Context: an optimization exercise on an open-source flow, tuned for small area. The choices shown serve that exercise and are no tape-out recipe.
At most, simulation tests tie the RTL to the original design; equivalence was not proved.
Not every run is shown, and edits may drop behaviour that the tests do not exercise.
The RTL of runs 3, 7 and 8 was laid out without a check of its function.
The flow treats the clock pin as an ideal source, which a real chip does not have.

Run 1, routed clock nets over the placement:
The bar under the picture is 100 um long.
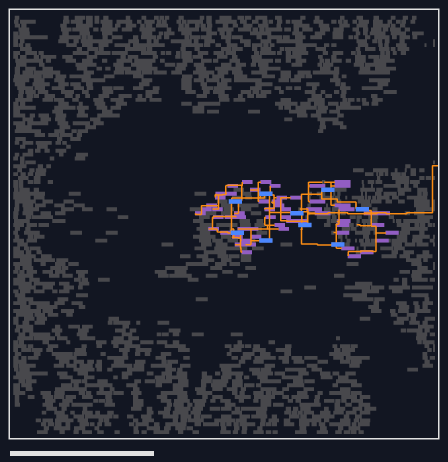
Run 1, clock tree after CTS:
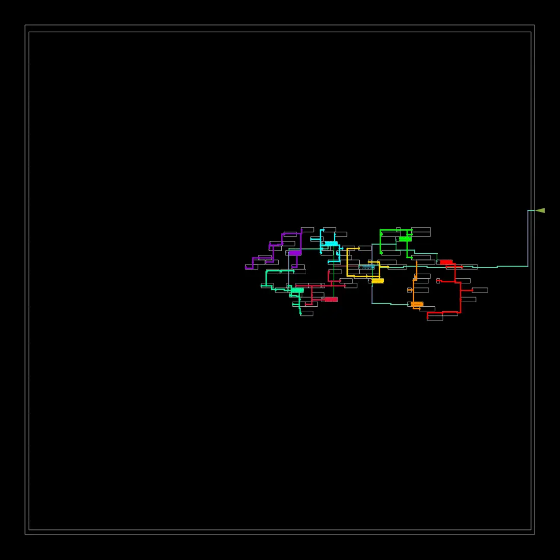
Run 1, cell classes on the final placement:
Fill, decap, tap and diode cells in grey.
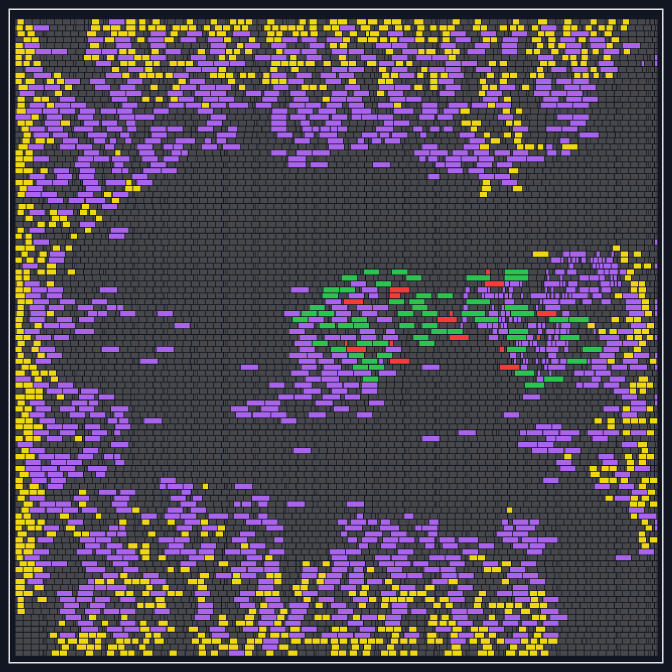
==> flow/design.v, too long to show whole: its modules and the start of the top module <==
// module div_by_3: 7 lines
// module maxer: 1791 lines
// module fa: 4 lines
// module ha: 4 lines
module maxer(
    input clk,
    input rst,
    input maxing,
    input [784-1:0] ips_gen_out,
    output reg start_ips_gen,
    output reg next_ips_gen,
    output reg maxer_valid,
    output [24-1:0] threshold
    );
  // ...
==> flow/run.sh <==
#!/bin/bash
# synth_recipe.tcl (not shown) runs the flow's synth.tcl, then flattens the netlist and writes it again
# the make line also repeats each setting of config.mk as NAME=value (left out here)
make -C /OpenROAD-flow-scripts/flow DESIGN_CONFIG=/design/flow/config.mk WORK_HOME=/design/flow/orfs CLKGATE_MAP_FILE= SYNTH_SCRIPT=/design/flow/synth_recipe.tcl finish
==> flow/config.mk <==
export PLATFORM = sky130hd
export DESIGN_NAME = maxer
export DESIGN_NICKNAME = maxer
export VERILOG_FILES = /design/flow/design.v
export SDC_FILE = /design/flow/constraint.sdc
export NUM_CORES = 4
export LEC_CHECK = 0
export CAP_MARGIN = 20
export CORE_MARGIN = 2
export CORE_UTILIZATION = 22
export SLEW_MARGIN = 20
export SYNTH_HIERARCHICAL = 1
==> flow/constraint.sdc <==
create_clock -name core_clock -period 7.0 [get_ports {clk}]
set_input_delay 1.4000 -clock core_clock [delete_from_list [all_inputs] [get_ports {clk}]]
set_output_delay 1.4000 -clock core_clock [all_outputs]
set_load 0.01 [all_outputs]
==> flow_metrics.tcl, run 1 <==
set metrics [dict create \
    die_area_sq_um 88700 \
    postRouteAntennaNets 0 \
    routedWlPerCell_um 23.8 \
    holdBufCountCts 0 \
    maxCapViolCount 0 \
    start_util_pct 22.2 \
    r2r_slack_ps 3990 \
    yosysSeqAreaShare_pct 6.83 \
    min_period_ps 7040 \
    largest_reg_flops 23 \
    ys_top_cells_by_area "fa_1 80%, ha_1 8.0%, dfxtp_1 4.1%, dfrtp_1 1.4%, edfxtp_1 1.3%" \
    final_common_cell "fa_1" \
    clkSlewWorstSetupHoldPaths_ps 50 \
    fin_ws_ps -37.9 \
    dpl_cell_area_sq_um 28400 \
    ctsResizeCount 254 \
    vias_per_cell 3.88 \
    startpoint_type "input port" \
    synth-edff-count 8 \
    max_clock_freq_mhz 142 \
    status "complete, but fails checks" \
    yosysMostFrequentCell "fa_1" \
    gp_congestion 1.06 \
    vias 11900 \
    synth_seq_cells 58 \
    grt_usage_pct 16.8 \
    synth_cell_types 40 \
    dp.cells 3045 \
    so_faults "negative setup slack" \
    wl_um 73000 \
    whs_path_depth 0 \
    cts_tree "done" \
    pin_count 814 \
    grt_pass1_vias 16100 \
    grt_overflow_total 0 \
    worst_pin_slew_ps 765 \
    yosysWarnings 7 \
    antenna_found_initial 14 \
    critPathKind "input port to register" \
    grt_pass1_wl_um 107000 \
    syn_to_final_growth_pct 55.0 \
    layout.nets 3578 \
    io_buffers 798 \
    hold_viol_final 0 \
    synth_ff_type "dfxtp_1" \
    hold_ws_ps 323 \
    drive_gt1_share_pct 7.04 \
    setup_viol_count_final 1 \
    die_w_um 298 \
    async_flop_share_pct 19.0 \
    final_cell_area_sq_um 29400 \
    tns_ps -37.9 \
    cp.required_ps 7210 \
    die_y_um 298 \
    coreArea_sq_um 85400 \
    pre_cts_ws_ps -902 \
    grt_max_degree 15 \
    postSynthCellCount 1098 \
    post_cts_buffers 0 \
    cp_max_fo 1 \
    period_share_pct 101 \
    drt-pass1-iter-count 4 \
    arrival_ps 7240 \
    synth_area_sq_um 19000 \
    stdcell_count 3067 \
    syn_area_per_cell_sq_um 17.3 \
    route.detailed.drc 0 \
    synth_common_cells "757 x fa_1, 122 x ha_1, 39 x dfxtp_1" \
    synth_top_area_cell "fa_1" \
    final_core_util_pct 34.5 \
    layout_common_cells "686 x fa_1, 480 x clkdlybuf4s50_1, 159 x dlymetal6s2s_1" \
    min_path_type "register to register" \
    synth.top_cell.area_share_pct 79.8 \
    cts.path.max_buffers 2 \
    slew_viol_final 0 \
    drtIter0Drc 378 \
    place.detailed.hpwl_um 71800 \
    rsz0062_at_grt "true" \
    crit_path_end_kind "register" \
    ff2ff_path_depth 8 \
    slew_headroom_pct 49.0 \
    rows 107 \
]
## Picture notes: 'routed clock nets over the placement'
[orange] clock wires | length: 909 um
[blue] clock-net drivers | count: 9
[purple] flip-flops | count: 58
routed clock nets	10
Max Clock Skew: 7.30 ps
Worst-Skew Late Latency: 330 ps

## Picture notes: 'clock tree after CTS'
clock sink count: 58
CTS root buf: clkbuf_16
H-tree lvl count: 3
number of buffers created by CTS: 9

## Picture notes: 'cell classes on the final placement'
colour	class	cells	share of their area
purple	remaining logic cells	1036	65%
red	clock drivers and dummy loads	16	0.97%
green	registers	58	4.6%
yellow	remaining buffers and delay cells	807	30%

[run 1: per-layer routing]
metal	wire length (um)	global-route usage (%)
met1	27800	20.3
met2	40000	31.5
met3	4580	3.86
met4	561	1.58
met5	41	0
[run 1: logic make-up after synthesis]
group,Yosys count,share of synthesized area (%)
DFF,58,6.83
AOI/OAI and AO/OA,28,0.968
buffers and inverters,48,1.32
and+or+nand+nor,51,1.50
muxes,1,0.0527
xor gates and xnor gates,32,1.48
other,1,0.0197
adders and majority gates,879,87.8
[run 1: layout make-up]
type,instances,area [sq um]
clock buffers,11,243
fillers,8347,56000
flip-flops and latches,58,1300
clock inverters,5,27.5
inverters,30,113
repair buffers,807,8280
well taps,1144,1430
diodes,6,15.0
multi-input cells,1006,18000
[run 1: critical path: stages]
cell and delay (ps):
clkdlybuf4s50_1 480, fa_1 450, fa_1 490, fa_2 630, ha_4 210, fa_2 400, fa_1 560, fa_2 370
fa_1 490, fa_1 530, fa_2 450, fa_2 350, fa_1 430
Run 1, signal wires by layer:
Two of the layers only.
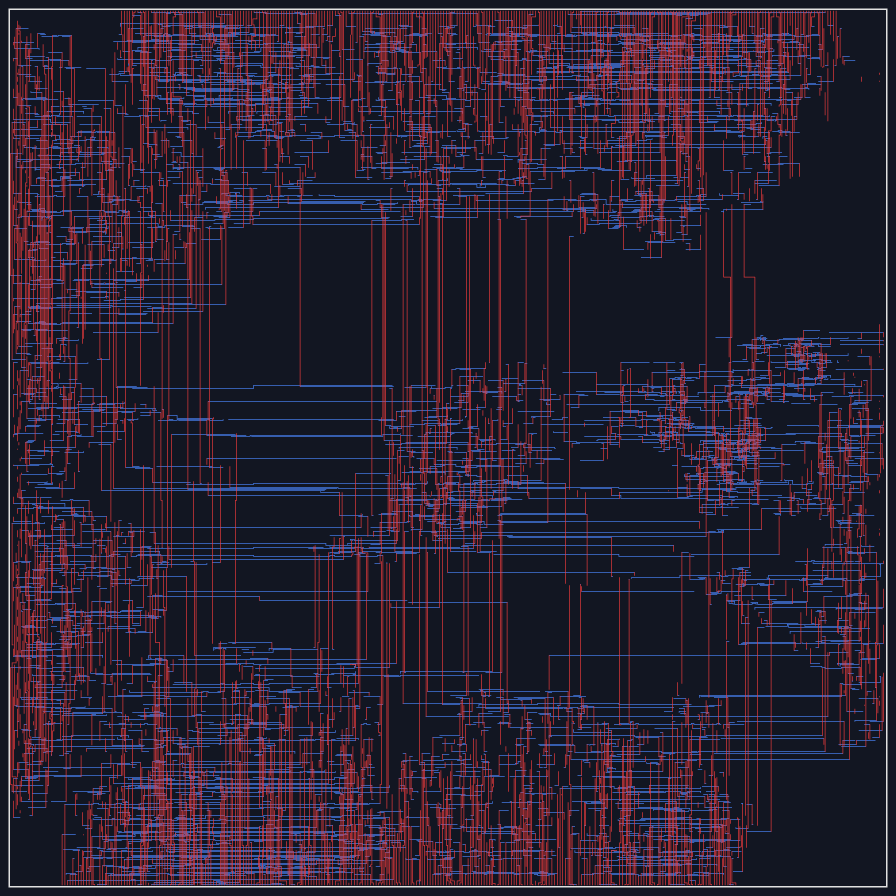

--- run 2 (diff from run 1) ---
==> flow/flow/run.sh (new file) <==
#!/bin/bash
# Standard ORFS layout (standard.sh, unchanged synthesis), with the
# port buffers made of the smallest buffer cell instead of the default pick.
set -euo pipefail
export BUFFER_PORTS_ARGS="-buffer_cell sky130_fd_sc_hd__buf_1"
bash standard.sh finish > flow_make.log 2>&1
==> flow/standard.sh (new file) <==
#!/bin/bash
# synth_recipe.tcl (not shown) runs the flow's synth.tcl, then flattens the netlist and writes it again
# the make line also repeats each setting of config.mk as NAME=value (left out here)
make -C /OpenROAD-flow-scripts/flow DESIGN_CONFIG=/design/flow/config.mk WORK_HOME=/design/flow/orfs CLKGATE_MAP_FILE= SYNTH_SCRIPT=/design/flow/synth_recipe.tcl "${@:-finish}"
removed: flow/run.sh
Run 2, signal wires by layer:
Two of the layers only.
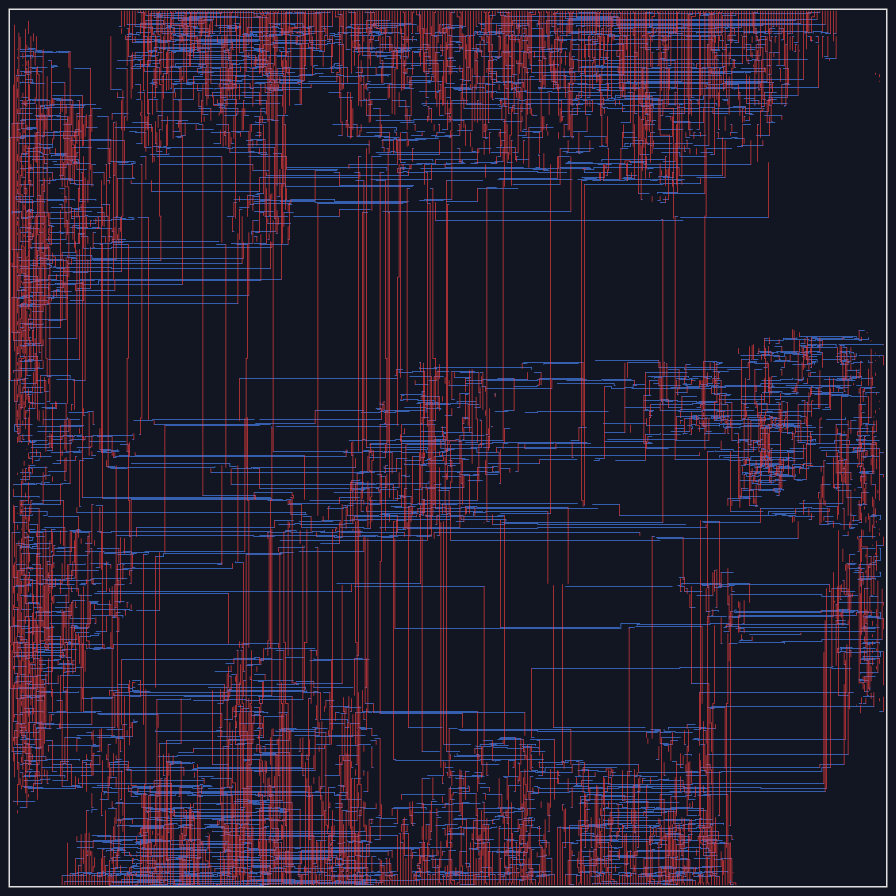
colour	layer	wire length
red	M2	36.1 mm
blue	M1	26.7 mm

Run 2, clock tree after CTS:
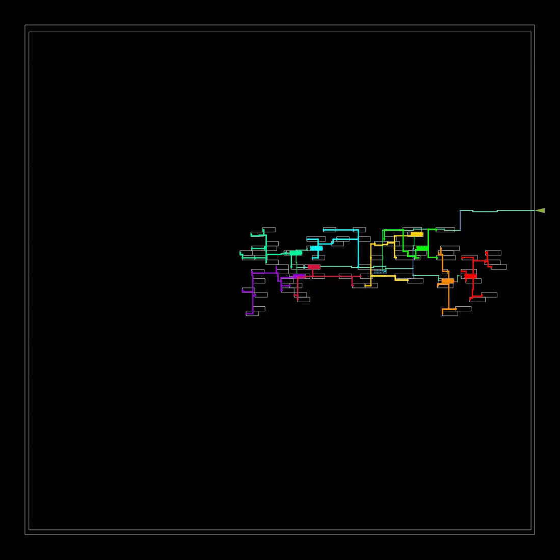
final sequential cell count: 58

==> run 2 against run 1 <==
Compared with the run above: now clean on timing, DRC and antenna; sequential share of layout area is 1.0 points higher; wire length is 8.9% lower; highest routed layer unchanged; critical endpoint unchanged; first-iteration DRC count is 8.7% higher; die area stayed put; sequential cell count stayed put; clock-buffer cell count is 1 higher; register-to-register slack worse by 30 ps; critical path depth stayed put; synthesized cell count stayed put.
==> flow_metrics.tcl, run 2 <==
set metrics [dict create \
    final_cell_area_sq_um 23800 \
    ys_top_cells_by_area "fa_1 80%, ha_1 8.0%, dfxtp_1 4.1%, dfrtp_1 1.4%, edfxtp_1 1.3%" \
    die_w_um 298 \
    pre_cts_ws_ps -504 \
    grt_usage_pct 15.2 \
    dpl_cell_area_sq_um 23400 \
    drtIter0Drc 411 \
    drt-pass1-iter-count 4 \
    wl_met3_um 3270 \
    path_cells "buf_1 > fa_1 > fa_1 > fa_1 > ha_1 > fa_1 > ha_1 > fa_1 > fa_1 > fa_1 > fa_1 > fa_1 > fa_1" \
    nFillCells 8891 \
    cts.path.max_buffers 2 \
    coreArea_sq_um 85400 \
    final_core_util_pct 27.9 \
    status "finished clean" \
    hold_viol_final 0 \
    fin_ws_ps 107 \
    syn_area_per_cell_sq_um 17.3 \
    hold_ws_ps 321 \
    layout_common_cells "794 x buf_1, 738 x fa_1, 119 x ha_1" \
    cpMaxStageDelayCell "fa_1" \
    r2r_slack_ps 3960 \
    routedWlPerCell_um 21.7 \
    async_flop_share_pct 19.0 \
    cp_max_fo 1 \
    period_share_pct 98.5 \
    m1WireLength_um 26700 \
    use_met1_pct 19.8 \
    gp_congestion 1.03 \
    wl_um 66500 \
    grt_overflow_total 0 \
    cts_htree_levels 3 \
    synth_top_area_cell "fa_1" \
    die_y_um 298 \
    cts_tree "done" \
    arrival_ps 7100 \
    clkSlewWorstSetupHoldPaths_ps 50 \
    route.detailed.drc 0 \
    largest_reg_flops 23 \
    vias 11900 \
    fin_skew_ps 5.42 \
    die_area_sq_um 88700 \
    slew_headroom_pct 44.0 \
    gr-usage-met3_pct 1.94 \
    synth.top_cell.area_share_pct 79.8 \
    yosysSeqAreaShare_pct 6.83 \
    synth_ff_type "dfxtp_1" \
]
-- run 2: timing repair --
item	CTS	global route
pin swaps	3	11
hold buffers	0	0
gates resized for setup	9	18
endpoints found under the setup margin	4	4
setup buffers	0	0
-- run 2: cells by family after synthesis --
family                   Yosys count  synth area share (%)
multiplexers                       1                0.0527
XOR/XNOR                          32                  1.48
adder cells (fa/ha/maj)          879                  87.8
flip-flops                        58                  6.83
buffers and inverters             48                  1.32
AO/OA/AOI/OAI                     28                 0.968
AND/OR/NAND/NOR                   51                  1.50
other                              1                0.0197
-- run 2: final cells by class --
| class | instances | area (sq um) | share of cell area, % |
|---|---|---|---|
| diodes | 6 | 15.0 | 0.0630 |
| clock buffers | 12 | 279 | 1.17 |
| clock inverters | 4 | 55.1 | 0.231 |
| inverters | 30 | 113 | 0.473 |
| multi-input cells | 1006 | 17600 | 73.7 |
| flip-flops and latches | 58 | 1300 | 5.44 |
| well taps | 1144 | 1430 | 6.01 |
| repair buffers | 804 | 3070 | 12.9 |
-- run 2: worst max-delay path, delay by kind of cell --
kind                     cells  cell delay, ps
adder cells (fa/ha/maj)     12            5600
buffers and inverters        1              90
Run 2, wiring heat map:
30 x 30 tiles, from dark blue (low) to red (high), scaled to the fullest tile. Values are wire area over tile area, all layers added.
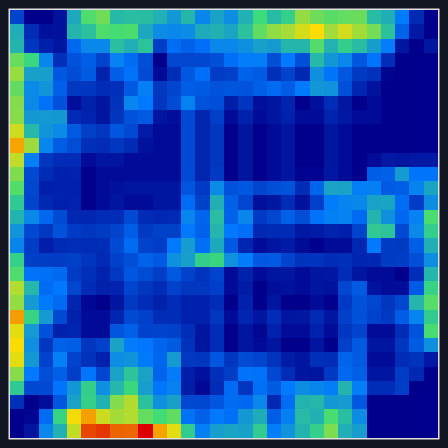

--- run 3 (diff from run 2) ---
--- a/flow/design.v
+++ b/flow/design.v
@@ -3,8 +3,40 @@
     input  [7:0] p,
     output [24-1:0] op
     );
-  wire [8:0] sum = p + (p >> 2) + (p >> 4) + (p >> 6) + (p >> 7);
-  assign op = {{(24-9){1'b0}}, sum};
+  wire s1746, c1747;
+  fa u_s1746 (.a(p[0]), .b(p[2]), .c(p[4]), .s(s1746), .co(c1747));
+  wire s1748, c1749;
+  fa u_s1748 (.a(p[6]), .b(p[7]), .c(s1746), .s(s1748), .co(c1749));
+  wire s1750, c1751;
+  fa u_s1750 (.a(p[1]), .b(p[3]), .c(p[5]), .s(s1750), .co(c1751));
+  wire s1752, c1753;
+  fa u_s1752 (.a(p[7]), .b(c1747), .c(s1750), .s(s1752), .co(c1753));
+  wire s1754, c1755;
+  ha u_s1754 (.a(c1749), .b(s1752), .s(s1754), .co(c1755));
+  wire s1756, c1757;
+  fa u_s1756 (.a(p[2]), .b(p[4]), .c(p[6]), .s(s1756), .co(c1757));
+  wire s1758, c1759;
+  fa u_s1758 (.a(c1751), .b(s1756), .c(c1753), .s(s1758), .co(c1759));
+  wire s1760, c1761;
+  ha u_s1760 (.a(c1755), .b(s1758), .s(s1760), .co(c1761));
+  wire s1762, c1763;
+  fa u_s1762 (.a(p[3]), .b(p[5]), .c(p[7]), .s(s1762), .co(c1763));
+  wire s1764, c1765;
+  fa u_s1764 (.a(c1757), .b(s1762), .c(c1759), .s(s1764), .co(c1765));
+  wire s1766, c1767;
+  ha u_s1766 (.a(c1761), .b(s1764), .s(s1766), .co(c1767));
+  wire s1768, c1769;
+  fa u_s1768 (.a(p[4]), .b(p[6]), .c(c1763), .s(s1768), .co(c1769));
+  wire s1770, c1771;
+  fa u_s1770 (.a(s1768), .b(c1765), .c(c1767), .s(s1770), .co(c1771));
+  wire s1772, c1773;
+  fa u_s1772 (.a(p[5]), .b(p[7]), .c(c1769), .s(s1772), .co(c1773));
+  wire s1774, c1775;
+  ha u_s1774 (.a(s1772), .b(c1771), .s(s1774), .co(c1775));
+  wire s1776, c1777;
+  fa u_s1776 (.a(p[6]), .b(c1773), .c(c1775), .s(s1776), .co(c1777));
+  wire x1778 = p[7] | c1777;
+  assign op = {{(24-8){1'b0}}, x1778, s1776, s1774, s1770, s1766, s1760, s1754, s1748};
 endmodule
 module maxer(
     input clk,
@@ -1769,32 +1801,35 @@
     tq3 <= tq2;
   end
   reg [7:0] c;
-  reg [7:0] peak;    
+  reg       m;
   always @(posedge clk, posedge rst) begin
     if (rst) begin
-      start_ips_gen <= 1'b0;
-      next_ips_gen  <= 1'b0;
-      maxer_valid   <= 1'b0;
-      c             <= 8'd0;
+      c <= 8'd0;
+      m <= 1'b0;
     end else begin
-      start_ips_gen <= maxing && c == 8'd0;
-      maxer_valid   <= maxing && c == 8'd206;
-      if (maxing) begin
-        next_ips_gen <= c <= 8'd200;
-        c            <= (c <= 8'd206) ? c + 8'd1 : 8'd0;
-      end
+      m <= maxing;
+      if (maxing)
+        c <= (c == 8'd207) ? 8'd0 : c + 8'd1;
     end
   end
-  always @(posedge clk) begin
-    if (maxing) begin
-      if (c == 8'd0)
-        peak <= 8'd0;
-      else if (c >= 8'd4 && c <= 8'd204 && tq3 > peak)
-        peak <= tq3;
-    end else if (c == 8'd206) begin
-      peak <= 8'd0;
-    end
+  always @(*) begin
+    start_ips_gen = m && c == 8'd1;
+    maxer_valid   = m && c == 8'd207;
+    next_ips_gen  = c != 8'd0 && c <= 8'd201;
   end
+  reg  [7:0] peak;
+  wire [8:0] gt;     
+  assign gt[0] = 1'b0;
+  genvar i;
+  generate
+    for (i = 0; i < 8; i = i + 1) begin : cmp
+      assign gt[i+1] = (tq3[i] & ~peak[i]) | (tq3[i] & gt[i]) | (~peak[i] & gt[i]);
+    end
+  endgenerate
+  wire load = maxing ? (c >= 8'd4 && c <= 8'd204 && (c == 8'd4 || gt[8])) : c == 8'd206;
+  always @(posedge clk)
+    if (load)
+      peak <= tq3 & {8{maxing}};
   div_by_3 div1(.p(peak), .op(threshold));
 endmodule
 module fa(input a, input b, input c, output s, output co);
==> flow/flow/run.sh (replaced) <==
#!/bin/bash
# Standard ORFS layout (standard.sh, unchanged synthesis), with
# - the port buffers made of the smallest buffer cell instead of the default pick,
# - a clock tree of mid-size clock buffers and no dummy loads.
set -euo pipefail
export BUFFER_PORTS_ARGS="-buffer_cell sky130_fd_sc_hd__buf_1"
export CTS_ARGS="-sink_clustering_enable -sink_clustering_size 10 -sink_clustering_max_diameter 60 -repair_clock_nets -root_buf sky130_fd_sc_hd__clkbuf_8 -buf_list sky130_fd_sc_hd__clkbuf_8 -dont_use_dummy_load"
bash standard.sh finish > flow_make.log 2>&1
Run 3, wiring heat map:
30 x 30 tiles, from dark blue (low) to red (high), scaled to the fullest tile. Values are wire area over tile area, all layers added.
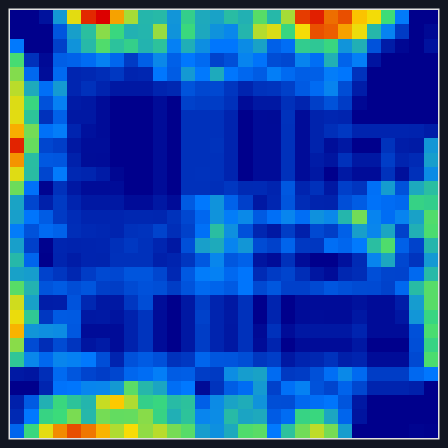
nearly empty tiles	12%
densest ninth of the die	south-west
mean over tiles	0.11
tiles over half the peak	8.2%
fullest tile	0.56
routed vias: 11600
drt wl/cell: 20.0 um
gr usage total: 13.7%
WL final: 60100 um

==> run 3 against run 2 <==
Compared with the run above: cell count fell by 2.0%; sequential cell count fell by 2; setup slack improved by 15 ps; maximum frequency rose by 0.22%; cell area fell by 2.5%; utilization fell by 0.49 points; critical endpoint unchanged; synthesized area fell by 1.4%; hold slack improved by 16 ps; critical path type unchanged; still clean.
==> flow_metrics.tcl, run 3 <==
set metrics [dict create \
    layout.nets 3507 \
    fin_skew_ps 26.6 \
    drt-pass1-iter-count 5 \
    yosysSeqAreaShare_pct 6.65 \
    synth_area_sq_um 18700 \
    syn_to_final_growth_pct 24.0 \
    crit_path_end_kind "register" \
    holdBufCountCts 0 \
    die_y_um 296 \
    setup_viol_count_final 0 \
    min_period_ps 6880 \
    status "finished clean" \
    vias_per_cell 3.85 \
    crit_family "adder cells" \
    grt_overflow_total 0 \
    syn_area_per_cell_sq_um 17.7 \
    startpoint_type "input port" \
    cts_buffers 5 \
    yosysMostFrequentCell "fa_1" \
    cts_htree_levels 2 \
    arrival_ps 7060 \
    cts_root_buf "clkbuf_8" \
    path_cells "buf_1 > fa_1 > fa_2 > fa_1 > ha_1 > fa_2 > fa_2 > fa_1 > fa_1 > fa_1 > fa_1 > fa_1 > fa_1" \
    min_path_type "register to register" \
    cts.path.max_buffers 2 \
    slew_headroom_pct 49.8 \
    async_flop_share_pct 16.1 \
    top_layer "met5" \
    pin_count 814 \
    ff2ff_path_depth 8 \
    worst_pin_slew_ps 749 \
    max_clock_freq_mhz 145 \
    synth_top_area_cell "fa_1" \
    post_cts_buffers 0 \
    critPathKind "input port to register" \
    cpMostUsedCell "fa_1" \
    whs_path_depth 0 \
    maxCapViolCount 0 \
    synth.top_cell.area_share_pct 81.4 \
    largest_reg_flops 23 \
    grt_max_degree 20 \
    rsz0062_at_grt "false" \
    cp_max_fo 1 \
    cp.depth 13 \
    die_w_um 296 \
    m1WireLength_um 24000 \
    r2r_slack_ps 3960 \
    dr_wl_met2_um 31500 \
    place.detailed.hpwl_um 60000 \
    clkSlewWorstSetupHoldPaths_ps 90 \
    pre_cts_ws_ps -511 \
    synth-edff-count 8 \
    grt_pass1_vias 14100 \
    drive_gt1_share_pct 2.22 \
    cp.buffers_inverters 1 \
    yosysWarnings 7 \
    postSynthCellCount 1056 \
    clk_latency_ps 320 \
    wl_met3_um 3640 \
    ctsResizeCount 12 \
    ys_top_cells_by_area "fa_1 81%, ha_1 7.1%, dfxtp_1 4.2%, edfxtp_1 1.3%, dfrtp_1 1.2%" \
    rows 107 \
    start_util_pct 22.1 \
    grt_pass1_wl_um 85800 \
    max_stage_delay_ps 630 \
    period_share_pct 98.2 \
    cp.required_ps 7180 \
    drtIter0Drc 413 \
    synth_common_cells "762 x fa_1, 107 x ha_1, 39 x dfxtp_1" \
    layout_common_cells "797 x buf_1, 739 x fa_1, 104 x ha_1" \
    coreArea_sq_um 84700 \
    slew_viol_final 0 \
    route.detailed.drc 0 \
    fin_ws_ps 123 \
    hold_viol_final 0 \
    cpMaxStageDelayCell "fa_2" \
    synth_ff_type "dfxtp_1" \
    final_core_util_pct 27.4 \
]
Run 3, signal wires by layer:
Two of the layers only.
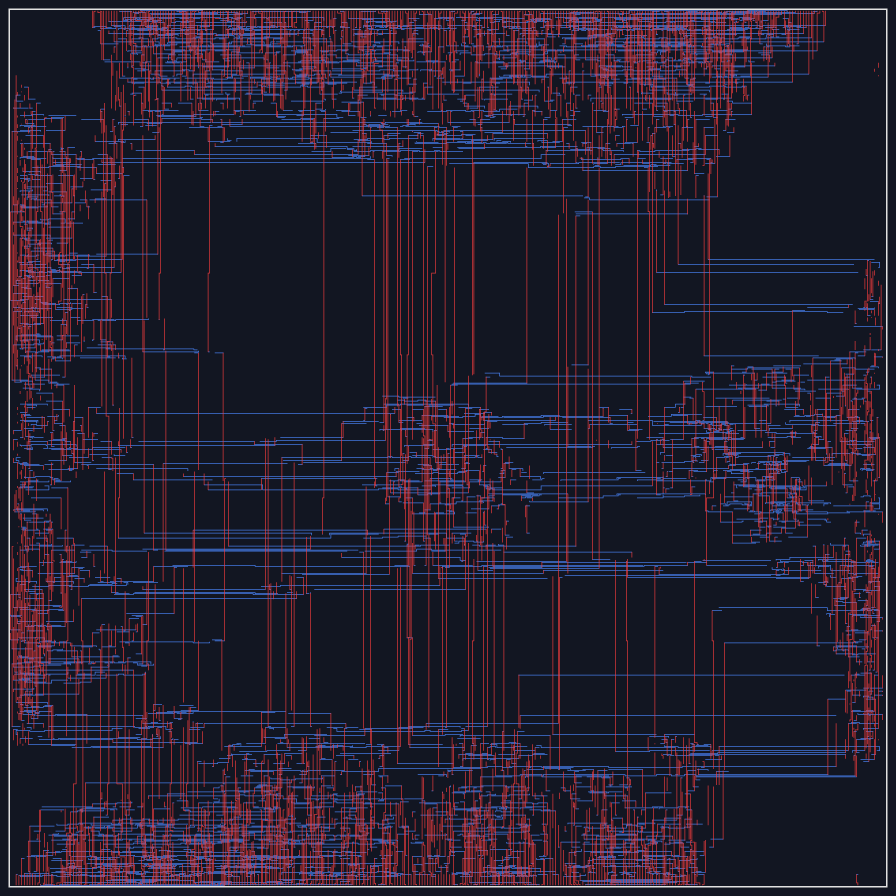
colour	layer	wire length
blue	M1	24.0 mm
red	M2	31.5 mm

==> run 3: kinds of logic (layout without fill, tap and decap cells) <==
family	Yosys count	in the layout	synth area share, %
simple gates	43	43	1.38
other cells	1	25	0.0200
xor+xnor	26	26	1.22
buf+inv	37	815	1.23
compound gates	20	20	0.708
flops	56	56	6.65
mux	2	2	0.114
fa+ha+maj	871	871	88.7
==> run 3: area by class of cell <==
type	instances	area, sq um
Multi-Input combinational cell	978	17400
Timing Repair Buffer	799	3010
Sequential cell	56	1250
Fill cell	8692	61500
Antenna cell	9	22.5
Inverter	11	41.3
Tap cell	1144	1430
Clock buffer	5	68.8
==> run 3: through the flow <==
stage | instances | hold WS, ps | setup TNS [ps] | area, sq um
floorplan | 1071 | 310 | 0 | 18800
global placement | 2988 | 312 | -2600 | 23000
detailed placement | 2988 | 319 | -3150 | 23000
CTS | 2993 | 340 | 0 | 23200
global route | 3000 | 343 | 0 | 23200
finish | 3002 | 337 | 0 | 23200
==> run 3: metal layers <==
layer  vias to the layer above  track usage, %
met3                        45            2.46
li1                       4878               -
met2                       488            24.2
met5                         -           0.887
met4                         4            1.97
met1                      6145            17.7
Run 3, clock tree after CTS:
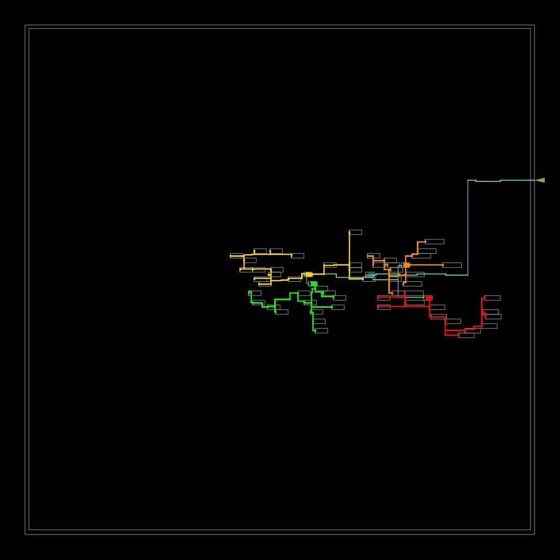

--- run 4 (diff from run 3) ---
--- a/flow/design.v
+++ b/flow/design.v
@@ -3,40 +3,40 @@
     input  [7:0] p,
     output [24-1:0] op
     );
-  wire s1746, c1747;
-  fa u_s1746 (.a(p[0]), .b(p[2]), .c(p[4]), .s(s1746), .co(c1747));
   wire s1748, c1749;
-  fa u_s1748 (.a(p[6]), .b(p[7]), .c(s1746), .s(s1748), .co(c1749));
+  fa u_s1748 (.a(p[0]), .b(p[2]), .c(p[4]), .s(s1748), .co(c1749));
   wire s1750, c1751;
-  fa u_s1750 (.a(p[1]), .b(p[3]), .c(p[5]), .s(s1750), .co(c1751));
+  fa u_s1750 (.a(p[6]), .b(p[7]), .c(s1748), .s(s1750), .co(c1751));
   wire s1752, c1753;
-  fa u_s1752 (.a(p[7]), .b(c1747), .c(s1750), .s(s1752), .co(c1753));
+  fa u_s1752 (.a(p[1]), .b(p[3]), .c(p[5]), .s(s1752), .co(c1753));
   wire s1754, c1755;
-  ha u_s1754 (.a(c1749), .b(s1752), .s(s1754), .co(c1755));
+  fa u_s1754 (.a(p[7]), .b(c1749), .c(s1752), .s(s1754), .co(c1755));
   wire s1756, c1757;
-  fa u_s1756 (.a(p[2]), .b(p[4]), .c(p[6]), .s(s1756), .co(c1757));
+  ha u_s1756 (.a(c1751), .b(s1754), .s(s1756), .co(c1757));
   wire s1758, c1759;
-  fa u_s1758 (.a(c1751), .b(s1756), .c(c1753), .s(s1758), .co(c1759));
+  fa u_s1758 (.a(p[2]), .b(p[4]), .c(p[6]), .s(s1758), .co(c1759));
   wire s1760, c1761;
-  ha u_s1760 (.a(c1755), .b(s1758), .s(s1760), .co(c1761));
+  fa u_s1760 (.a(c1753), .b(s1758), .c(c1755), .s(s1760), .co(c1761));
   wire s1762, c1763;
-  fa u_s1762 (.a(p[3]), .b(p[5]), .c(p[7]), .s(s1762), .co(c1763));
+  ha u_s1762 (.a(c1757), .b(s1760), .s(s1762), .co(c1763));
   wire s1764, c1765;
-  fa u_s1764 (.a(c1757), .b(s1762), .c(c1759), .s(s1764), .co(c1765));
+  fa u_s1764 (.a(p[3]), .b(p[5]), .c(p[7]), .s(s1764), .co(c1765));
   wire s1766, c1767;
-  ha u_s1766 (.a(c1761), .b(s1764), .s(s1766), .co(c1767));
+  fa u_s1766 (.a(c1759), .b(s1764), .c(c1761), .s(s1766), .co(c1767));
   wire s1768, c1769;
-  fa u_s1768 (.a(p[4]), .b(p[6]), .c(c1763), .s(s1768), .co(c1769));
+  ha u_s1768 (.a(c1763), .b(s1766), .s(s1768), .co(c1769));
   wire s1770, c1771;
-  fa u_s1770 (.a(s1768), .b(c1765), .c(c1767), .s(s1770), .co(c1771));
+  fa u_s1770 (.a(p[4]), .b(p[6]), .c(c1765), .s(s1770), .co(c1771));
   wire s1772, c1773;
-  fa u_s1772 (.a(p[5]), .b(p[7]), .c(c1769), .s(s1772), .co(c1773));
+  fa u_s1772 (.a(s1770), .b(c1767), .c(c1769), .s(s1772), .co(c1773));
   wire s1774, c1775;
-  ha u_s1774 (.a(s1772), .b(c1771), .s(s1774), .co(c1775));
+  fa u_s1774 (.a(p[5]), .b(p[7]), .c(c1771), .s(s1774), .co(c1775));
   wire s1776, c1777;
-  fa u_s1776 (.a(p[6]), .b(c1773), .c(c1775), .s(s1776), .co(c1777));
-  wire x1778 = p[7] | c1777;
-  assign op = {{(24-8){1'b0}}, x1778, s1776, s1774, s1770, s1766, s1760, s1754, s1748};
+  ha u_s1776 (.a(s1774), .b(c1773), .s(s1776), .co(c1777));
+  wire s1778, c1779;
+  fa u_s1778 (.a(p[6]), .b(c1775), .c(c1777), .s(s1778), .co(c1779));
+  wire x1780 = p[7] | c1779;
+  assign op = {{(24-8){1'b0}}, x1780, s1778, s1776, s1772, s1768, s1762, s1756, s1750};
 endmodule
 module maxer(
     input clk,
@@ -1679,125 +1679,127 @@
   wire s1629, c1630;
   fa u_s1629 (.a(s1621), .b(s1623), .c(c1586), .s(s1629), .co(c1630));
   wire s1631, c1632;
-  fa u_s1631 (.a(s1625), .b(s1627), .c(c1588), .s(s1631), .co(c1632));
+  fa u_s1631 (.a(x61), .b(x122), .c(x183), .s(s1631), .co(c1632));
   wire s1633, c1634;
-  fa u_s1633 (.a(x61), .b(x122), .c(x183), .s(s1633), .co(c1634));
+  fa u_s1633 (.a(x244), .b(x305), .c(x366), .s(s1633), .co(c1634));
   wire s1635, c1636;
-  fa u_s1635 (.a(x244), .b(x305), .c(x366), .s(s1635), .co(c1636));
+  fa u_s1635 (.a(x427), .b(x488), .c(x549), .s(s1635), .co(c1636));
   wire s1637, c1638;
-  fa u_s1637 (.a(x427), .b(x488), .c(x549), .s(s1637), .co(c1638));
+  fa u_s1637 (.a(x610), .b(x671), .c(x732), .s(s1637), .co(c1638));
   wire s1639, c1640;
-  fa u_s1639 (.a(x610), .b(x671), .c(x732), .s(s1639), .co(c1640));
+  fa u_s1639 (.a(x793), .b(x854), .c(x915), .s(s1639), .co(c1640));
   wire s1641, c1642;
-  fa u_s1641 (.a(x793), .b(x854), .c(x915), .s(s1641), .co(c1642));
+  fa u_s1641 (.a(x976), .b(x1037), .c(x1098), .s(s1641), .co(c1642));
   wire s1643, c1644;
-  fa u_s1643 (.a(x976), .b(x1037), .c(x1098), .s(s1643), .co(c1644));
+  fa u_s1643 (.a(x1159), .b(x1220), .c(x1281), .s(s1643), .co(c1644));
   wire s1645, c1646;
-  fa u_s1645 (.a(x1159), .b(x1220), .c(x1281), .s(s1645), .co(c1646));
+  fa u_s1645 (.a(x1342), .b(x1403), .c(x1464), .s(s1645), .co(c1646));
   wire s1647, c1648;
-  fa u_s1647 (.a(x1342), .b(x1403), .c(x1464), .s(s1647), .co(c1648));
+  fa u_s1647 (.a(c1590), .b(c1592), .c(c1594), .s(s1647), .co(c1648));
   wire s1649, c1650;
-  fa u_s1649 (.a(c1590), .b(c1592), .c(c1594), .s(s1649), .co(c1650));
+  fa u_s1649 (.a(c1596), .b(c1598), .c(c1600), .s(s1649), .co(c1650));
   wire s1651, c1652;
-  fa u_s1651 (.a(c1596), .b(c1598), .c(c1600), .s(s1651), .co(c1652));
+  fa u_s1651 (.a(c1602), .b(c1604), .c(c1606), .s(s1651), .co(c1652));
   wire s1653, c1654;
-  fa u_s1653 (.a(c1602), .b(c1604), .c(c1606), .s(s1653), .co(c1654));
+  fa u_s1653 (.a(c1608), .b(c1610), .c(c1612), .s(s1653), .co(c1654));
   wire s1655, c1656;
-  fa u_s1655 (.a(c1608), .b(c1610), .c(c1612), .s(s1655), .co(c1656));
+  fa u_s1655 (.a(s1631), .b(s1633), .c(s1635), .s(s1655), .co(c1656));
   wire s1657, c1658;
-  fa u_s1657 (.a(s1633), .b(s1635), .c(s1637), .s(s1657), .co(c1658));
+  fa u_s1657 (.a(s1637), .b(s1639), .c(s1641), .s(s1657), .co(c1658));
   wire s1659, c1660;
-  fa u_s1659 (.a(s1639), .b(s1641), .c(s1643), .s(s1659), .co(c1660));
+  fa u_s1659 (.a(s1643), .b(s1645), .c(c1614), .s(s1659), .co(c1660));
   wire s1661, c1662;
-  fa u_s1661 (.a(s1645), .b(s1647), .c(c1614), .s(s1661), .co(c1662));
+  fa u_s1661 (.a(c1616), .b(c1618), .c(c1620), .s(s1661), .co(c1662));
   wire s1663, c1664;
-  fa u_s1663 (.a(c1616), .b(c1618), .c(c1620), .s(s1663), .co(c1664));
+  fa u_s1663 (.a(c1622), .b(c1624), .c(s1647), .s(s1663), .co(c1664));
   wire s1665, c1666;
-  fa u_s1665 (.a(c1622), .b(c1624), .c(s1649), .s(s1665), .co(c1666));
+  fa u_s1665 (.a(s1649), .b(s1651), .c(s1653), .s(s1665), .co(c1666));
   wire s1667, c1668;
-  fa u_s1667 (.a(s1651), .b(s1653), .c(s1655), .s(s1667), .co(c1668));
+  fa u_s1667 (.a(s1655), .b(s1657), .c(c1626), .s(s1667), .co(c1668));
   wire s1669, c1670;
-  fa u_s1669 (.a(s1657), .b(s1659), .c(c1626), .s(s1669), .co(c1670));
+  fa u_s1669 (.a(c1628), .b(s1659), .c(s1661), .s(s1669), .co(c1670));
   wire s1671, c1672;
-  fa u_s1671 (.a(c1628), .b(s1661), .c(s1663), .s(s1671), .co(c1672));
+  fa u_s1671 (.a(c1632), .b(c1634), .c(c1636), .s(s1671), .co(c1672));
   wire s1673, c1674;
-  fa u_s1673 (.a(s1665), .b(s1667), .c(c1630), .s(s1673), .co(c1674));
+  fa u_s1673 (.a(c1638), .b(c1640), .c(c1642), .s(s1673), .co(c1674));
   wire s1675, c1676;
-  fa u_s1675 (.a(c1634), .b(c1636), .c(c1638), .s(s1675), .co(c1676));
+  fa u_s1675 (.a(c1644), .b(c1646), .c(c1648), .s(s1675), .co(c1676));
   wire s1677, c1678;
-  fa u_s1677 (.a(c1640), .b(c1642), .c(c1644), .s(s1677), .co(c1678));
+  fa u_s1677 (.a(c1650), .b(c1652), .c(c1654), .s(s1677), .co(c1678));
   wire s1679, c1680;
-  fa u_s1679 (.a(c1646), .b(c1648), .c(c1650), .s(s1679), .co(c1680));
+  fa u_s1679 (.a(c1656), .b(c1658), .c(s1671), .s(s1679), .co(c1680));
   wire s1681, c1682;
-  fa u_s1681 (.a(c1652), .b(c1654), .c(c1656), .s(s1681), .co(c1682));
+  fa u_s1681 (.a(s1673), .b(c1660), .c(c1662), .s(s1681), .co(c1682));
   wire s1683, c1684;
-  fa u_s1683 (.a(c1658), .b(c1660), .c(s1675), .s(s1683), .co(c1684));
+  fa u_s1683 (.a(c1664), .b(c1666), .c(s1675), .s(s1683), .co(c1684));
   wire s1685, c1686;
-  fa u_s1685 (.a(s1677), .b(c1662), .c(c1664), .s(s1685), .co(c1686));
-  wire s1687, c1688;
-  fa u_s1687 (.a(c1666), .b(c1668), .c(s1679), .s(s1687), .co(c1688));
-  wire s1689, c1690;
-  fa u_s1689 (.a(c1676), .b(c1678), .c(c1680), .s(s1689), .co(c1690));
-  reg [22:0] r1;
-  wire r1_1691 = r1[0];
-  wire r1_1692 = r1[1];
-  wire r1_1693 = r1[2];
-  wire r1_1694 = r1[3];
-  wire r1_1695 = r1[4];
-  wire r1_1696 = r1[5];
-  wire r1_1697 = r1[6];
-  wire r1_1698 = r1[7];
-  wire r1_1699 = r1[8];
-  wire r1_1700 = r1[9];
-  wire r1_1701 = r1[10];
-  wire r1_1702 = r1[11];
-  wire r1_1703 = r1[12];
-  wire r1_1704 = r1[13];
-  wire r1_1705 = r1[14];
-  wire r1_1706 = r1[15];
-  wire r1_1707 = r1[16];
-  wire r1_1708 = r1[17];
-  wire r1_1709 = r1[18];
-  wire r1_1710 = r1[19];
-  wire r1_1711 = r1[20];
-  wire r1_1712 = r1[21];
-  wire r1_1713 = r1[22];
-  always @(posedge clk) r1 <= {c1690, s1689, c1688, c1686, c1684, c1682, c1674, s1687, s1685, c1672, c1670, s1683, s1681, s1673, c1632, s1671, s1669, s1631, s1629, s1587, s1543, s1501, s1499};
-  wire c1714 = r1_1691 & r1_1692;
-  wire c1715 = r1_1693 & c1714;
+  fa u_s1685 (.a(c1672), .b(c1674), .c(c1676), .s(s1685), .co(c1686));
+  reg [24:0] r1;
+  wire r1_1687 = r1[0];
+  wire r1_1688 = r1[1];
+  wire r1_1689 = r1[2];
+  wire r1_1690 = r1[3];
+  wire r1_1691 = r1[4];
+  wire r1_1692 = r1[5];
+  wire r1_1693 = r1[6];
+  wire r1_1694 = r1[7];
+  wire r1_1695 = r1[8];
+  wire r1_1696 = r1[9];
+  wire r1_1697 = r1[10];
+  wire r1_1698 = r1[11];
+  wire r1_1699 = r1[12];
+  wire r1_1700 = r1[13];
+  wire r1_1701 = r1[14];
+  wire r1_1702 = r1[15];
+  wire r1_1703 = r1[16];
+  wire r1_1704 = r1[17];
+  wire r1_1705 = r1[18];
+  wire r1_1706 = r1[19];
+  wire r1_1707 = r1[20];
+  wire r1_1708 = r1[21];
+  wire r1_1709 = r1[22];
+  wire r1_1710 = r1[23];
+  wire r1_1711 = r1[24];
+  always @(posedge clk) r1 <= {c1686, s1685, c1684, c1682, c1680, c1678, s1683, s1681, c1670, c1668, s1679, s1677, s1669, s1667, c1630, s1665, s1663, s1629, c1588, s1627, s1625, s1587, s1543, s1501, s1499};
+  wire c1712 = r1_1687 & r1_1688;
+  wire c1713 = r1_1689 & c1712;
+  wire s1714, c1715;
+  ha u_s1714 (.a(r1_1690), .b(c1713), .s(s1714), .co(c1715));
   wire s1716, c1717;
-  ha u_s1716 (.a(r1_1694), .b(c1715), .s(s1716), .co(c1717));
+  fa u_s1716 (.a(r1_1691), .b(r1_1692), .c(r1_1693), .s(s1716), .co(c1717));
   wire s1718, c1719;
-  fa u_s1718 (.a(r1_1695), .b(r1_1696), .c(c1717), .s(s1718), .co(c1719));
+  fa u_s1718 (.a(r1_1694), .b(s1716), .c(c1715), .s(s1718), .co(c1719));
   wire s1720, c1721;
-  fa u_s1720 (.a(r1_1697), .b(r1_1698), .c(r1_1699), .s(s1720), .co(c1721));
+  fa u_s1720 (.a(r1_1695), .b(r1_1696), .c(r1_1697), .s(s1720), .co(c1721));
   wire s1722, c1723;
-  fa u_s1722 (.a(r1_1700), .b(s1720), .c(c1719), .s(s1722), .co(c1723));
+  fa u_s1722 (.a(r1_1698), .b(r1_1699), .c(c1717), .s(s1722), .co(c1723));
   wire s1724, c1725;
-  fa u_s1724 (.a(r1_1701), .b(r1_1702), .c(r1_1703), .s(s1724), .co(c1725));
+  fa u_s1724 (.a(s1720), .b(s1722), .c(c1719), .s(s1724), .co(c1725));
   wire s1726, c1727;
-  fa u_s1726 (.a(r1_1704), .b(r1_1705), .c(r1_1706), .s(s1726), .co(c1727));
+  fa u_s1726 (.a(r1_1700), .b(r1_1701), .c(r1_1702), .s(s1726), .co(c1727));
   wire s1728, c1729;
-  fa u_s1728 (.a(r1_1707), .b(c1721), .c(s1724), .s(s1728), .co(c1729));
+  fa u_s1728 (.a(r1_1703), .b(r1_1704), .c(r1_1705), .s(s1728), .co(c1729));
   wire s1730, c1731;
-  fa u_s1730 (.a(s1726), .b(s1728), .c(c1723), .s(s1730), .co(c1731));
+  fa u_s1730 (.a(c1721), .b(s1726), .c(s1728), .s(s1730), .co(c1731));
   wire s1732, c1733;
-  fa u_s1732 (.a(r1_1708), .b(r1_1709), .c(r1_1710), .s(s1732), .co(c1733));
+  fa u_s1732 (.a(c1723), .b(s1730), .c(c1725), .s(s1732), .co(c1733));
   wire s1734, c1735;
-  fa u_s1734 (.a(r1_1711), .b(r1_1712), .c(c1725), .s(s1734), .co(c1735));
+  fa u_s1734 (.a(r1_1706), .b(r1_1707), .c(r1_1708), .s(s1734), .co(c1735));
   wire s1736, c1737;
-  fa u_s1736 (.a(c1727), .b(s1732), .c(c1729), .s(s1736), .co(c1737));
+  fa u_s1736 (.a(r1_1709), .b(r1_1710), .c(c1727), .s(s1736), .co(c1737));
   wire s1738, c1739;
-  fa u_s1738 (.a(s1734), .b(s1736), .c(c1731), .s(s1738), .co(c1739));
+  fa u_s1738 (.a(c1729), .b(s1734), .c(c1731), .s(s1738), .co(c1739));
   wire s1740, c1741;
-  fa u_s1740 (.a(r1_1713), .b(c1733), .c(c1735), .s(s1740), .co(c1741));
+  fa u_s1740 (.a(s1736), .b(s1738), .c(c1733), .s(s1740), .co(c1741));
   wire s1742, c1743;
-  fa u_s1742 (.a(c1737), .b(s1740), .c(c1739), .s(s1742), .co(c1743));
+  fa u_s1742 (.a(r1_1711), .b(c1735), .c(c1737), .s(s1742), .co(c1743));
   wire s1744, c1745;
-  ha u_s1744 (.a(c1741), .b(c1743), .s(s1744), .co(c1745));
+  fa u_s1744 (.a(c1739), .b(s1742), .c(c1741), .s(s1744), .co(c1745));
+  wire s1746, c1747;
+  ha u_s1746 (.a(c1743), .b(c1745), .s(s1746), .co(c1747));
   reg [7:0] tq2, tq3;
   always @(posedge clk) begin
-    tq2 <= {c1745, s1744, s1742, s1738, s1730, s1722, s1718, s1716};
+    tq2 <= {c1747, s1746, s1744, s1740, s1732, s1724, s1718, s1714};
     tq3 <= tq2;
   end
   reg [7:0] c;
==> flow/flow/run.sh (replaced) <==
#!/bin/bash
# Standard ORFS layout (standard.sh, unchanged synthesis), with the
# port buffers made of the smallest buffer cell instead of the default pick.
set -euo pipefail
export BUFFER_PORTS_ARGS="-buffer_cell sky130_fd_sc_hd__buf_1"
bash standard.sh finish > flow_make.log 2>&1
Run 4, clock tree after CTS:
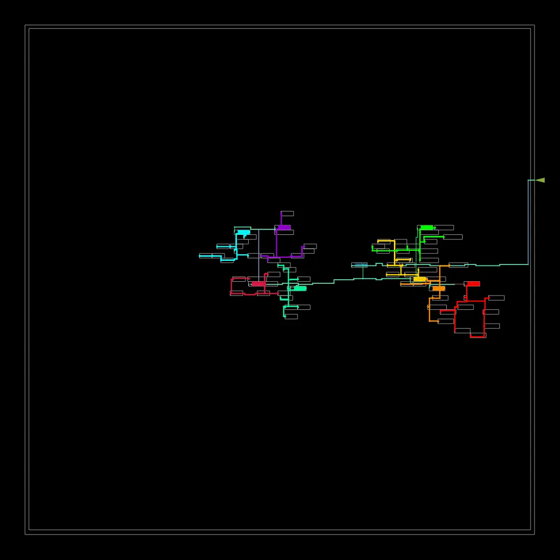

Run 4, wiring heat map:
30 x 30 tiles, from dark blue (low) to red (high), scaled to the fullest tile. Values are wire area over tile area, all layers added.
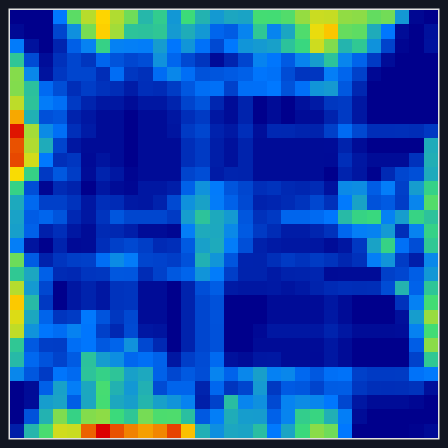
nearly empty tiles	11%
tiles over half the peak	7.4%
fullest tile	0.59
emptiest ninth of the die	south-east
densest ninth of the die	south-west

==> run 4 against run 3 <==
Compared with the run above: non-clock buffer count increased by 2; clock-buffer cell count up 4; first-iteration DRC count is 9.0% lower; critical endpoint is now r1[12]$_DFF_P_; register-to-register slack lost 210 ps; still clean; global-route usage up 0.62 points; highest routed layer unchanged; sequential share of layout area grew 0.13 points; synthesized cell count about the same; hold slack got worse by 13 ps; clock skew is 20 ps lower; cell area up 0.79%; maximum frequency increased by 0.32%; critical path type unchanged.
==> flow_metrics.tcl, run 4 <==
set metrics [dict create \
    wl_um 61900 \
    taps 1144 \
    wl_met3_um 3560 \
    pin_count 814 \
    stdcell_count 3010 \
    coreArea_sq_um 84700 \
    place.detailed.hpwl_um 61900 \
    startpoint_type "input port" \
    synth_cell_types 35 \
    drive_gt1_share_pct 1.29 \
    holdBufCountCts 0 \
    cp.required_ps 7210 \
    hold_ws_ps 324 \
    grt_pass1_wl_um 88300 \
    crit_path_end_kind "register" \
    ys_top_cells_by_area "fa_1 81%, ha_1 7.1%, dfxtp_1 4.4%, edfxtp_1 1.3%, xor2_1 1.2%" \
    multi_input_area_share_pct 73.9 \
    syn_area_per_cell_sq_um 17.8 \
    status "finished clean" \
    cts.sinks 58 \
    max_stage_delay_ps 590 \
    area_dominant_class "multi-input gates" \
    area_share_clock_buf_inv_pct 1.42 \
    max_clock_freq_mhz 146 \
    min_path_type "register to register" \
    yosysSeqAreaShare_pct 6.87 \
    worst_pin_slew_ps 707 \
    layout_common_cells "796 x buf_1, 761 x fa_1, 106 x ha_1" \
    cts_root_buf "clkbuf_16" \
    syn_to_final_growth_pct 25.0 \
    crit_family "adder cells" \
    synth_ff_type "dfxtp_1" \
    synth-edff-count 8 \
    vias 11600 \
    nMultiInputCombCells 978 \
    antenna_cells 4 \
    grt_max_degree 18 \
    grt_overflow_total 0 \
    maxCapViolCount 0 \
    nClkBuffers 9 \
    die_w_um 296 \
    seq_share_pct 5.49 \
    hold_viol_final 0 \
    cp.depth 13 \
    cp_max_fo 1 \
    fin_skew_ps 6.73 \
    buffer_area_share_pct 12.9 \
    final_core_util_pct 27.6 \
    yosysWarnings 7 \
    postSynthCellCount 1055 \
]
==> run 4: through the flow <==
| stage | area (sq um) | setup WS (ps) |
|---|---|---|
| 5_1_grt | 23400 | 2.34 |
| 6_report | 23400 | 145 |
| 3_5_place_dp | 23100 | -252 |
| 2_1_floorplan | 18800 | 308 |
| 3_3_place_gp | 23100 | -245 |
| 4_1_cts | 23400 | 36.1 |
==> run 4: logic make-up after synthesis <==
| family | count (synthesis) | share of synthesized area [%] |
|---|---|---|
| adder cells (fa/ha/maj) | 869 | 88.6 |
| buffers and inverters | 34 | 1.16 |
| flip-flops | 58 | 6.87 |
| AND/OR/NAND/NOR | 43 | 1.34 |
| other | 1 | 0.0200 |
| XOR/XNOR | 29 | 1.36 |
| AO/OA/AOI/OAI | 21 | 0.675 |
==> run 4: metal layers <==
| layer | up-vias | track usage [%] |
|---|---|---|
| met2 | 430 | 25.4 |
| met1 | 6215 | 18.6 |
| met5 | - | 0 |
| met4 | 4 | 2.20 |
| met3 | 30 | 2.38 |
| li1 | 4893 | - |
Run 4, cell classes on the final placement:
Fill, decap, tap and diode cells in grey.
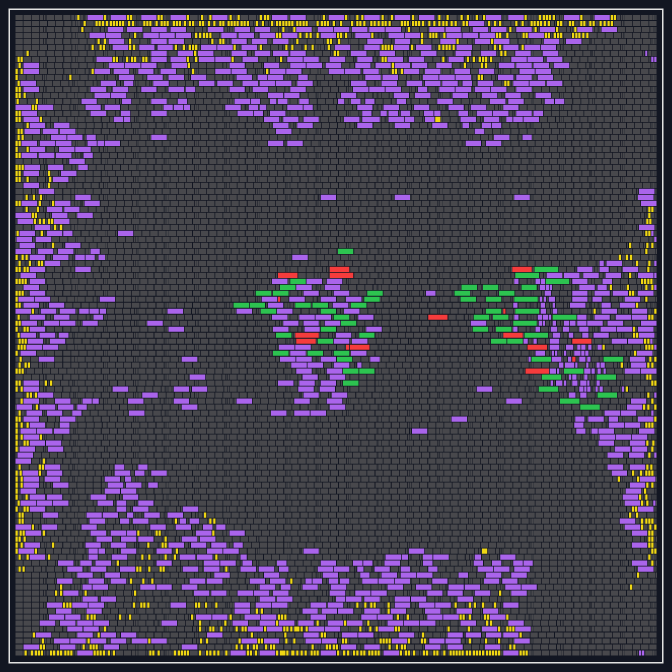

--- run 5 (diff from run 4) ---
==> flow/flow/run.sh (replaced) <==
#!/bin/bash
# Standard ORFS layout (standard.sh, unchanged synthesis), with
# - the port buffers made of the smallest buffer cell instead of the default pick,
# - a clock tree of small clock buffers and no dummy loads.
set -euo pipefail
export BUFFER_PORTS_ARGS="-buffer_cell sky130_fd_sc_hd__buf_1"
export CTS_ARGS="-sink_clustering_enable -repair_clock_nets -root_buf sky130_fd_sc_hd__clkbuf_4 -buf_list sky130_fd_sc_hd__clkbuf_4 -dont_use_dummy_load"
bash standard.sh finish > flow_make.log 2>&1
Run 5, cell classes on the final placement:
Fill, decap, tap and diode cells in grey.
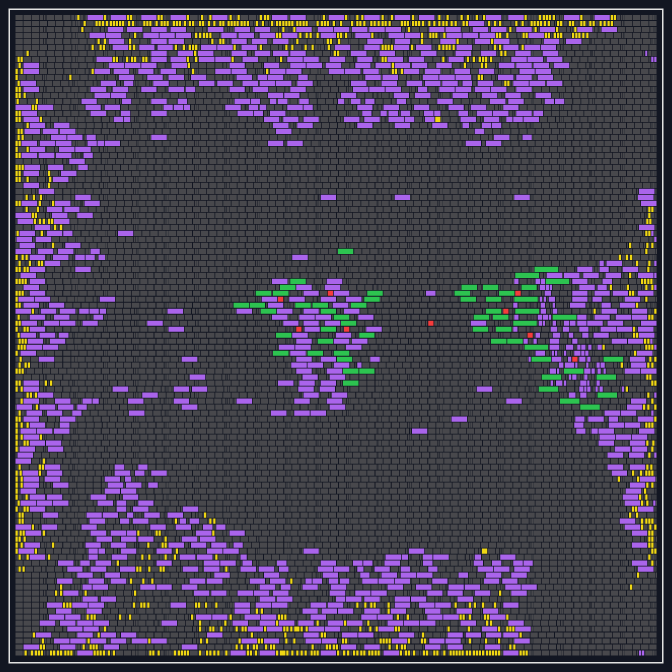
colour	class	cells	share of their area
green	registers	58	5.9%
yellow	remaining buffers and delay cells	801	14%
red	clock-net drivers	9	0.31%
purple	remaining logic cells	987	80%
FP Rows: 107
core area: 84700 sq um

Run 5, routed clock nets over the placement:
The bar under the picture is 100 um long.
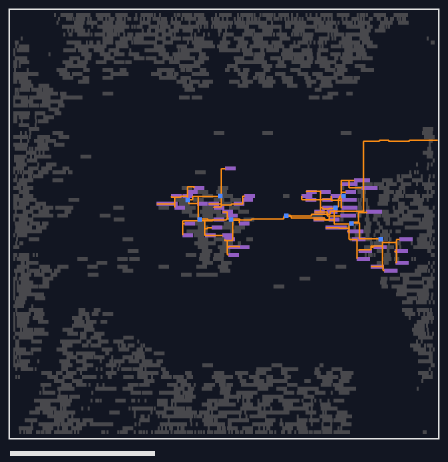
[orange] clock wires | length: 909 um
[blue] clock-net drivers | count: 9
[purple] flip-flops | count: 58
routed clock nets	10

==> run 5 against run 4 <==
Compared with the run above: sequential cell count unchanged; critical path depth unchanged; still clean; largest cell class unchanged; global-route usage about the same; wire length decreased by 0.25%.
==> flow_metrics.tcl, run 5 <==
set metrics [dict create \
    status "finished clean" \
    dpl_cell_area_sq_um 23100 \
    final_core_util_pct 27.3 \
    start_util_pct 22.1 \
    postRouteAntennaNets 0 \
    ys_top_cells_by_area "fa_1 81%, ha_1 7.1%, dfxtp_1 4.4%, edfxtp_1 1.3%, xor2_1 1.2%" \
    vias 11600 \
    holdBufCountCts 0 \
    synth_cell_types 35 \
    drive_gt1_share_pct 0.863 \
    cts_tree "done" \
    rsz0062_at_grt "false" \
    syn_area_per_cell_sq_um 17.8 \
    slew_viol_final 0 \
    cts_root_buf "clkbuf_4" \
    cp_max_fo 1 \
    hold_ws_ps 330 \
    critPathKind "input port to register" \
    synth.top_cell.area_share_pct 81.4 \
    io_buffers 797 \
    vias_per_cell 3.86 \
    crit_path_end_kind "register" \
    period_share_pct 97.1 \
    synth_area_sq_um 18700 \
    yosysMostFrequentCell "fa_1" \
    clkSlewWorstSetupHoldPaths_ps 70 \
    die_area_sq_um 87500 \
    grt_pass1_vias 14300 \
    slew_headroom_pct 52.6 \
    synth_seq_cells 58 \
    post_cts_buffers 0 \
    drt-pass1-iter-count 4 \
    synth_common_cells "762 x fa_1, 107 x ha_1, 41 x dfxtp_1" \
    tns_ps 0 \
    yosysWarnings 7 \
    nFillCells 8767 \
    yosysSeqAreaShare_pct 6.87 \
    whs_path_depth 0 \
    synth-edff-count 8 \
    arrival_ps 7070 \
    die_w_um 296 \
    final_common_cell "buf_1" \
    worst_pin_slew_ps 711 \
    min_period_ps 6800 \
    cts.sinks 58 \
    min_path_type "register to register" \
    pre_cts_ws_ps -252 \
    hold_viol_final 0 \
    synth_mux_area_share_pct 0 \
    layout.nets 3513 \
    largest_reg_flops 25 \
    wl_um 61700 \
    synth_compound_area_share_pct 0.675 \
    grt_usage_pct 14.3 \
    cts_htree_levels 3 \
    setup_viol_count_final 0 \
    gp_congestion 0.927 \
    startpoint_type "input port" \
    syn_to_final_growth_pct 23.5 \
    stdcell_count 3004 \
    clk_latency_ps 410 \
    maxCapViolCount 0 \
    grt_overflow_total 0 \
    cp.required_ps 7270 \
    synth_top_family_by_area "adder cells" \
    dp.cells 2990 \
    postSynthCellCount 1055 \
    fin_ws_ps 200 \
    pin_count 814 \
    synth_ff_type "dfxtp_1" \
    antenna_found_initial 6 \
    ff2ff_path_depth 7 \
    layout_common_cells "797 x buf_1, 762 x fa_1, 107 x ha_1" \
    synth-simple-area-share_pct 1.34 \
    cts.path.max_buffers 2 \
    synth_top_area_cell "fa_1" \
    drtIter0Drc 398 \
    route.detailed.drc 0 \
    die_y_um 296 \
]
==> run 5: cell counts after synthesis <==
Identical to the previous run, type by type.
==> run 5: critical path, stage by stage <==
cell,delay (ps)
buf_1,260
fa_1,500
fa_1,550
fa_1,450
ha_1,210
fa_1,440
ha_1,400
fa_1,500
fa_1,490
fa_1,440
fa_1,470
fa_1,460
fa_1,490
==> run 5: layout make-up <==
| class | instances | area [sq um] | area share [%] |
|---|---|---|---|
| flip-flops and latches | 58 | 1290 | 5.56 |
| clock buffers | 9 | 67.6 | 0.292 |
| multi-input cells | 978 | 17300 | 74.7 |
| inverters | 9 | 33.8 | 0.146 |
| well taps | 1144 | 1430 | 6.19 |
| diodes | 5 | 12.5 | 0.0541 |
| repair buffers | 801 | 3020 | 13.1 |
==> run 5: layer usage <==
layer	vias to the layer above	share of wire [%]	GRT usage, %
li1	4891	-	-
met1	6232	40	18.5
met2	430	53	25.3
met3	37	5.6	2.41
met4	4	1.4	2.19
met5	-	0.045	0
Run 5, signal wires by layer:
Two of the layers only.
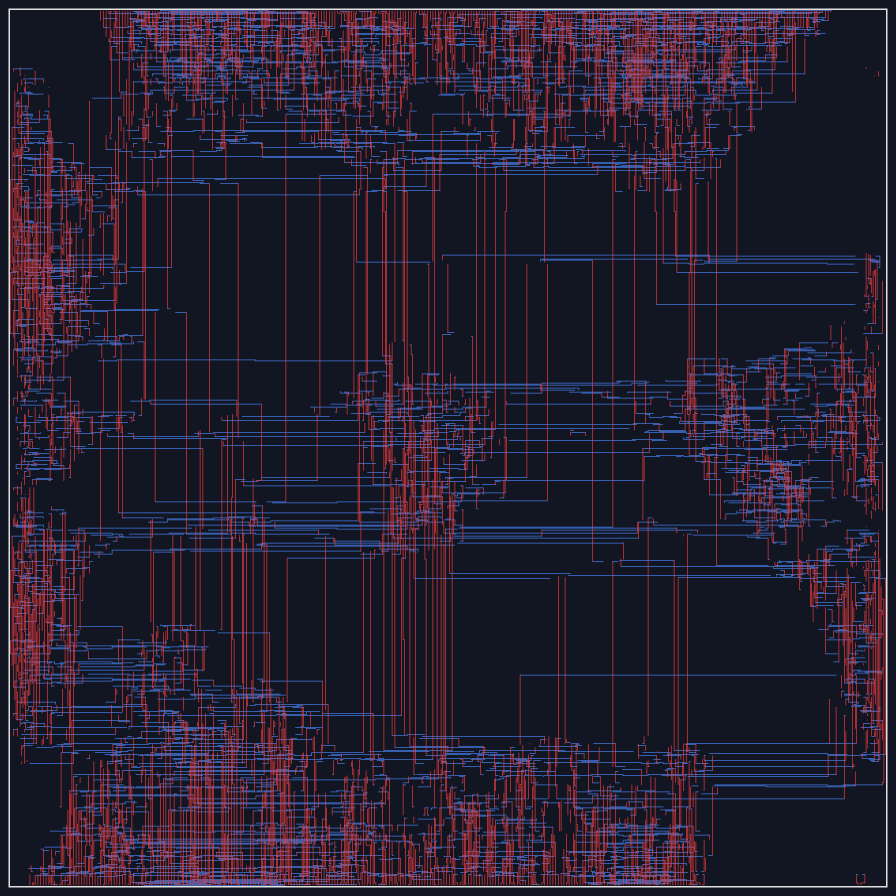

--- run 6 (diff from run 5) ---
--- a/flow/config.mk
+++ b/flow/config.mk
@@ -6,7 +6,7 @@
 export NUM_CORES = 4
 export LEC_CHECK = 0
 export CAP_MARGIN = 20
-export CORE_MARGIN = 2
-export CORE_UTILIZATION = 22
+export CORE_AREA = 2 2 418 148
+export DIE_AREA = 0 0 420 150
 export SLEW_MARGIN = 20
 export SYNTH_HIERARCHICAL = 1
Run 6, signal wires by layer:
Two of the layers only.
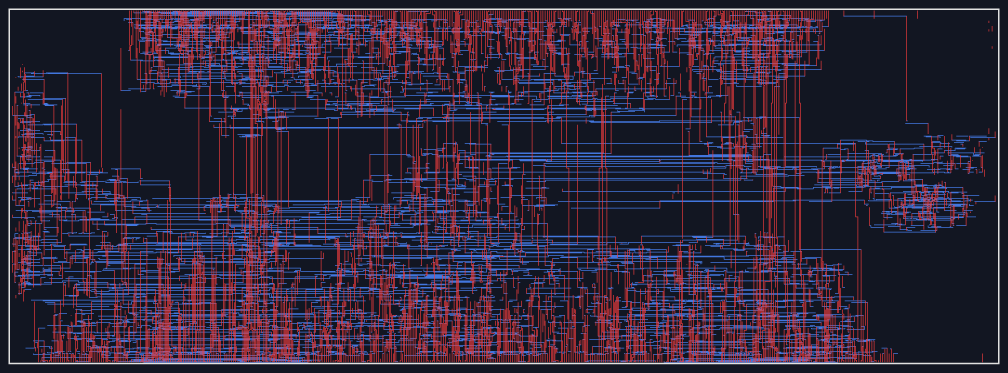
colour	layer	wire length
blue	M1	27.3 mm
red	M2	29.0 mm
WL final: 61000 um
routed vias: 11600
gr usage total: 20.0%
drt wl/cell: 22.7 um

Run 6, wiring heat map:
21 x 8 tiles, from dark blue (low) to red (high), scaled to the fullest tile. Values are wire area over tile area, all layers added.
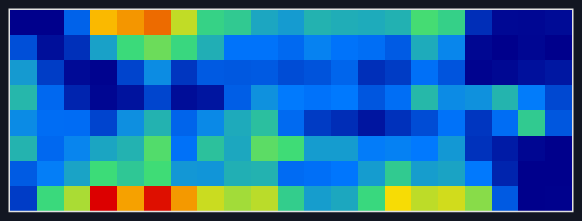
fullest tile	0.53
nearly empty tiles	11%
emptiest ninth of the die	north-east
mean over tiles	0.16
densest ninth of the die	south-west
tiles over half the peak	14%

==> run 6 against run 5 <==
Compared with the run above: maximum frequency decreased by 0.31%; largest cell class unchanged; wire length down 1.2%; first-iteration DRC count grew 25%; critical endpoint unchanged; critical path type unchanged; die area is 28% lower; synthesized cell count stayed put; hold slack better by 26 ps; cell count decreased by 10%.
==> flow_metrics.tcl, run 6 <==
set metrics [dict create \
    synth-edff-count 8 \
    met2_usage_pct 31.0 \
    drive_gt1_share_pct 1.08 \
    cts_tree "done" \
    coreArea_sq_um 59900 \
    slew_headroom_pct 56.7 \
    hold_ws_ps 356 \
    route.detailed.drc 0 \
    fin_ws_ps 179 \
    cp.depth 14 \
    ctsResizeCount 0 \
    busiest_layer "met2" \
    m1WireLength_um 27300 \
    status "finished clean" \
    rsz0062_at_grt "false" \
    pre_cts_ws_ps -286 \
    ys_top_cells_by_area "fa_1 81%, ha_1 7.1%, dfxtp_1 4.4%, edfxtp_1 1.3%, xor2_1 1.2%" \
    die_y_um 150 \
    grt_pass1_wl_um 89000 \
    final_common_cell "buf_1" \
    setup_viol_count_final 0 \
    rows 53 \
    r2r_slack_ps 3660 \
    startpoint_type "input port" \
    async_flop_share_pct 15.5 \
    dr_wl_met2_um 29000 \
    cp.required_ps 7340 \
    dp.cells 2675 \
    ff2ff_path_depth 7 \
    cpMostUsedCell "fa_1" \
    vias_per_cell 4.32 \
    drtIter0Drc 496 \
    hold_viol_final 0 \
    layout_common_cells "797 x buf_1, 762 x fa_1, 107 x ha_1" \
    antenna_found_initial 14 \
    holdBufCountCts 0 \
    stdcell_count 2691 \
    cp.buffers_inverters 2 \
    grt_pass1_vias 14100 \
    fin_skew_ps 36.7 \
    critPathKind "input port to register" \
    postRouteAntennaNets 0 \
    synth_ff_type "dfxtp_1" \
    whs_path_depth 0 \
    gp_congestion 1.00 \
    yosysMostFrequentCell "fa_1" \
    synth_top_area_cell "fa_1" \
    crit_family "adder cells" \
    max_stage_delay_ps 710 \
    gr-usage-met3_pct 5.81 \
    cts_htree_levels 3 \
    cp_max_fo 1 \
    synth_area_sq_um 18700 \
    cts_root_buf "clkbuf_4" \
    post_cts_buffers 0 \
    final_cell_area_sq_um 22800 \
    cts.path.max_buffers 2 \
    slew_viol_final 0 \
    syn_to_final_growth_pct 21.8 \
    synth_cell_types 35 \
    synth_seq_cells 58 \
    top_layer "met5" \
    period_share_pct 97.4 \
    grt_max_degree 18 \
    yosysSeqAreaShare_pct 6.87 \
    io_buffers 797 \
    largest_reg_flops 25 \
    arrival_ps 7160 \
    crit_path_end_kind "register" \
    min_path_type "register to register" \
    clk_latency_ps 470 \
    start_util_pct 31.3 \
]
## run 6: changes by cell type in the layout (fill, tap and decap cells not counted)
cell | before | now
buf_12 | 0 | 3
buf_4 | 4 | 5
diode_2 | 5 | 7
## run 6: worst reg2reg max path, cell delays in order (launching register included)
cell and delay (ps):
dfxtp_1 330, fa_1 440, fa_1 470, fa_1 420, fa_1 390, fa_1 400, fa_1 510, ha_1 320
## run 6: area by class of cell
cell class | count | area, sq um
Inverter | 9 | 33.8
Fill cell | 5821 | 37100
Tap cell | 825 | 1030
Antenna cell | 7 | 17.5
Clock buffer | 9 | 67.6
Timing Repair Buffer | 805 | 3090
Multi-Input combinational cell | 978 | 17300
Sequential cell | 58 | 1290
## run 6: cells by family (layout without fill, tap and decap cells)
family	Yosys count	in the layout	synth area share (%)
other	1	23	0.0200
AO/OA/AOI/OAI	21	21	0.675
buffers and inverters	34	823	1.16
AND/OR/NAND/NOR	43	43	1.34
flip-flops	58	58	6.87
adder cells (fa/ha/maj)	869	869	88.6
XOR/XNOR	29	29	1.36
Run 6, routed clock nets over the placement:
The bar under the picture is 100 um long.
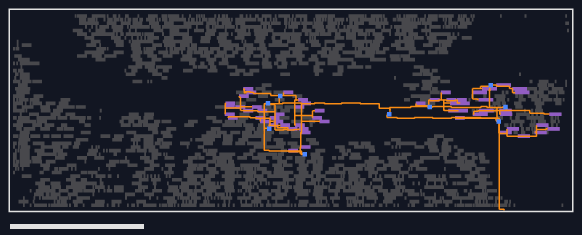

--- run 7: outline of the changes from run 6 ---
flow/design.v: 1844 -> 1844 lines; modules unchanged: 3
  maxer: edited, 1796 -> 1796 lines
==> flow/flow/run.sh (replaced) <==
#!/bin/bash
# Standard ORFS layout (standard.sh, unchanged synthesis), with
# - the port buffers made of the smallest buffer cell instead of the default pick,
# - a clock tree of mid-size clock buffers and no dummy loads.
set -euo pipefail
export BUFFER_PORTS_ARGS="-buffer_cell sky130_fd_sc_hd__buf_1"
export CTS_ARGS="-sink_clustering_enable -sink_clustering_size 10 -sink_clustering_max_diameter 60 -repair_clock_nets -root_buf sky130_fd_sc_hd__clkbuf_8 -buf_list sky130_fd_sc_hd__clkbuf_8 -dont_use_dummy_load"
bash standard.sh finish > flow_make.log 2>&1
--- a/flow/config.mk
+++ b/flow/config.mk
@@ -7,6 +7,6 @@
 export LEC_CHECK = 0
 export CAP_MARGIN = 20
-export CORE_AREA = 2 2 418 148
-export DIE_AREA = 0 0 420 150
+export CORE_MARGIN = 2
+export CORE_UTILIZATION = 22
 export SLEW_MARGIN = 20
 export SYNTH_HIERARCHICAL = 1
Run 7, routed clock nets over the placement:
The bar under the picture is 100 um long.
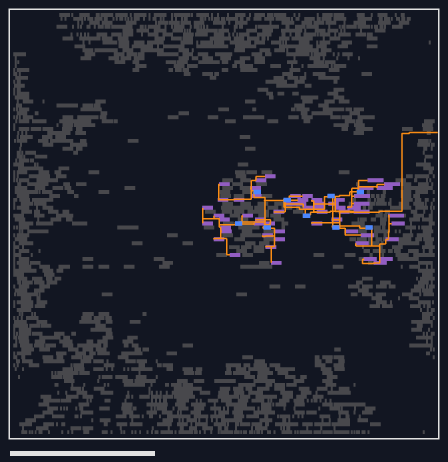
[orange] clock wires | length: 874 um
[blue] clock-net drivers | count: 9
[purple] flip-flops | count: 58
routed clock nets	10

Run 7, signal wires by layer:
Two of the layers only.
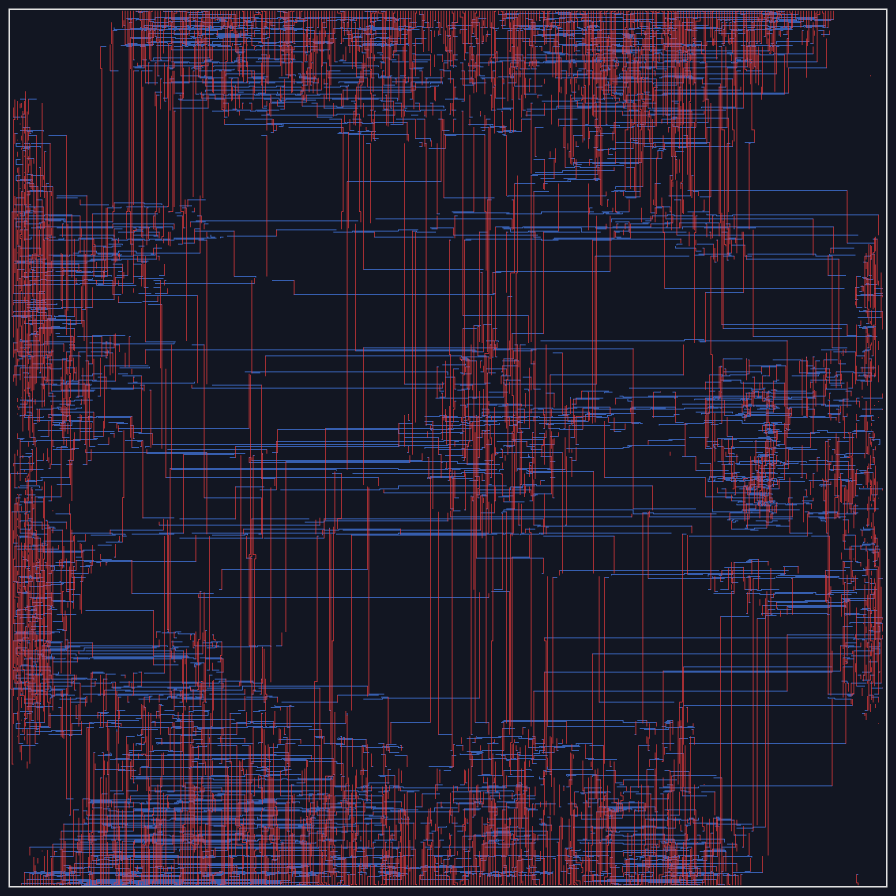
colour	layer	wire length
red	M2	35.5 mm
blue	M1	26.2 mm

==> run 7 against run 6 <==
Compared with the run above: still clean; setup slack better by 87 ps; clock skew is 21 ps lower; non-clock buffer count is 4 lower; critical path depth is 1 lower; first-iteration DRC count is 31% lower; critical path type unchanged.
==> flow_metrics.tcl, run 7 <==
set metrics [dict create \
    cp.depth 13 \
    grt_max_degree 18 \
    cts_htree_levels 3 \
    max_stage_delay_ps 610 \
    cts.sinks 58 \
    ys_top_cells_by_area "fa_1 81%, ha_1 7.1%, dfxtp_1 4.4%, edfxtp_1 1.3%, xor2_1 1.2%" \
    gp_congestion 0.949 \
    cts_tree "done" \
    min_path_type "register to register" \
    final_core_util_pct 27.4 \
    vias_per_cell 3.88 \
    routedWlPerCell_um 21.9 \
    crit_family "adder cells" \
    antenna_found_initial 5 \
    grt_overflow_total 0 \
    cpMostUsedCell "fa_1" \
    synth-edff-count 8 \
    cts_buffers 9 \
    cts_root_buf "clkbuf_8" \
    use_met1_pct 19.3 \
    grt_usage_pct 15.1 \
    syn_area_per_cell_sq_um 17.8 \
    place.detailed.hpwl_um 65400 \
    max_clock_freq_mhz 149 \
    synth_cell_types 35 \
    ctsResizeCount 0 \
    pin_count 814 \
    die_w_um 296 \
    final_common_cell "buf_1" \
    maxCapViolCount 0 \
    yosysWarnings 7 \
    hold_viol_final 0 \
    r2r_slack_ps 3780 \
    synth_area_sq_um 18700 \
    stdcell_count 3004 \
    die_area_sq_um 87500 \
    route.detailed.drc 0 \
    fin_ws_ps 266 \
    synth.top_cell.area_share_pct 81.4 \
    cts.path.max_buffers 2 \
    whs_path_depth 0 \
    setup_viol_count_final 0 \
    startpoint_type "input port" \
    min_period_ps 6730 \
    hold_ws_ps 326 \
    tns_ps 0 \
    postSynthCellCount 1055 \
    slew_viol_final 0 \
    holdBufCountCts 0 \
    postRouteAntennaNets 0 \
    synth_seq_cells 58 \
    cp_max_fo 1 \
    status "finished clean" \
    clk_latency_ps 340 \
    crit_path_end_kind "register" \
    critPathKind "input port to register" \
    drtIter0Drc 342 \
    m1WireLength_um 26200 \
    yosysMostFrequentCell "fa_1" \
    die_y_um 296 \
    arrival_ps 6940 \
    dr_wl_met2_um 35500 \
    period_share_pct 96.2 \
    worst_pin_slew_ps 667 \
    busiest_layer "met2" \
]
-- run 7: cell counts after synthesis --
No cell type changed its count.
-- run 7: final cells by class --
class,count,area [sq um]
Fill cell,8812,61500
Multi-Input combinational cell,978,17300
Timing Repair Buffer,801,3020
Tap cell,1144,1430
Sequential cell,58,1290
Clock buffer,9,124
Inverter,9,33.8
Antenna cell,5,12.5
-- run 7: cell families (layout without fill, tap and decap cells) --
family                     count (synthesis)  in the layout  share of synthesized area (%)
adders and majority gates                869            869                           88.6
DFF                                       58             58                           6.87
and+or+nand+nor                           43             43                           1.34
buffers and inverters                     34            819                           1.16
xor gates and xnor gates                  29             29                           1.36
AOI/OAI and AO/OA                         21             21                          0.675
other                                      1             21                         0.0200
--- run 8 (diff from run 7) ---
==> flow/flow/run.sh (replaced) <==
#!/bin/bash
# Standard ORFS layout (standard.sh, unchanged synthesis), with
# - the port buffers made of the smallest buffer cell instead of the default pick,
set -euo pipefail
export BUFFER_PORTS_ARGS="-buffer_cell sky130_fd_sc_hd__buf_1"
L=orfs/logs/sky130hd/maxer/base

bash standard.sh place > make_place.log 2>&1
for buf in clkbuf_4 clkbuf_8 clkbuf_16; do
  export CTS_ARGS="-sink_clustering_enable -repair_clock_nets -root_buf sky130_fd_sc_hd__$buf -buf_list sky130_fd_sc_hd__$buf -dont_use_dummy_load"
  bash standard.sh cts > make_cts_$buf.log 2>&1
  openroad -no_init -exit flow/clk_slew.tcl > clk_slew_$buf.log 2>&1
  slew=$(awk '/^CLK_SLEW_PS/ {print $2}' clk_slew_$buf.log)
  echo "clock buffers $buf: worst flip-flop clock slew ${slew} ps"
  if awk -v s="$slew" 'BEGIN { exit !(s != "" && s <= 110) }'; then break; fi
  cp $L/4_1_cts.log cts_$buf.log || true
  bash standard.sh clean_cts > make_clean_cts_$buf.log 2>&1
done
bash standard.sh finish > make_finish.log 2>&1
==> flow/flow/clk_slew.tcl (new file) <==
# Worst slew at the flip-flop clock pins of the clock tree just built.
set P $::env(FLOW_HOME)/platforms/sky130hd
read_liberty $P/lib/sky130_fd_sc_hd__tt_025C_1v80.lib
read_db orfs/results/sky130hd/maxer/base/4_cts.odb
read_sdc orfs/results/sky130hd/maxer/base/4_cts.sdc
source $P/setRC.tcl
set_propagated_clock [all_clocks]
estimate_parasitics -placement
set mx 0
foreach p [get_pins -hierarchical */CLK] {
  set s [get_property $p slew_max]
  if { $s > $mx } { set mx $s }
}
puts "CLK_SLEW_PS [expr { $mx * 1000.0 }]"
Run 8, wiring heat map:
30 x 30 tiles, from dark blue (low) to red (high), scaled to the fullest tile. Values are wire area over tile area, all layers added.
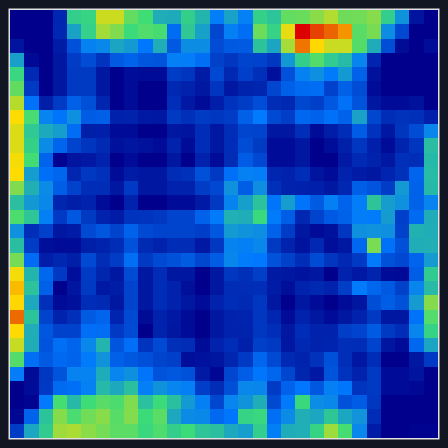
nearly empty tiles	8.9%
densest ninth of the die	south-west
tiles over half the peak	8.1%
mean over tiles	0.12

==> run 8 against run 7 <==
Compared with the run above: synthesized area did not move; die area did not move; highest routed layer unchanged; setup slack did not move; non-clock buffer count did not move; utilization did not move; first-iteration DRC count did not move; via count did not move; cell count did not move; maximum frequency did not move; register-to-register slack barely moved; still clean.
==> flow_metrics.tcl, run 8 <==
set metrics [dict create \
    synth-edff-count 8 \
    postSynthCellCount 1055 \
    cp_max_fo 1 \
    hold_ws_ps 326 \
    start_util_pct 22.1 \
    final_common_cell "buf_1" \
    dpl_cell_area_sq_um 23100 \
    vias 11700 \
    slew_headroom_pct 55.6 \
    clkSlewWorstSetupHoldPaths_ps 50 \
    gp_congestion 0.949 \
    ff2ff_path_depth 7 \
    multi_input_area_sq_um 17300 \
    slew_viol_final 0 \
    yosysSeqAreaShare_pct 6.87 \
    status "finished clean" \
    hold_viol_final 0 \
    die_area_sq_um 87500 \
    coreArea_sq_um 84700 \
    syn_area_per_cell_sq_um 17.8 \
    synth_ff_type "dfxtp_1" \
    ys_top_cells_by_area "fa_1 81%, ha_1 7.1%, dfxtp_1 4.4%, edfxtp_1 1.3%, xor2_1 1.2%" \
    layout.nets 3513 \
    synth_area_sq_um 18700 \
    yosysMostFrequentCell "fa_1" \
    cts.path.max_buffers 2 \
    final_cell_area_sq_um 23200 \
    postRouteAntennaNets 0 \
    drt-pass1-iter-count 7 \
    die_y_um 296 \
    nFillCells 8812 \
    post_cts_buffers 0 \
    max_clock_freq_mhz 149 \
    vias_per_cell 3.88 \
    min_path_type "register to register" \
    holdBufCountCts 0 \
    synth_common_cells "762 x fa_1, 107 x ha_1, 41 x dfxtp_1" \
    pin_count 814 \
    ctsResizeCount 0 \
    cts.sinks 58 \
    wl_um 65700 \
    r2r_slack_ps 3780 \
    cp.required_ps 7200 \
    cts_root_buf "clkbuf_8" \
    largest_reg_flops 25 \
    synth_seq_cells 58 \
    maxCapViolCount 0 \
    stdcell_count 3004 \
    cts_htree_levels 3 \
    clk_latency_ps 340 \
    drive_gt1_share_pct 0.863 \
    routedWlPerCell_um 21.9 \
    startpoint_type "input port" \
    place.detailed.hpwl_um 65400 \
    io_buffers 797 \
    whs_path_depth 0 \
    final_core_util_pct 27.4 \
    fin_ws_ps 266 \
    setup_viol_count_final 0 \
    syn_to_final_growth_pct 23.8 \
    grt_usage_pct 15.1 \
    synth_top_area_cell "fa_1" \
    die_w_um 296 \
    fin_skew_ps 15.7 \
    grt_overflow_total 0 \
    critPathKind "input port to register" \
    grt_pass1_vias 14300 \
    drtIter0Drc 342 \
    rsz0062_at_grt "false" \
    antenna_found_initial 5 \
]
Run 8, cell classes on the final placement:
Fill, decap, tap and diode cells in grey.
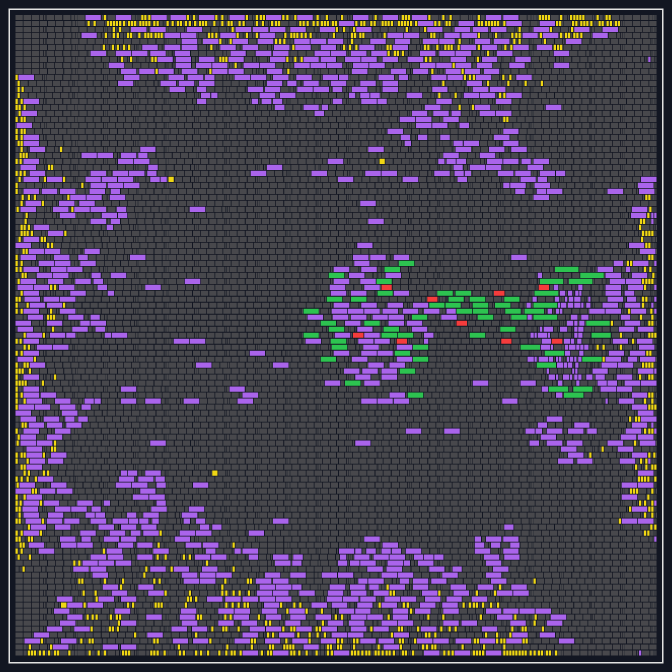
colour	class	cells	share of their area
purple	remaining logic cells	987	80%
yellow	remaining buffers and delay cells	801	14%
green	registers	58	5.9%
red	clock-net drivers	9	0.57%

-- run 8: logic make-up after synthesis --
kind of cell | count (synthesis) | synth area share, %
fa+ha+maj | 869 | 88.6
compound gates | 21 | 0.675
other cells | 1 | 0.0200
xor+xnor | 29 | 1.36
flops | 58 | 6.87
simple gates | 43 | 1.34
buf+inv | 34 | 1.16
-- run 8: layout make-up --
class	count	area share (%)
antenna	5	0.0539
clock buffer	9	0.534
inverter	9	0.146
multi-input combinational	978	74.5
sequential	58	5.54
tap	1144	6.17
timing repair buffer	801	13.0
-- run 8: critical path, cell delays in order --
cell and delay, ps:
buf_1 90, fa_1 610, fa_1 480, fa_1 500
ha_1 200, fa_1 380, fa_1 390, fa_1 450
ha_1 350, fa_1 470, fa_1 590, fa_1 600
fa_1 430
-- run 8: layer usage --
layer,share of wire [%],track usage [%]
met4,0.91,1.56
met3,5.2,2.14
met1,40,19.3
met2,54,27.6
met5,0,0
Run 8, clock tree after CTS:
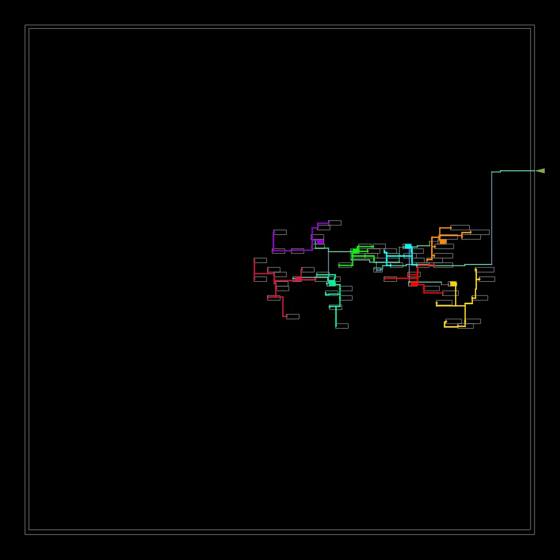

--- run 9 (diff from run 8) ---
--- a/flow/design.v
+++ b/flow/design.v
@@ -3,10 +3,11 @@
     input  [7:0] p,
     output [24-1:0] op
     );
+  wire m67 = p[7] | p[6];
   wire s1748, c1749;
   fa u_s1748 (.a(p[0]), .b(p[2]), .c(p[4]), .s(s1748), .co(c1749));
   wire s1750, c1751;
-  fa u_s1750 (.a(p[6]), .b(p[7]), .c(s1748), .s(s1750), .co(c1751));
+  ha u_s1750 (.a(m67), .b(s1748), .s(s1750), .co(c1751));
   wire s1752, c1753;
   fa u_s1752 (.a(p[1]), .b(p[3]), .c(p[5]), .s(s1752), .co(c1753));
   wire s1754, c1755;
--- a/flow/flow/run.sh
+++ b/flow/flow/run.sh
@@ -12,7 +12,7 @@
   openroad -no_init -exit flow/clk_slew.tcl > clk_slew_$buf.log 2>&1
   slew=$(awk '/^CLK_SLEW_PS/ {print $2}' clk_slew_$buf.log)
   echo "clock buffers $buf: worst flip-flop clock slew ${slew} ps"
-  if awk -v s="$slew" 'BEGIN { exit !(s != "" && s <= 110) }'; then break; fi
+  if awk -v s="$slew" 'BEGIN { exit !(s != "" && s <= 120) }'; then break; fi
   cp $L/4_1_cts.log cts_$buf.log || true
   bash standard.sh clean_cts > make_clean_cts_$buf.log 2>&1
 done
Run 9, clock tree after CTS:
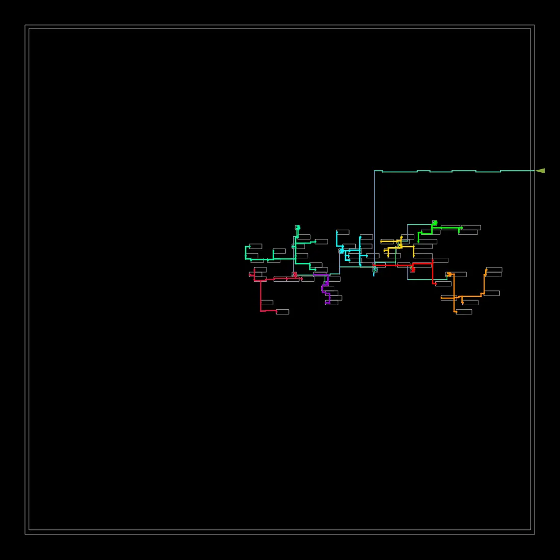
CTS root buf: clkbuf_4

Run 9, routed clock nets over the placement:
The bar under the picture is 100 um long.
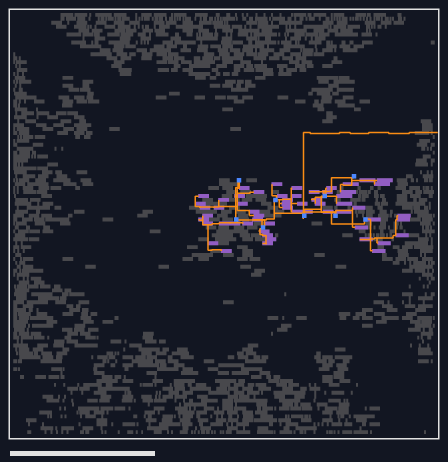
[purple] flip-flops | count: 58
[blue] clock-net drivers | count: 9
[orange] clock wires | length: 822 um
routed clock nets	10
Max Clock Skew: 39.3 ps
Worst-Skew Late Latency: 420 ps

==> run 9 against run 8 <==
Compared with the run above: critical endpoint unchanged; critical path type unchanged; via count decreased by 0.22%; highest routed layer is now met5; register-to-register slack gained 60 ps; largest cell class unchanged; die area is essentially flat; clock-buffer cell count unchanged; cell area down 0.23%; cell count up 0.30%; maximum frequency up 1.1%.
==> flow_metrics.tcl, run 9 <==
set metrics [dict create \
    status "finished clean" \
    synth_ff_type "dfxtp_1" \
    cp.buffers_inverters 1 \
    grt_overflow_total 0 \
    holdBufCountCts 0 \
    antenna_found_initial 18 \
    final_cell_area_sq_um 23100 \
    synth_top_area_cell "fa_1" \
    synth_mux_area_share_pct 0 \
    layout_common_cells "797 x buf_1, 761 x fa_1, 108 x ha_1" \
    synth_xor_area_share_pct 1.36 \
    grt_usage_pct 15.1 \
    pre_cts_ws_ps -107 \
    cts_buffers 9 \
    path_cells "buf_1 > fa_1 > fa_1 > fa_1 > ha_1 > fa_1 > fa_1 > fa_1 > ha_1 > fa_1 > fa_1 > fa_1 > fa_1" \
    vias 11600 \
    largest_reg_flops 25 \
    min_period_ps 6660 \
    fin_ws_ps 337 \
    max_clock_freq_mhz 150 \
    cts_htree_levels 3 \
    tns_ps 0 \
    layout.nets 3511 \
    die_y_um 296 \
    cts_tree "done" \
    synth-simple-area-share_pct 1.37 \
    postSynthCellCount 1056 \
    rows 107 \
    startpoint_type "input port" \
    postRouteAntennaNets 0 \
    post_cts_buffers 0 \
    synth_compound_area_share_pct 0.675 \
    hold_viol_final 0 \
    vias_per_cell 3.86 \
    slew_headroom_pct 57.1 \
    coreArea_sq_um 84700 \
    cts.path.max_buffers 2 \
    synth_seq_cells 58 \
    cp_max_fo 1 \
    drive_gt1_share_pct 0.702 \
    synth.top_cell.area_share_pct 81.3 \
    synth-adder-area-share_pct 88.6 \
    yosysMostFrequentCell "fa_1" \
    start_util_pct 22.1 \
    final_core_util_pct 27.3 \
    yosysSeqAreaShare_pct 6.87 \
    ctsResizeCount 0 \
    synth_area_sq_um 18700 \
    dp.cells 2988 \
    ff2ff_path_depth 7 \
    synth-edff-count 8 \
    die_area_sq_um 87500 \
    drtIter0Drc 381 \
    die_w_um 296 \
    place.detailed.hpwl_um 65300 \
    nFillCells 8869 \
    min_path_type "register to register" \
    dpl_cell_area_sq_um 23000 \
    crit_path_end_kind "register" \
    routedWlPerCell_um 21.8 \
    final_common_cell "buf_1" \
    r2r_slack_ps 3840 \
    cp.required_ps 7290 \
    slew_viol_final 0 \
    syn_to_final_growth_pct 23.6 \
    whs_path_depth 0 \
    grt_pass1_vias 14300 \
    crit_family "adder cells" \
    cpMostUsedCell "fa_1" \
    drt-pass1-iter-count 4 \
]
## run 9: cell count changes after synthesis, sizes merged
cell and change:
ha +1, or2 +1, fa -1
## run 9: per-layer routing
metal,part of all wire [%],track usage [%],vias up
met4,1.2,2.17,8
met2,53,27.3,440
met5,0.18,0.831,-
met3,6.4,2.97,41
li1,-,-,4908
met1,39,18.9,6233
## run 9: logic make-up after synthesis
kind of cell	Yosys count
AOI/OAI and AO/OA	21
adders and majority gates	869
buffers and inverters	34
and+or+nand+nor	44
xor gates and xnor gates	29
other	1
DFF	58
## run 9: worst reg2reg max path, stage by stage (launching register included)
cell and delay, ps:
dfxtp_1 320, fa_1 430, fa_1 460, fa_1 420, fa_1 380, fa_1 390
fa_1 390, ha_1 280
## run 9: final cells by class
class	count	area (sq um)	area share (%)
Antenna cell	16	40.0	0.173
Sequential cell	58	1290	5.56
Timing Repair Buffer	798	3000	13.0
Multi-Input combinational cell	979	17300	74.7
Inverter	9	33.8	0.146
Clock buffer	9	67.6	0.292
Tap cell	1144	1430	6.18
Run 9, cell classes on the final placement:
Fill, decap, tap and diode cells in grey.
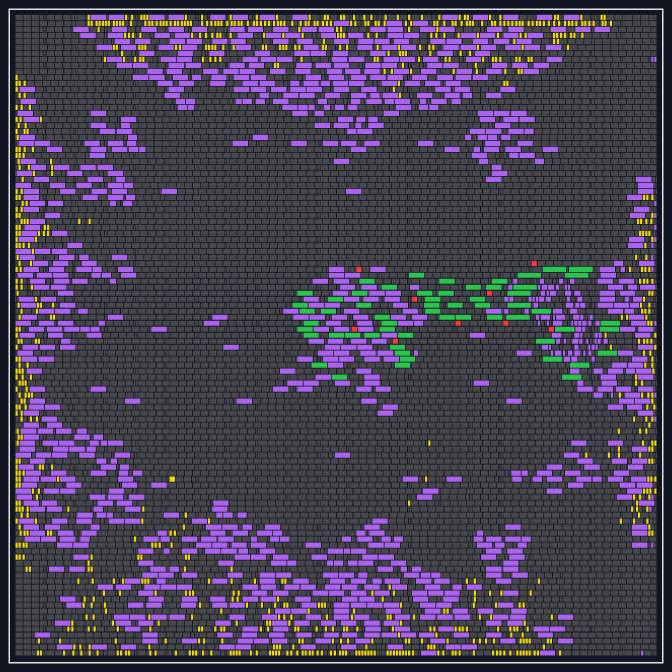

--- run 10 (diff from run 9) ---
--- a/flow/design.v
+++ b/flow/design.v
@@ -1805,20 +1805,36 @@
   end
   reg [7:0] c;
   reg       m;
+  wire hi    = c[7] & c[6];
+  wire is207 = hi & c[3] & c[2] & c[1] & c[0];
+  wire is206 = hi & c[3] & c[2] & c[1] & ~c[0];
+  wire is0   = c == 8'd0;
+  wire [7:0] t;      
+  assign t[0] = maxing;
+  genvar j;
+  generate
+    for (j = 1; j < 8; j = j + 1) begin : inc
+      assign t[j] = t[j-1] & c[j-1];
+    end
+  endgenerate
+  wire w = t[4] & hi;    
   always @(posedge clk, posedge rst) begin
     if (rst) begin
       c <= 8'd0;
       m <= 1'b0;
     end else begin
       m <= maxing;
-      if (maxing)
-        c <= (c == 8'd207) ? 8'd0 : c + 8'd1;
+      c <= {(c[7:6] ^ t[7:6]) & {2{~w}}, c[5] ^ t[5], c[4] ^ (t[4] & ~hi), c[3:0] ^ t[3:0]};
     end
   end
+  wire le201 = ~hi | ~c[3] | (~c[2] & ~c[1]);
+  wire ge4   = c[7:2] != 6'd0;
+  wire le204 = ~hi | ~(c[3] & c[2]) | (~c[1] & ~c[0]);
+  wire is4   = c[7:3] == 5'd0 && c[2] && !c[1] && !c[0];
   always @(*) begin
-    start_ips_gen = m && c == 8'd1;
-    maxer_valid   = m && c == 8'd207;
-    next_ips_gen  = c != 8'd0 && c <= 8'd201;
+    start_ips_gen = m && c[7:1] == 7'd0 && c[0];
+    maxer_valid   = m && is207;
+    next_ips_gen  = !is0 && le201;
   end
   reg  [7:0] peak;
   wire [8:0] gt;     
@@ -1829,7 +1845,7 @@
       assign gt[i+1] = (tq3[i] & ~peak[i]) | (tq3[i] & gt[i]) | (~peak[i] & gt[i]);
     end
   endgenerate
-  wire load = maxing ? (c >= 8'd4 && c <= 8'd204 && (c == 8'd4 || gt[8])) : c == 8'd206;
+  wire load = maxing ? (ge4 && le204 && (is4 || gt[8])) : is206;
   always @(posedge clk)
     if (load)
       peak <= tq3 & {8{maxing}};
Run 10, cell classes on the final placement:
Fill, decap, tap and diode cells in grey.
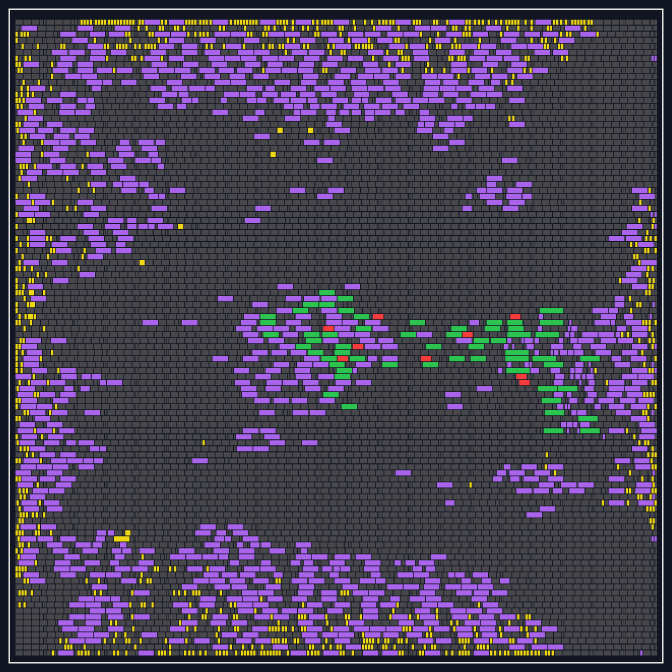
colour	class	cells	share of their area
green	registers	58	5.9%
yellow	remaining buffers and delay cells	808	14%
red	clock-net drivers	9	0.57%
purple	remaining logic cells	965	79%

==> run 10 against run 9 <==
Compared with the run above: still clean; setup slack lost 100 ps; clock-buffer cell count is the same; global-route usage shrank 0.17 points; critical endpoint is now r1[3]$_DFF_P_; synthesized cell count shrank 2.3%; first-iteration DRC count shrank 11%.
==> flow_metrics.tcl, run 10 <==
set metrics [dict create \
    hold_viol_final 0 \
    grt_max_degree 13 \
    multi_input_area_sq_um 17200 \
    die_w_um 295 \
    critPathKind "input port to register" \
    antenna_found_initial 7 \
    gp_congestion 0.959 \
    status "finished clean" \
    grt_overflow_total 0 \
    cts_htree_levels 3 \
    min_path_type "register to register" \
    synth_mux_area_share_pct 0.0536 \
    syn_to_final_growth_pct 24.3 \
    cpMostUsedCell "fa_1" \
    start_util_pct 22.3 \
    r2r_slack_ps 3750 \
    cp_max_fo 1 \
    synth.top_cell.area_share_pct 81.6 \
    tns_ps 0 \
    worst_pin_slew_ps 501 \
    dp.cells 2965 \
    fin_ws_ps 232 \
    route.detailed.drc 0 \
    cts_root_buf "clkbuf_8" \
    synth_ff_type "dfxtp_1" \
    synth_area_sq_um 18700 \
    coreArea_sq_um 83800 \
    synth_common_cells "761 x fa_1, 109 x ha_1, 41 x dfxtp_1" \
    whs_path_depth 0 \
    post_cts_buffers 0 \
    syn_area_per_cell_sq_um 18.1 \
    yosysSeqAreaShare_pct 6.89 \
    cpMaxStageDelayCell "fa_1" \
    yosysMostFrequentCell "fa_1" \
    final_common_cell "buf_1" \
    synth-edff-count 8 \
    die_y_um 295 \
    async_flop_share_pct 15.5 \
    rsz0062_at_grt "false" \
    stdcell_count 2983 \
    fin_skew_ps 21.8 \
    synth_seq_cells 58 \
    vias_per_cell 3.86 \
    cts_buffers 9 \
    slew_headroom_pct 66.6 \
    setup_viol_count_final 0 \
]
Run 10, routed clock nets over the placement:
The bar under the picture is 100 um long.
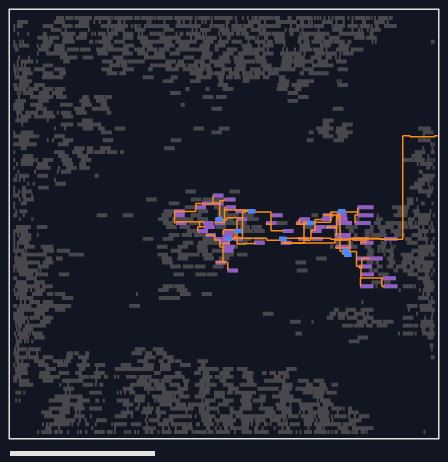
[orange] clock wires | length: 938 um
[blue] clock-net drivers | count: 9
[purple] flip-flops | count: 58
routed clock nets	10

run 10: area by class of cell:
class | count | share of cell area (%)
multi-input combinational | 956 | 74.2
timing repair buffer | 808 | 13.3
tap | 1134 | 6.12
sequential | 58 | 5.55
clock buffer | 9 | 0.534
inverter | 9 | 0.146
antenna | 9 | 0.0971
run 10: layer usage:
| layer | vias up | global-route usage, % | routed length, um | part of all wire [%] |
|---|---|---|---|---|
| li1 | 4831 | - | - | - |
| met1 | 6162 | 19.3 | 25400 | 39 |
| met2 | 463 | 27.0 | 34400 | 53 |
| met3 | 46 | 1.93 | 3820 | 5.9 |
| met4 | 4 | 2.60 | 1140 | 1.8 |
| met5 | - | 0 | 27 | 0.042 |
Run 10, signal wires by layer:
Two of the layers only.
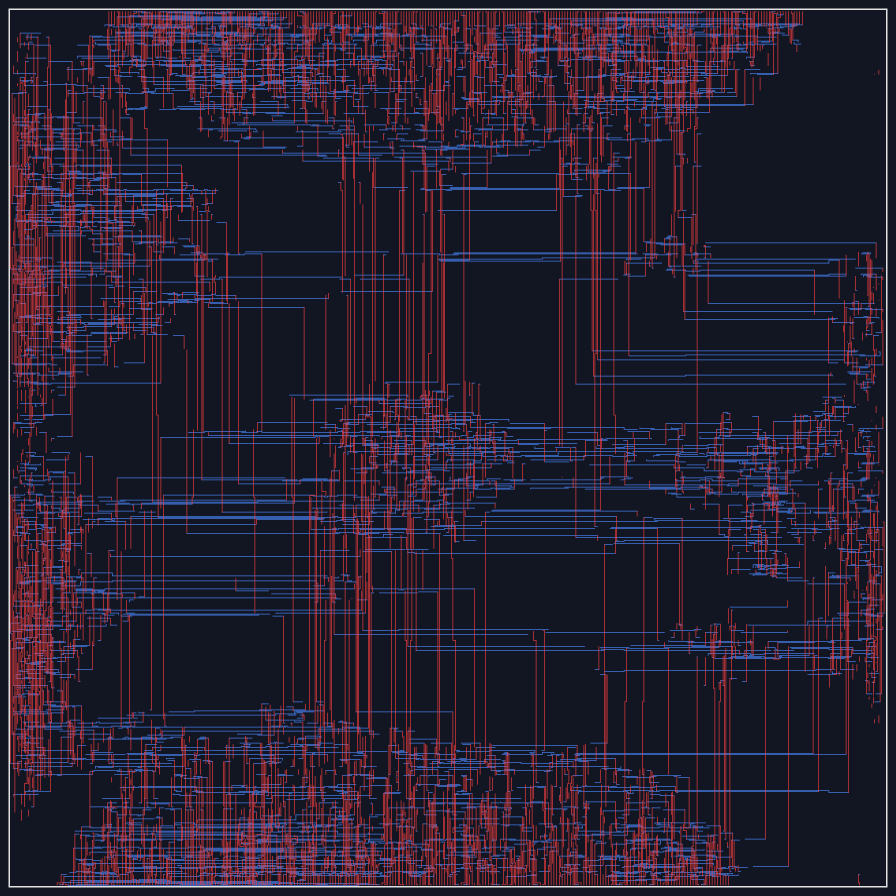

--- run 11 (diff from run 10) ---
--- a/flow/flow/run.sh
+++ b/flow/flow/run.sh
@@ -12,7 +12,7 @@
   openroad -no_init -exit flow/clk_slew.tcl > clk_slew_$buf.log 2>&1
   slew=$(awk '/^CLK_SLEW_PS/ {print $2}' clk_slew_$buf.log)
   echo "clock buffers $buf: worst flip-flop clock slew ${slew} ps"
-  if awk -v s="$slew" 'BEGIN { exit !(s != "" && s <= 120) }'; then break; fi
+  if awk -v s="$slew" 'BEGIN { exit !(s != "" && s <= 125) }'; then break; fi
   cp $L/4_1_cts.log cts_$buf.log || true
   bash standard.sh clean_cts > make_clean_cts_$buf.log 2>&1
 done
Run 11, signal wires by layer:
Two of the layers only.
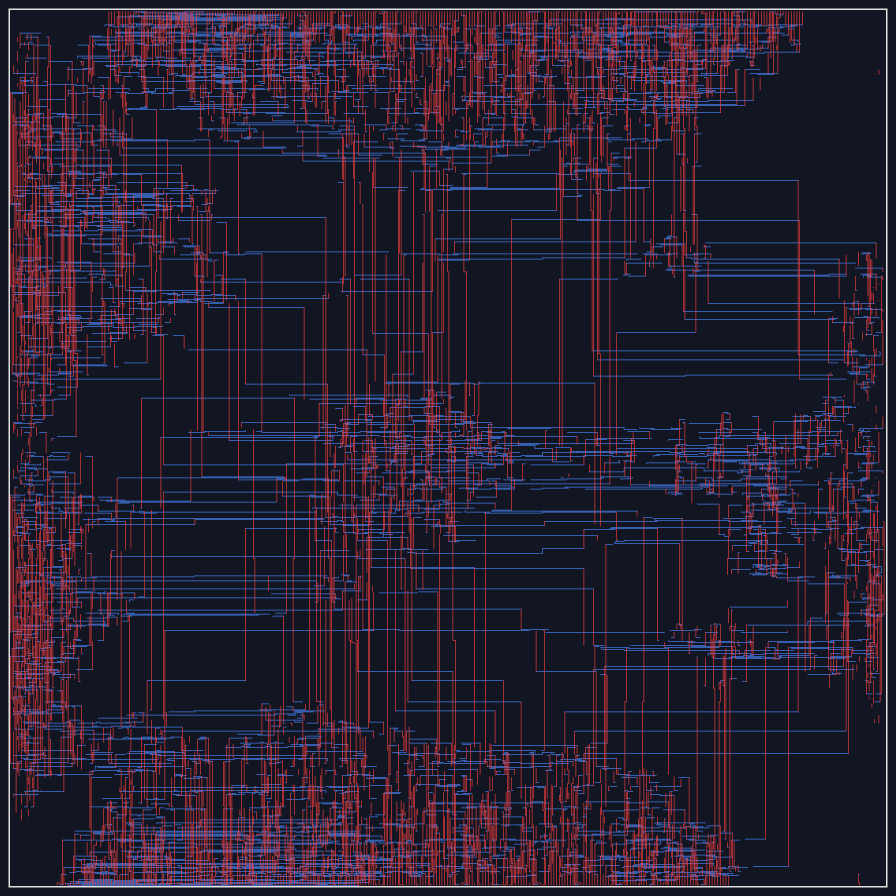
colour	layer	wire length
blue	M1	25.5 mm
red	M2	34.4 mm
routed vias: 11600
drt wl/cell: 21.7 um
gr usage total: 14.9%

==> run 11 against run 10 <==
Compared with the run above: maximum frequency is 0.64% higher; die area stayed put; first-iteration DRC count is 3.2% higher; wire length hardly changed; clock-buffer cell count stayed put; clock skew is 14 ps higher; largest cell class unchanged; highest routed layer unchanged.
==> flow_metrics.tcl, run 11 <==
set metrics [dict create \
    startpoint_type "input port" \
    worst_pin_slew_ps 505 \
    seq_cell_count 58 \
    cp.required_ps 7240 \
    min_path_type "register to register" \
    slew_viol_final 0 \
    synth_cell_types 36 \
    final_cell_area_sq_um 23100 \
    nClkBuffers 9 \
    io_buffers 797 \
    cts_tree "done" \
    area_share_clock_buf_inv_pct 0.292 \
    postRouteAntennaNets 0 \
    route.detailed.drc 0 \
    crit_path_end_kind "register" \
    max_clock_freq_mhz 149 \
    layout_common_cells "797 x buf_1, 761 x fa_1, 109 x ha_1" \
    synth_top_area_cell "fa_1" \
    status "finished clean" \
    drtIter0Drc 351 \
    critPathKind "input port to register" \
    multi_input_area_sq_um 17200 \
    antenna_found_initial 8 \
    setup_viol_count_final 0 \
    final_common_cell "buf_1" \
    nMultiInputCombCells 956 \
    die_area_sq_um 87200 \
    die_w_um 295 \
    seq_share_pct 5.56 \
    cts_htree_levels 3 \
    hold_ws_ps 316 \
    place.detailed.hpwl_um 64900 \
    die_y_um 295 \
    slew_headroom_pct 66.3 \
    synth_seq_cells 58 \
    num-nonclk-inverters 9 \
    clk_latency_ps 400 \
    r2r_slack_ps 3730 \
    antenna_cells 8 \
    cts_buffers 9 \
    pre_cts_ws_ps -115 \
    grt_pass1_wl_um 92200 \
    ff2ff_path_depth 7 \
    rows 106 \
    grt_pass1_vias 14600 \
    nFillCells 8729 \
    gp_congestion 0.959 \
    final_core_util_pct 27.6 \
    period_share_pct 96.1 \
    vias_per_cell 3.88 \
    rsz0062_at_grt "false" \
    fin_skew_ps 35.6 \
    fin_ws_ps 275 \
    cts_root_buf "clkbuf_4" \
    post_cts_buffers 0 \
    whs_path_depth 0 \
    signal_buffers 808 \
    grt_max_degree 13 \
    cts.sinks 58 \
    yosysSeqAreaShare_pct 6.89 \
    dpl_cell_area_sq_um 23000 \
    synth_ff_type "dfxtp_1" \
    buffer_area_share_pct 13.3 \
    postSynthCellCount 1032 \
    yosysWarnings 7 \
    taps 1134 \
    cp_max_fo 1 \
    stdcell_count 2982 \
    wl_um 64800 \
    area_dominant_class "multi-input gates" \
    multi_input_area_share_pct 74.4 \
    tns_ps 0 \
    drive_gt1_share_pct 1.52 \
    start_util_pct 22.3 \
    synth_common_cells "761 x fa_1, 109 x ha_1, 41 x dfxtp_1" \
    min_period_ps 6720 \
    arrival_ps 6970 \
    ys_top_cells_by_area "fa_1 82%, ha_1 7.3%, dfxtp_1 4.4%, edfxtp_1 1.3%, dfrtp_1 1.2%" \
    synth_area_sq_um 18700 \
    cts.path.max_buffers 2 \
    yosysMostFrequentCell "fa_1" \
    drt-pass1-iter-count 4 \
    clkSlewWorstSetupHoldPaths_ps 90 \
]
Run 11, cell classes on the final placement:
Fill, decap, tap and diode cells in grey.
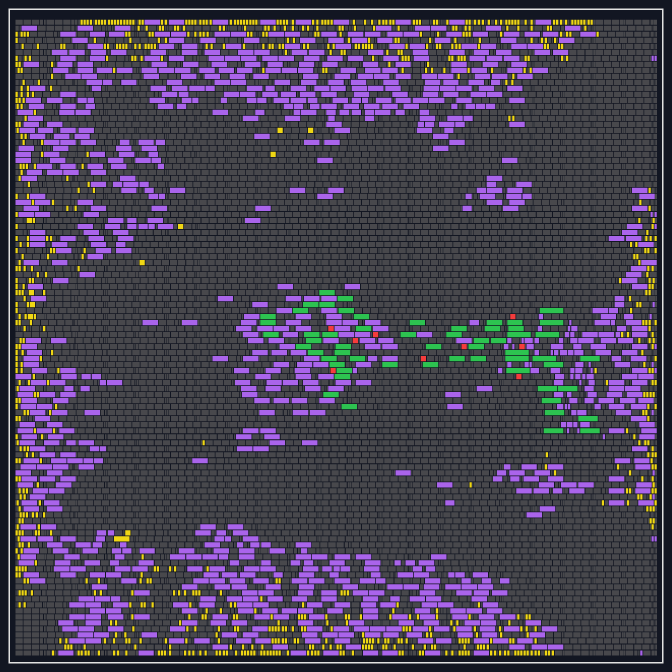
colour	class	cells	share of their area
yellow	remaining buffers and delay cells	808	14%
red	clock-net drivers	9	0.31%
purple	remaining logic cells	965	80%
green	registers	58	5.9%

[run 11: cell families after synthesis]
logic type	after synthesis	share of synthesized area, %
fa+ha+maj	875	89.2
flops	58	6.89
buf+inv	33	1.15
simple gates	30	1.03
xor+xnor	25	1.17
compound gates	9	0.449
other cells	1	0.0201
mux	1	0.0536
[run 11: worst max-delay path, cell delays in order]
cell and delay [ps]:
buf_1 180, fa_1 670, fa_1 470, fa_1 500, ha_1 220, fa_1 380
fa_1 440, ha_1 340, fa_1 610, fa_1 470, fa_1 440, fa_1 380
fa_1 440
[run 11: routing by layer]
layer	part of all wire [%]	vias up	global-route usage [%]	wire (um)
li1	-	4830	-	-
met1	39	6245	19.0	25500
met2	53	440	26.9	34400
met3	5.8	44	2.41	3740
met4	1.7	4	2.74	1120
met5	0.042	-	0	27
Run 11, routed clock nets over the placement:
The bar under the picture is 100 um long.
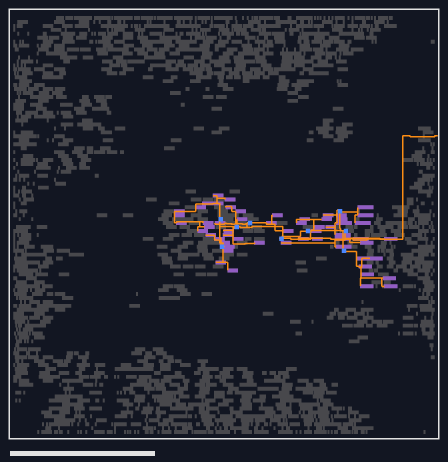

--- run 12 (diff from run 11) ---
--- a/flow/config.mk
+++ b/flow/config.mk
@@ -8,5 +8,6 @@
 export CAP_MARGIN = 20
 export CORE_MARGIN = 2
 export CORE_UTILIZATION = 22
+export GPL_TIMING_DRIVEN = 0
 export SLEW_MARGIN = 20
 export SYNTH_HIERARCHICAL = 1
Run 12, routed clock nets over the placement:
The bar under the picture is 100 um long.
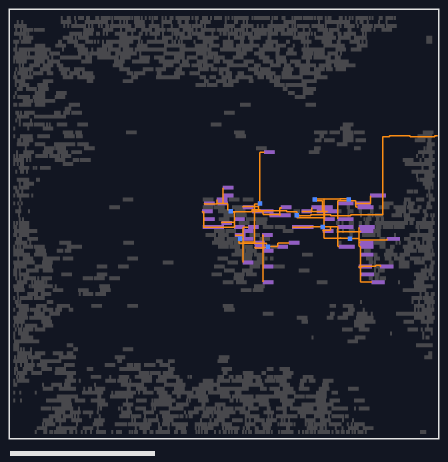
[orange] clock wires | length: 875 um
[blue] clock-net drivers | count: 9
[purple] flip-flops | count: 58
routed clock nets	10

==> run 12 against run 11 <==
Compared with the run above: still clean on timing, DRC and antenna; utilization rose by 0.12 points; critical path depth did not move; non-clock buffer count rose by 13; synthesized area did not move; largest cell class unchanged; highest routed layer unchanged.
==> flow_metrics.tcl, run 12 <==
set metrics [dict create \
    signal_buffers 821 \
    layout_common_cells "797 x buf_1, 760 x fa_1, 109 x ha_1" \
    drive_gt1_share_pct 2.27 \
    post_cts_buffers 0 \
    yosysWarnings 7 \
    max_stage_delay_ps 650 \
    min_path_type "register to register" \
    clkSlewWorstSetupHoldPaths_ps 70 \
    cts_htree_levels 3 \
    place.detailed.hpwl_um 62900 \
    gp_congestion 0.936 \
    cts.path.max_buffers 2 \
    startpoint_type "input port" \
    maxCapViolCount 0 \
    worst_pin_slew_ps 526 \
    slew_viol_final 0 \
    gr-usage-met3_pct 2.97 \
    ctsResizeCount 0 \
    postSynthCellCount 1032 \
    yosysMostFrequentCell "fa_1" \
    grt_overflow_total 0 \
    grt_max_degree 13 \
    grt_pass1_vias 14300 \
    synth_cell_types 36 \
    dp.cells 2978 \
    taps 1134 \
    wl_um 62600 \
    synth-edff-count 8 \
    coreArea_sq_um 83800 \
    cp_max_fo 1 \
    synth_ff_type "dfxtp_1" \
    multi_input_area_sq_um 17200 \
    critPathKind "input port to register" \
    syn_to_final_growth_pct 24.5 \
    start_util_pct 22.3 \
    fin_skew_ps 37.9 \
    clk_latency_ps 410 \
    synth.top_cell.area_share_pct 81.6 \
    status "finished clean" \
    pre_cts_ws_ps -348 \
    largest_reg_flops 25 \
    seq_share_pct 5.54 \
    drtIter0Drc 263 \
    holdBufCountCts 0 \
    hold_viol_final 0 \
    postRouteAntennaNets 0 \
    stdcell_count 2999 \
    r2r_slack_ps 3720 \
    setup_viol_count_final 0 \
    io_buffers 797 \
    cts_root_buf "clkbuf_4" \
    cts_tree "done" \
    area_share_clock_buf_inv_pct 0.291 \
    die_w_um 295 \
    nClkBuffers 9 \
    synth_area_sq_um 18700 \
    fin_ws_ps 217 \
    min_period_ps 6780 \
    antenna_cells 12 \
    period_share_pct 96.9 \
    route.detailed.drc 0 \
    rsz0062_at_grt "false" \
    final_core_util_pct 27.7 \
    use_met1_pct 17.5 \
    rows 106 \
    routedWlPerCell_um 20.9 \
    drt-pass1-iter-count 4 \
    vias_per_cell 3.82 \
    syn_area_per_cell_sq_um 18.1 \
    synth_common_cells "761 x fa_1, 109 x ha_1, 41 x dfxtp_1" \
    cts_buffers 9 \
    nMultiInputCombCells 956 \
    async_flop_share_pct 15.5 \
    buffer_area_share_pct 13.7 \
    synth_seq_cells 58 \
    cpMaxStageDelayCell "fa_2" \
    met2_usage_pct 26.7 \
    busiest_layer "met2" \
    grt_pass1_wl_um 89200 \
    area_dominant_class "multi-input gates" \
    arrival_ps 7030 \
    whs_path_depth 0 \
    ff2ff_path_depth 7 \
    seq_cell_count 58 \
    hold_ws_ps 327 \
    regArea_sq_um 1290 \
    crit_path_end_kind "register" \
    vias 11500 \
    cpMostUsedCell "fa_1" \
    cp.required_ps 7250 \
    cts.sinks 58 \
    ys_top_cells_by_area "fa_1 82%, ha_1 7.3%, dfxtp_1 4.4%, edfxtp_1 1.3%, dfrtp_1 1.2%" \
    slew_headroom_pct 64.9 \
    max_clock_freq_mhz 147 \
    path_cells "buf_1 > fa_1 > fa_1 > fa_1 > ha_1 > fa_1 > fa_1 > ha_1 > fa_2 > fa_1 > fa_1 > fa_1 > fa_1" \
    num-nonclk-inverters 9 \
    grt_usage_pct 14.5 \
    layout.nets 3512 \
    antenna_found_initial 12 \
    yosysSeqAreaShare_pct 6.89 \
]
Run 12, wiring heat map:
30 x 30 tiles, from dark blue (low) to red (high), scaled to the fullest tile. Values are wire area over tile area, all layers added.
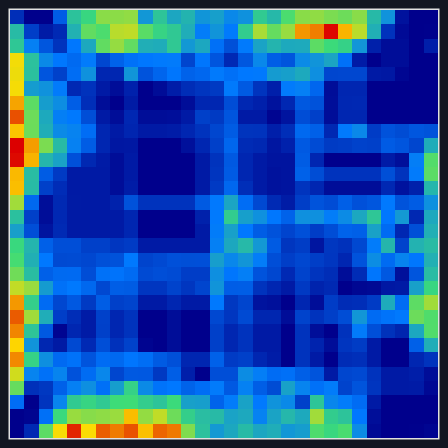
emptiest ninth of the die	centre
tiles over half the peak	9.6%
fullest tile	0.53
nearly empty tiles	12%
mean over tiles	0.11

run 12: cell counts after synthesis:
Identical to the previous run, type by type.
run 12: per-layer routing:
layer / up-vias / share of wire [%]
li1: 4866 / -
met1: 6113 / 38
met5: - / 0.021
met3: 42 / 5.9
met4: 2 / 1.9
met2: 438 / 54
run 12: stage by stage:
stage               area (sq um)  setup TNS [ps]
floorplan                  18700               0
global placement           23100           -1250
detailed placement         23100           -1370
CTS                        23200               0
global route               23200               0
finish                     23200               0
run 12: logic make-up after synthesis:
group | share of synthesized area, %
adders and majority gates | 89.2
DFF | 6.89
buffers and inverters | 1.15
and+or+nand+nor | 1.03
xor gates and xnor gates | 1.17
AOI/OAI and AO/OA | 0.449
other | 0.0201
muxes | 0.0536
run 12: critical path, delay by kind of cell:
family	cells	cell delay [ps]
adders and majority gates	12	5350
buffers and inverters	1	270

separate check: timing with driven ports:
No port has a modelled driver above. Below, the same layouts with a new extraction and two added sets of constraints.
Step 1 (the two cells are an assumption about what drives the block):
set clk [get_ports {clk}]
set_driving_cell -lib_cell sky130_fd_sc_hd__clkbuf_16 $clk
set_driving_cell -lib_cell sky130_fd_sc_hd__buf_2 [delete_from_list [all_inputs] $clk]
Step 2 moves the port delays by t, midway between the first and last clock arrival at a register: inputs arrive t later, outputs are due t later. That takes back most of the time a late clock gives input paths.
a / b / c = ideal / step 1 / step 2; a / b = the first two.
run | t (ns) | setup slack, ns | worst setup path at the end
run 1 | 0.372 | -0.038 / -0.039 / -0.412 | input to register
run 2 | 0.360 | 0.107 / 0.123 / -0.237 | input to register
run 3 | 0.352 | 0.123 / 0.101 / -0.251 | input to register
run 4 | 0.383 | 0.145 / 0.171 / -0.212 | input to register
run 5 | 0.444 | 0.200 / 0.218 / -0.226 | input to register
run 6 | 0.499 | 0.179 / 0.200 / -0.299 | input to register
run 7 | 0.371 | 0.266 / 0.279 / -0.092 | input to register
run 8 | 0.371 | 0.266 / 0.279 / -0.092 | input to register
run 9 | 0.442 | 0.337 / 0.355 / -0.087 | input to register
run 10 | 0.379 | 0.232 / 0.260 / -0.118 | input to register
run 11 | 0.426 | 0.275 / 0.303 / -0.123 | input to register
run 12 | 0.437 | 0.217 / 0.232 / -0.205 | input to register
With both steps, setup timing fails in 11 of these runs, where it was met with ideal ports. For run 6, which loses most, drivers alone change the setup slack by +0.021 ns; drivers and shift together by -0.478 ns.
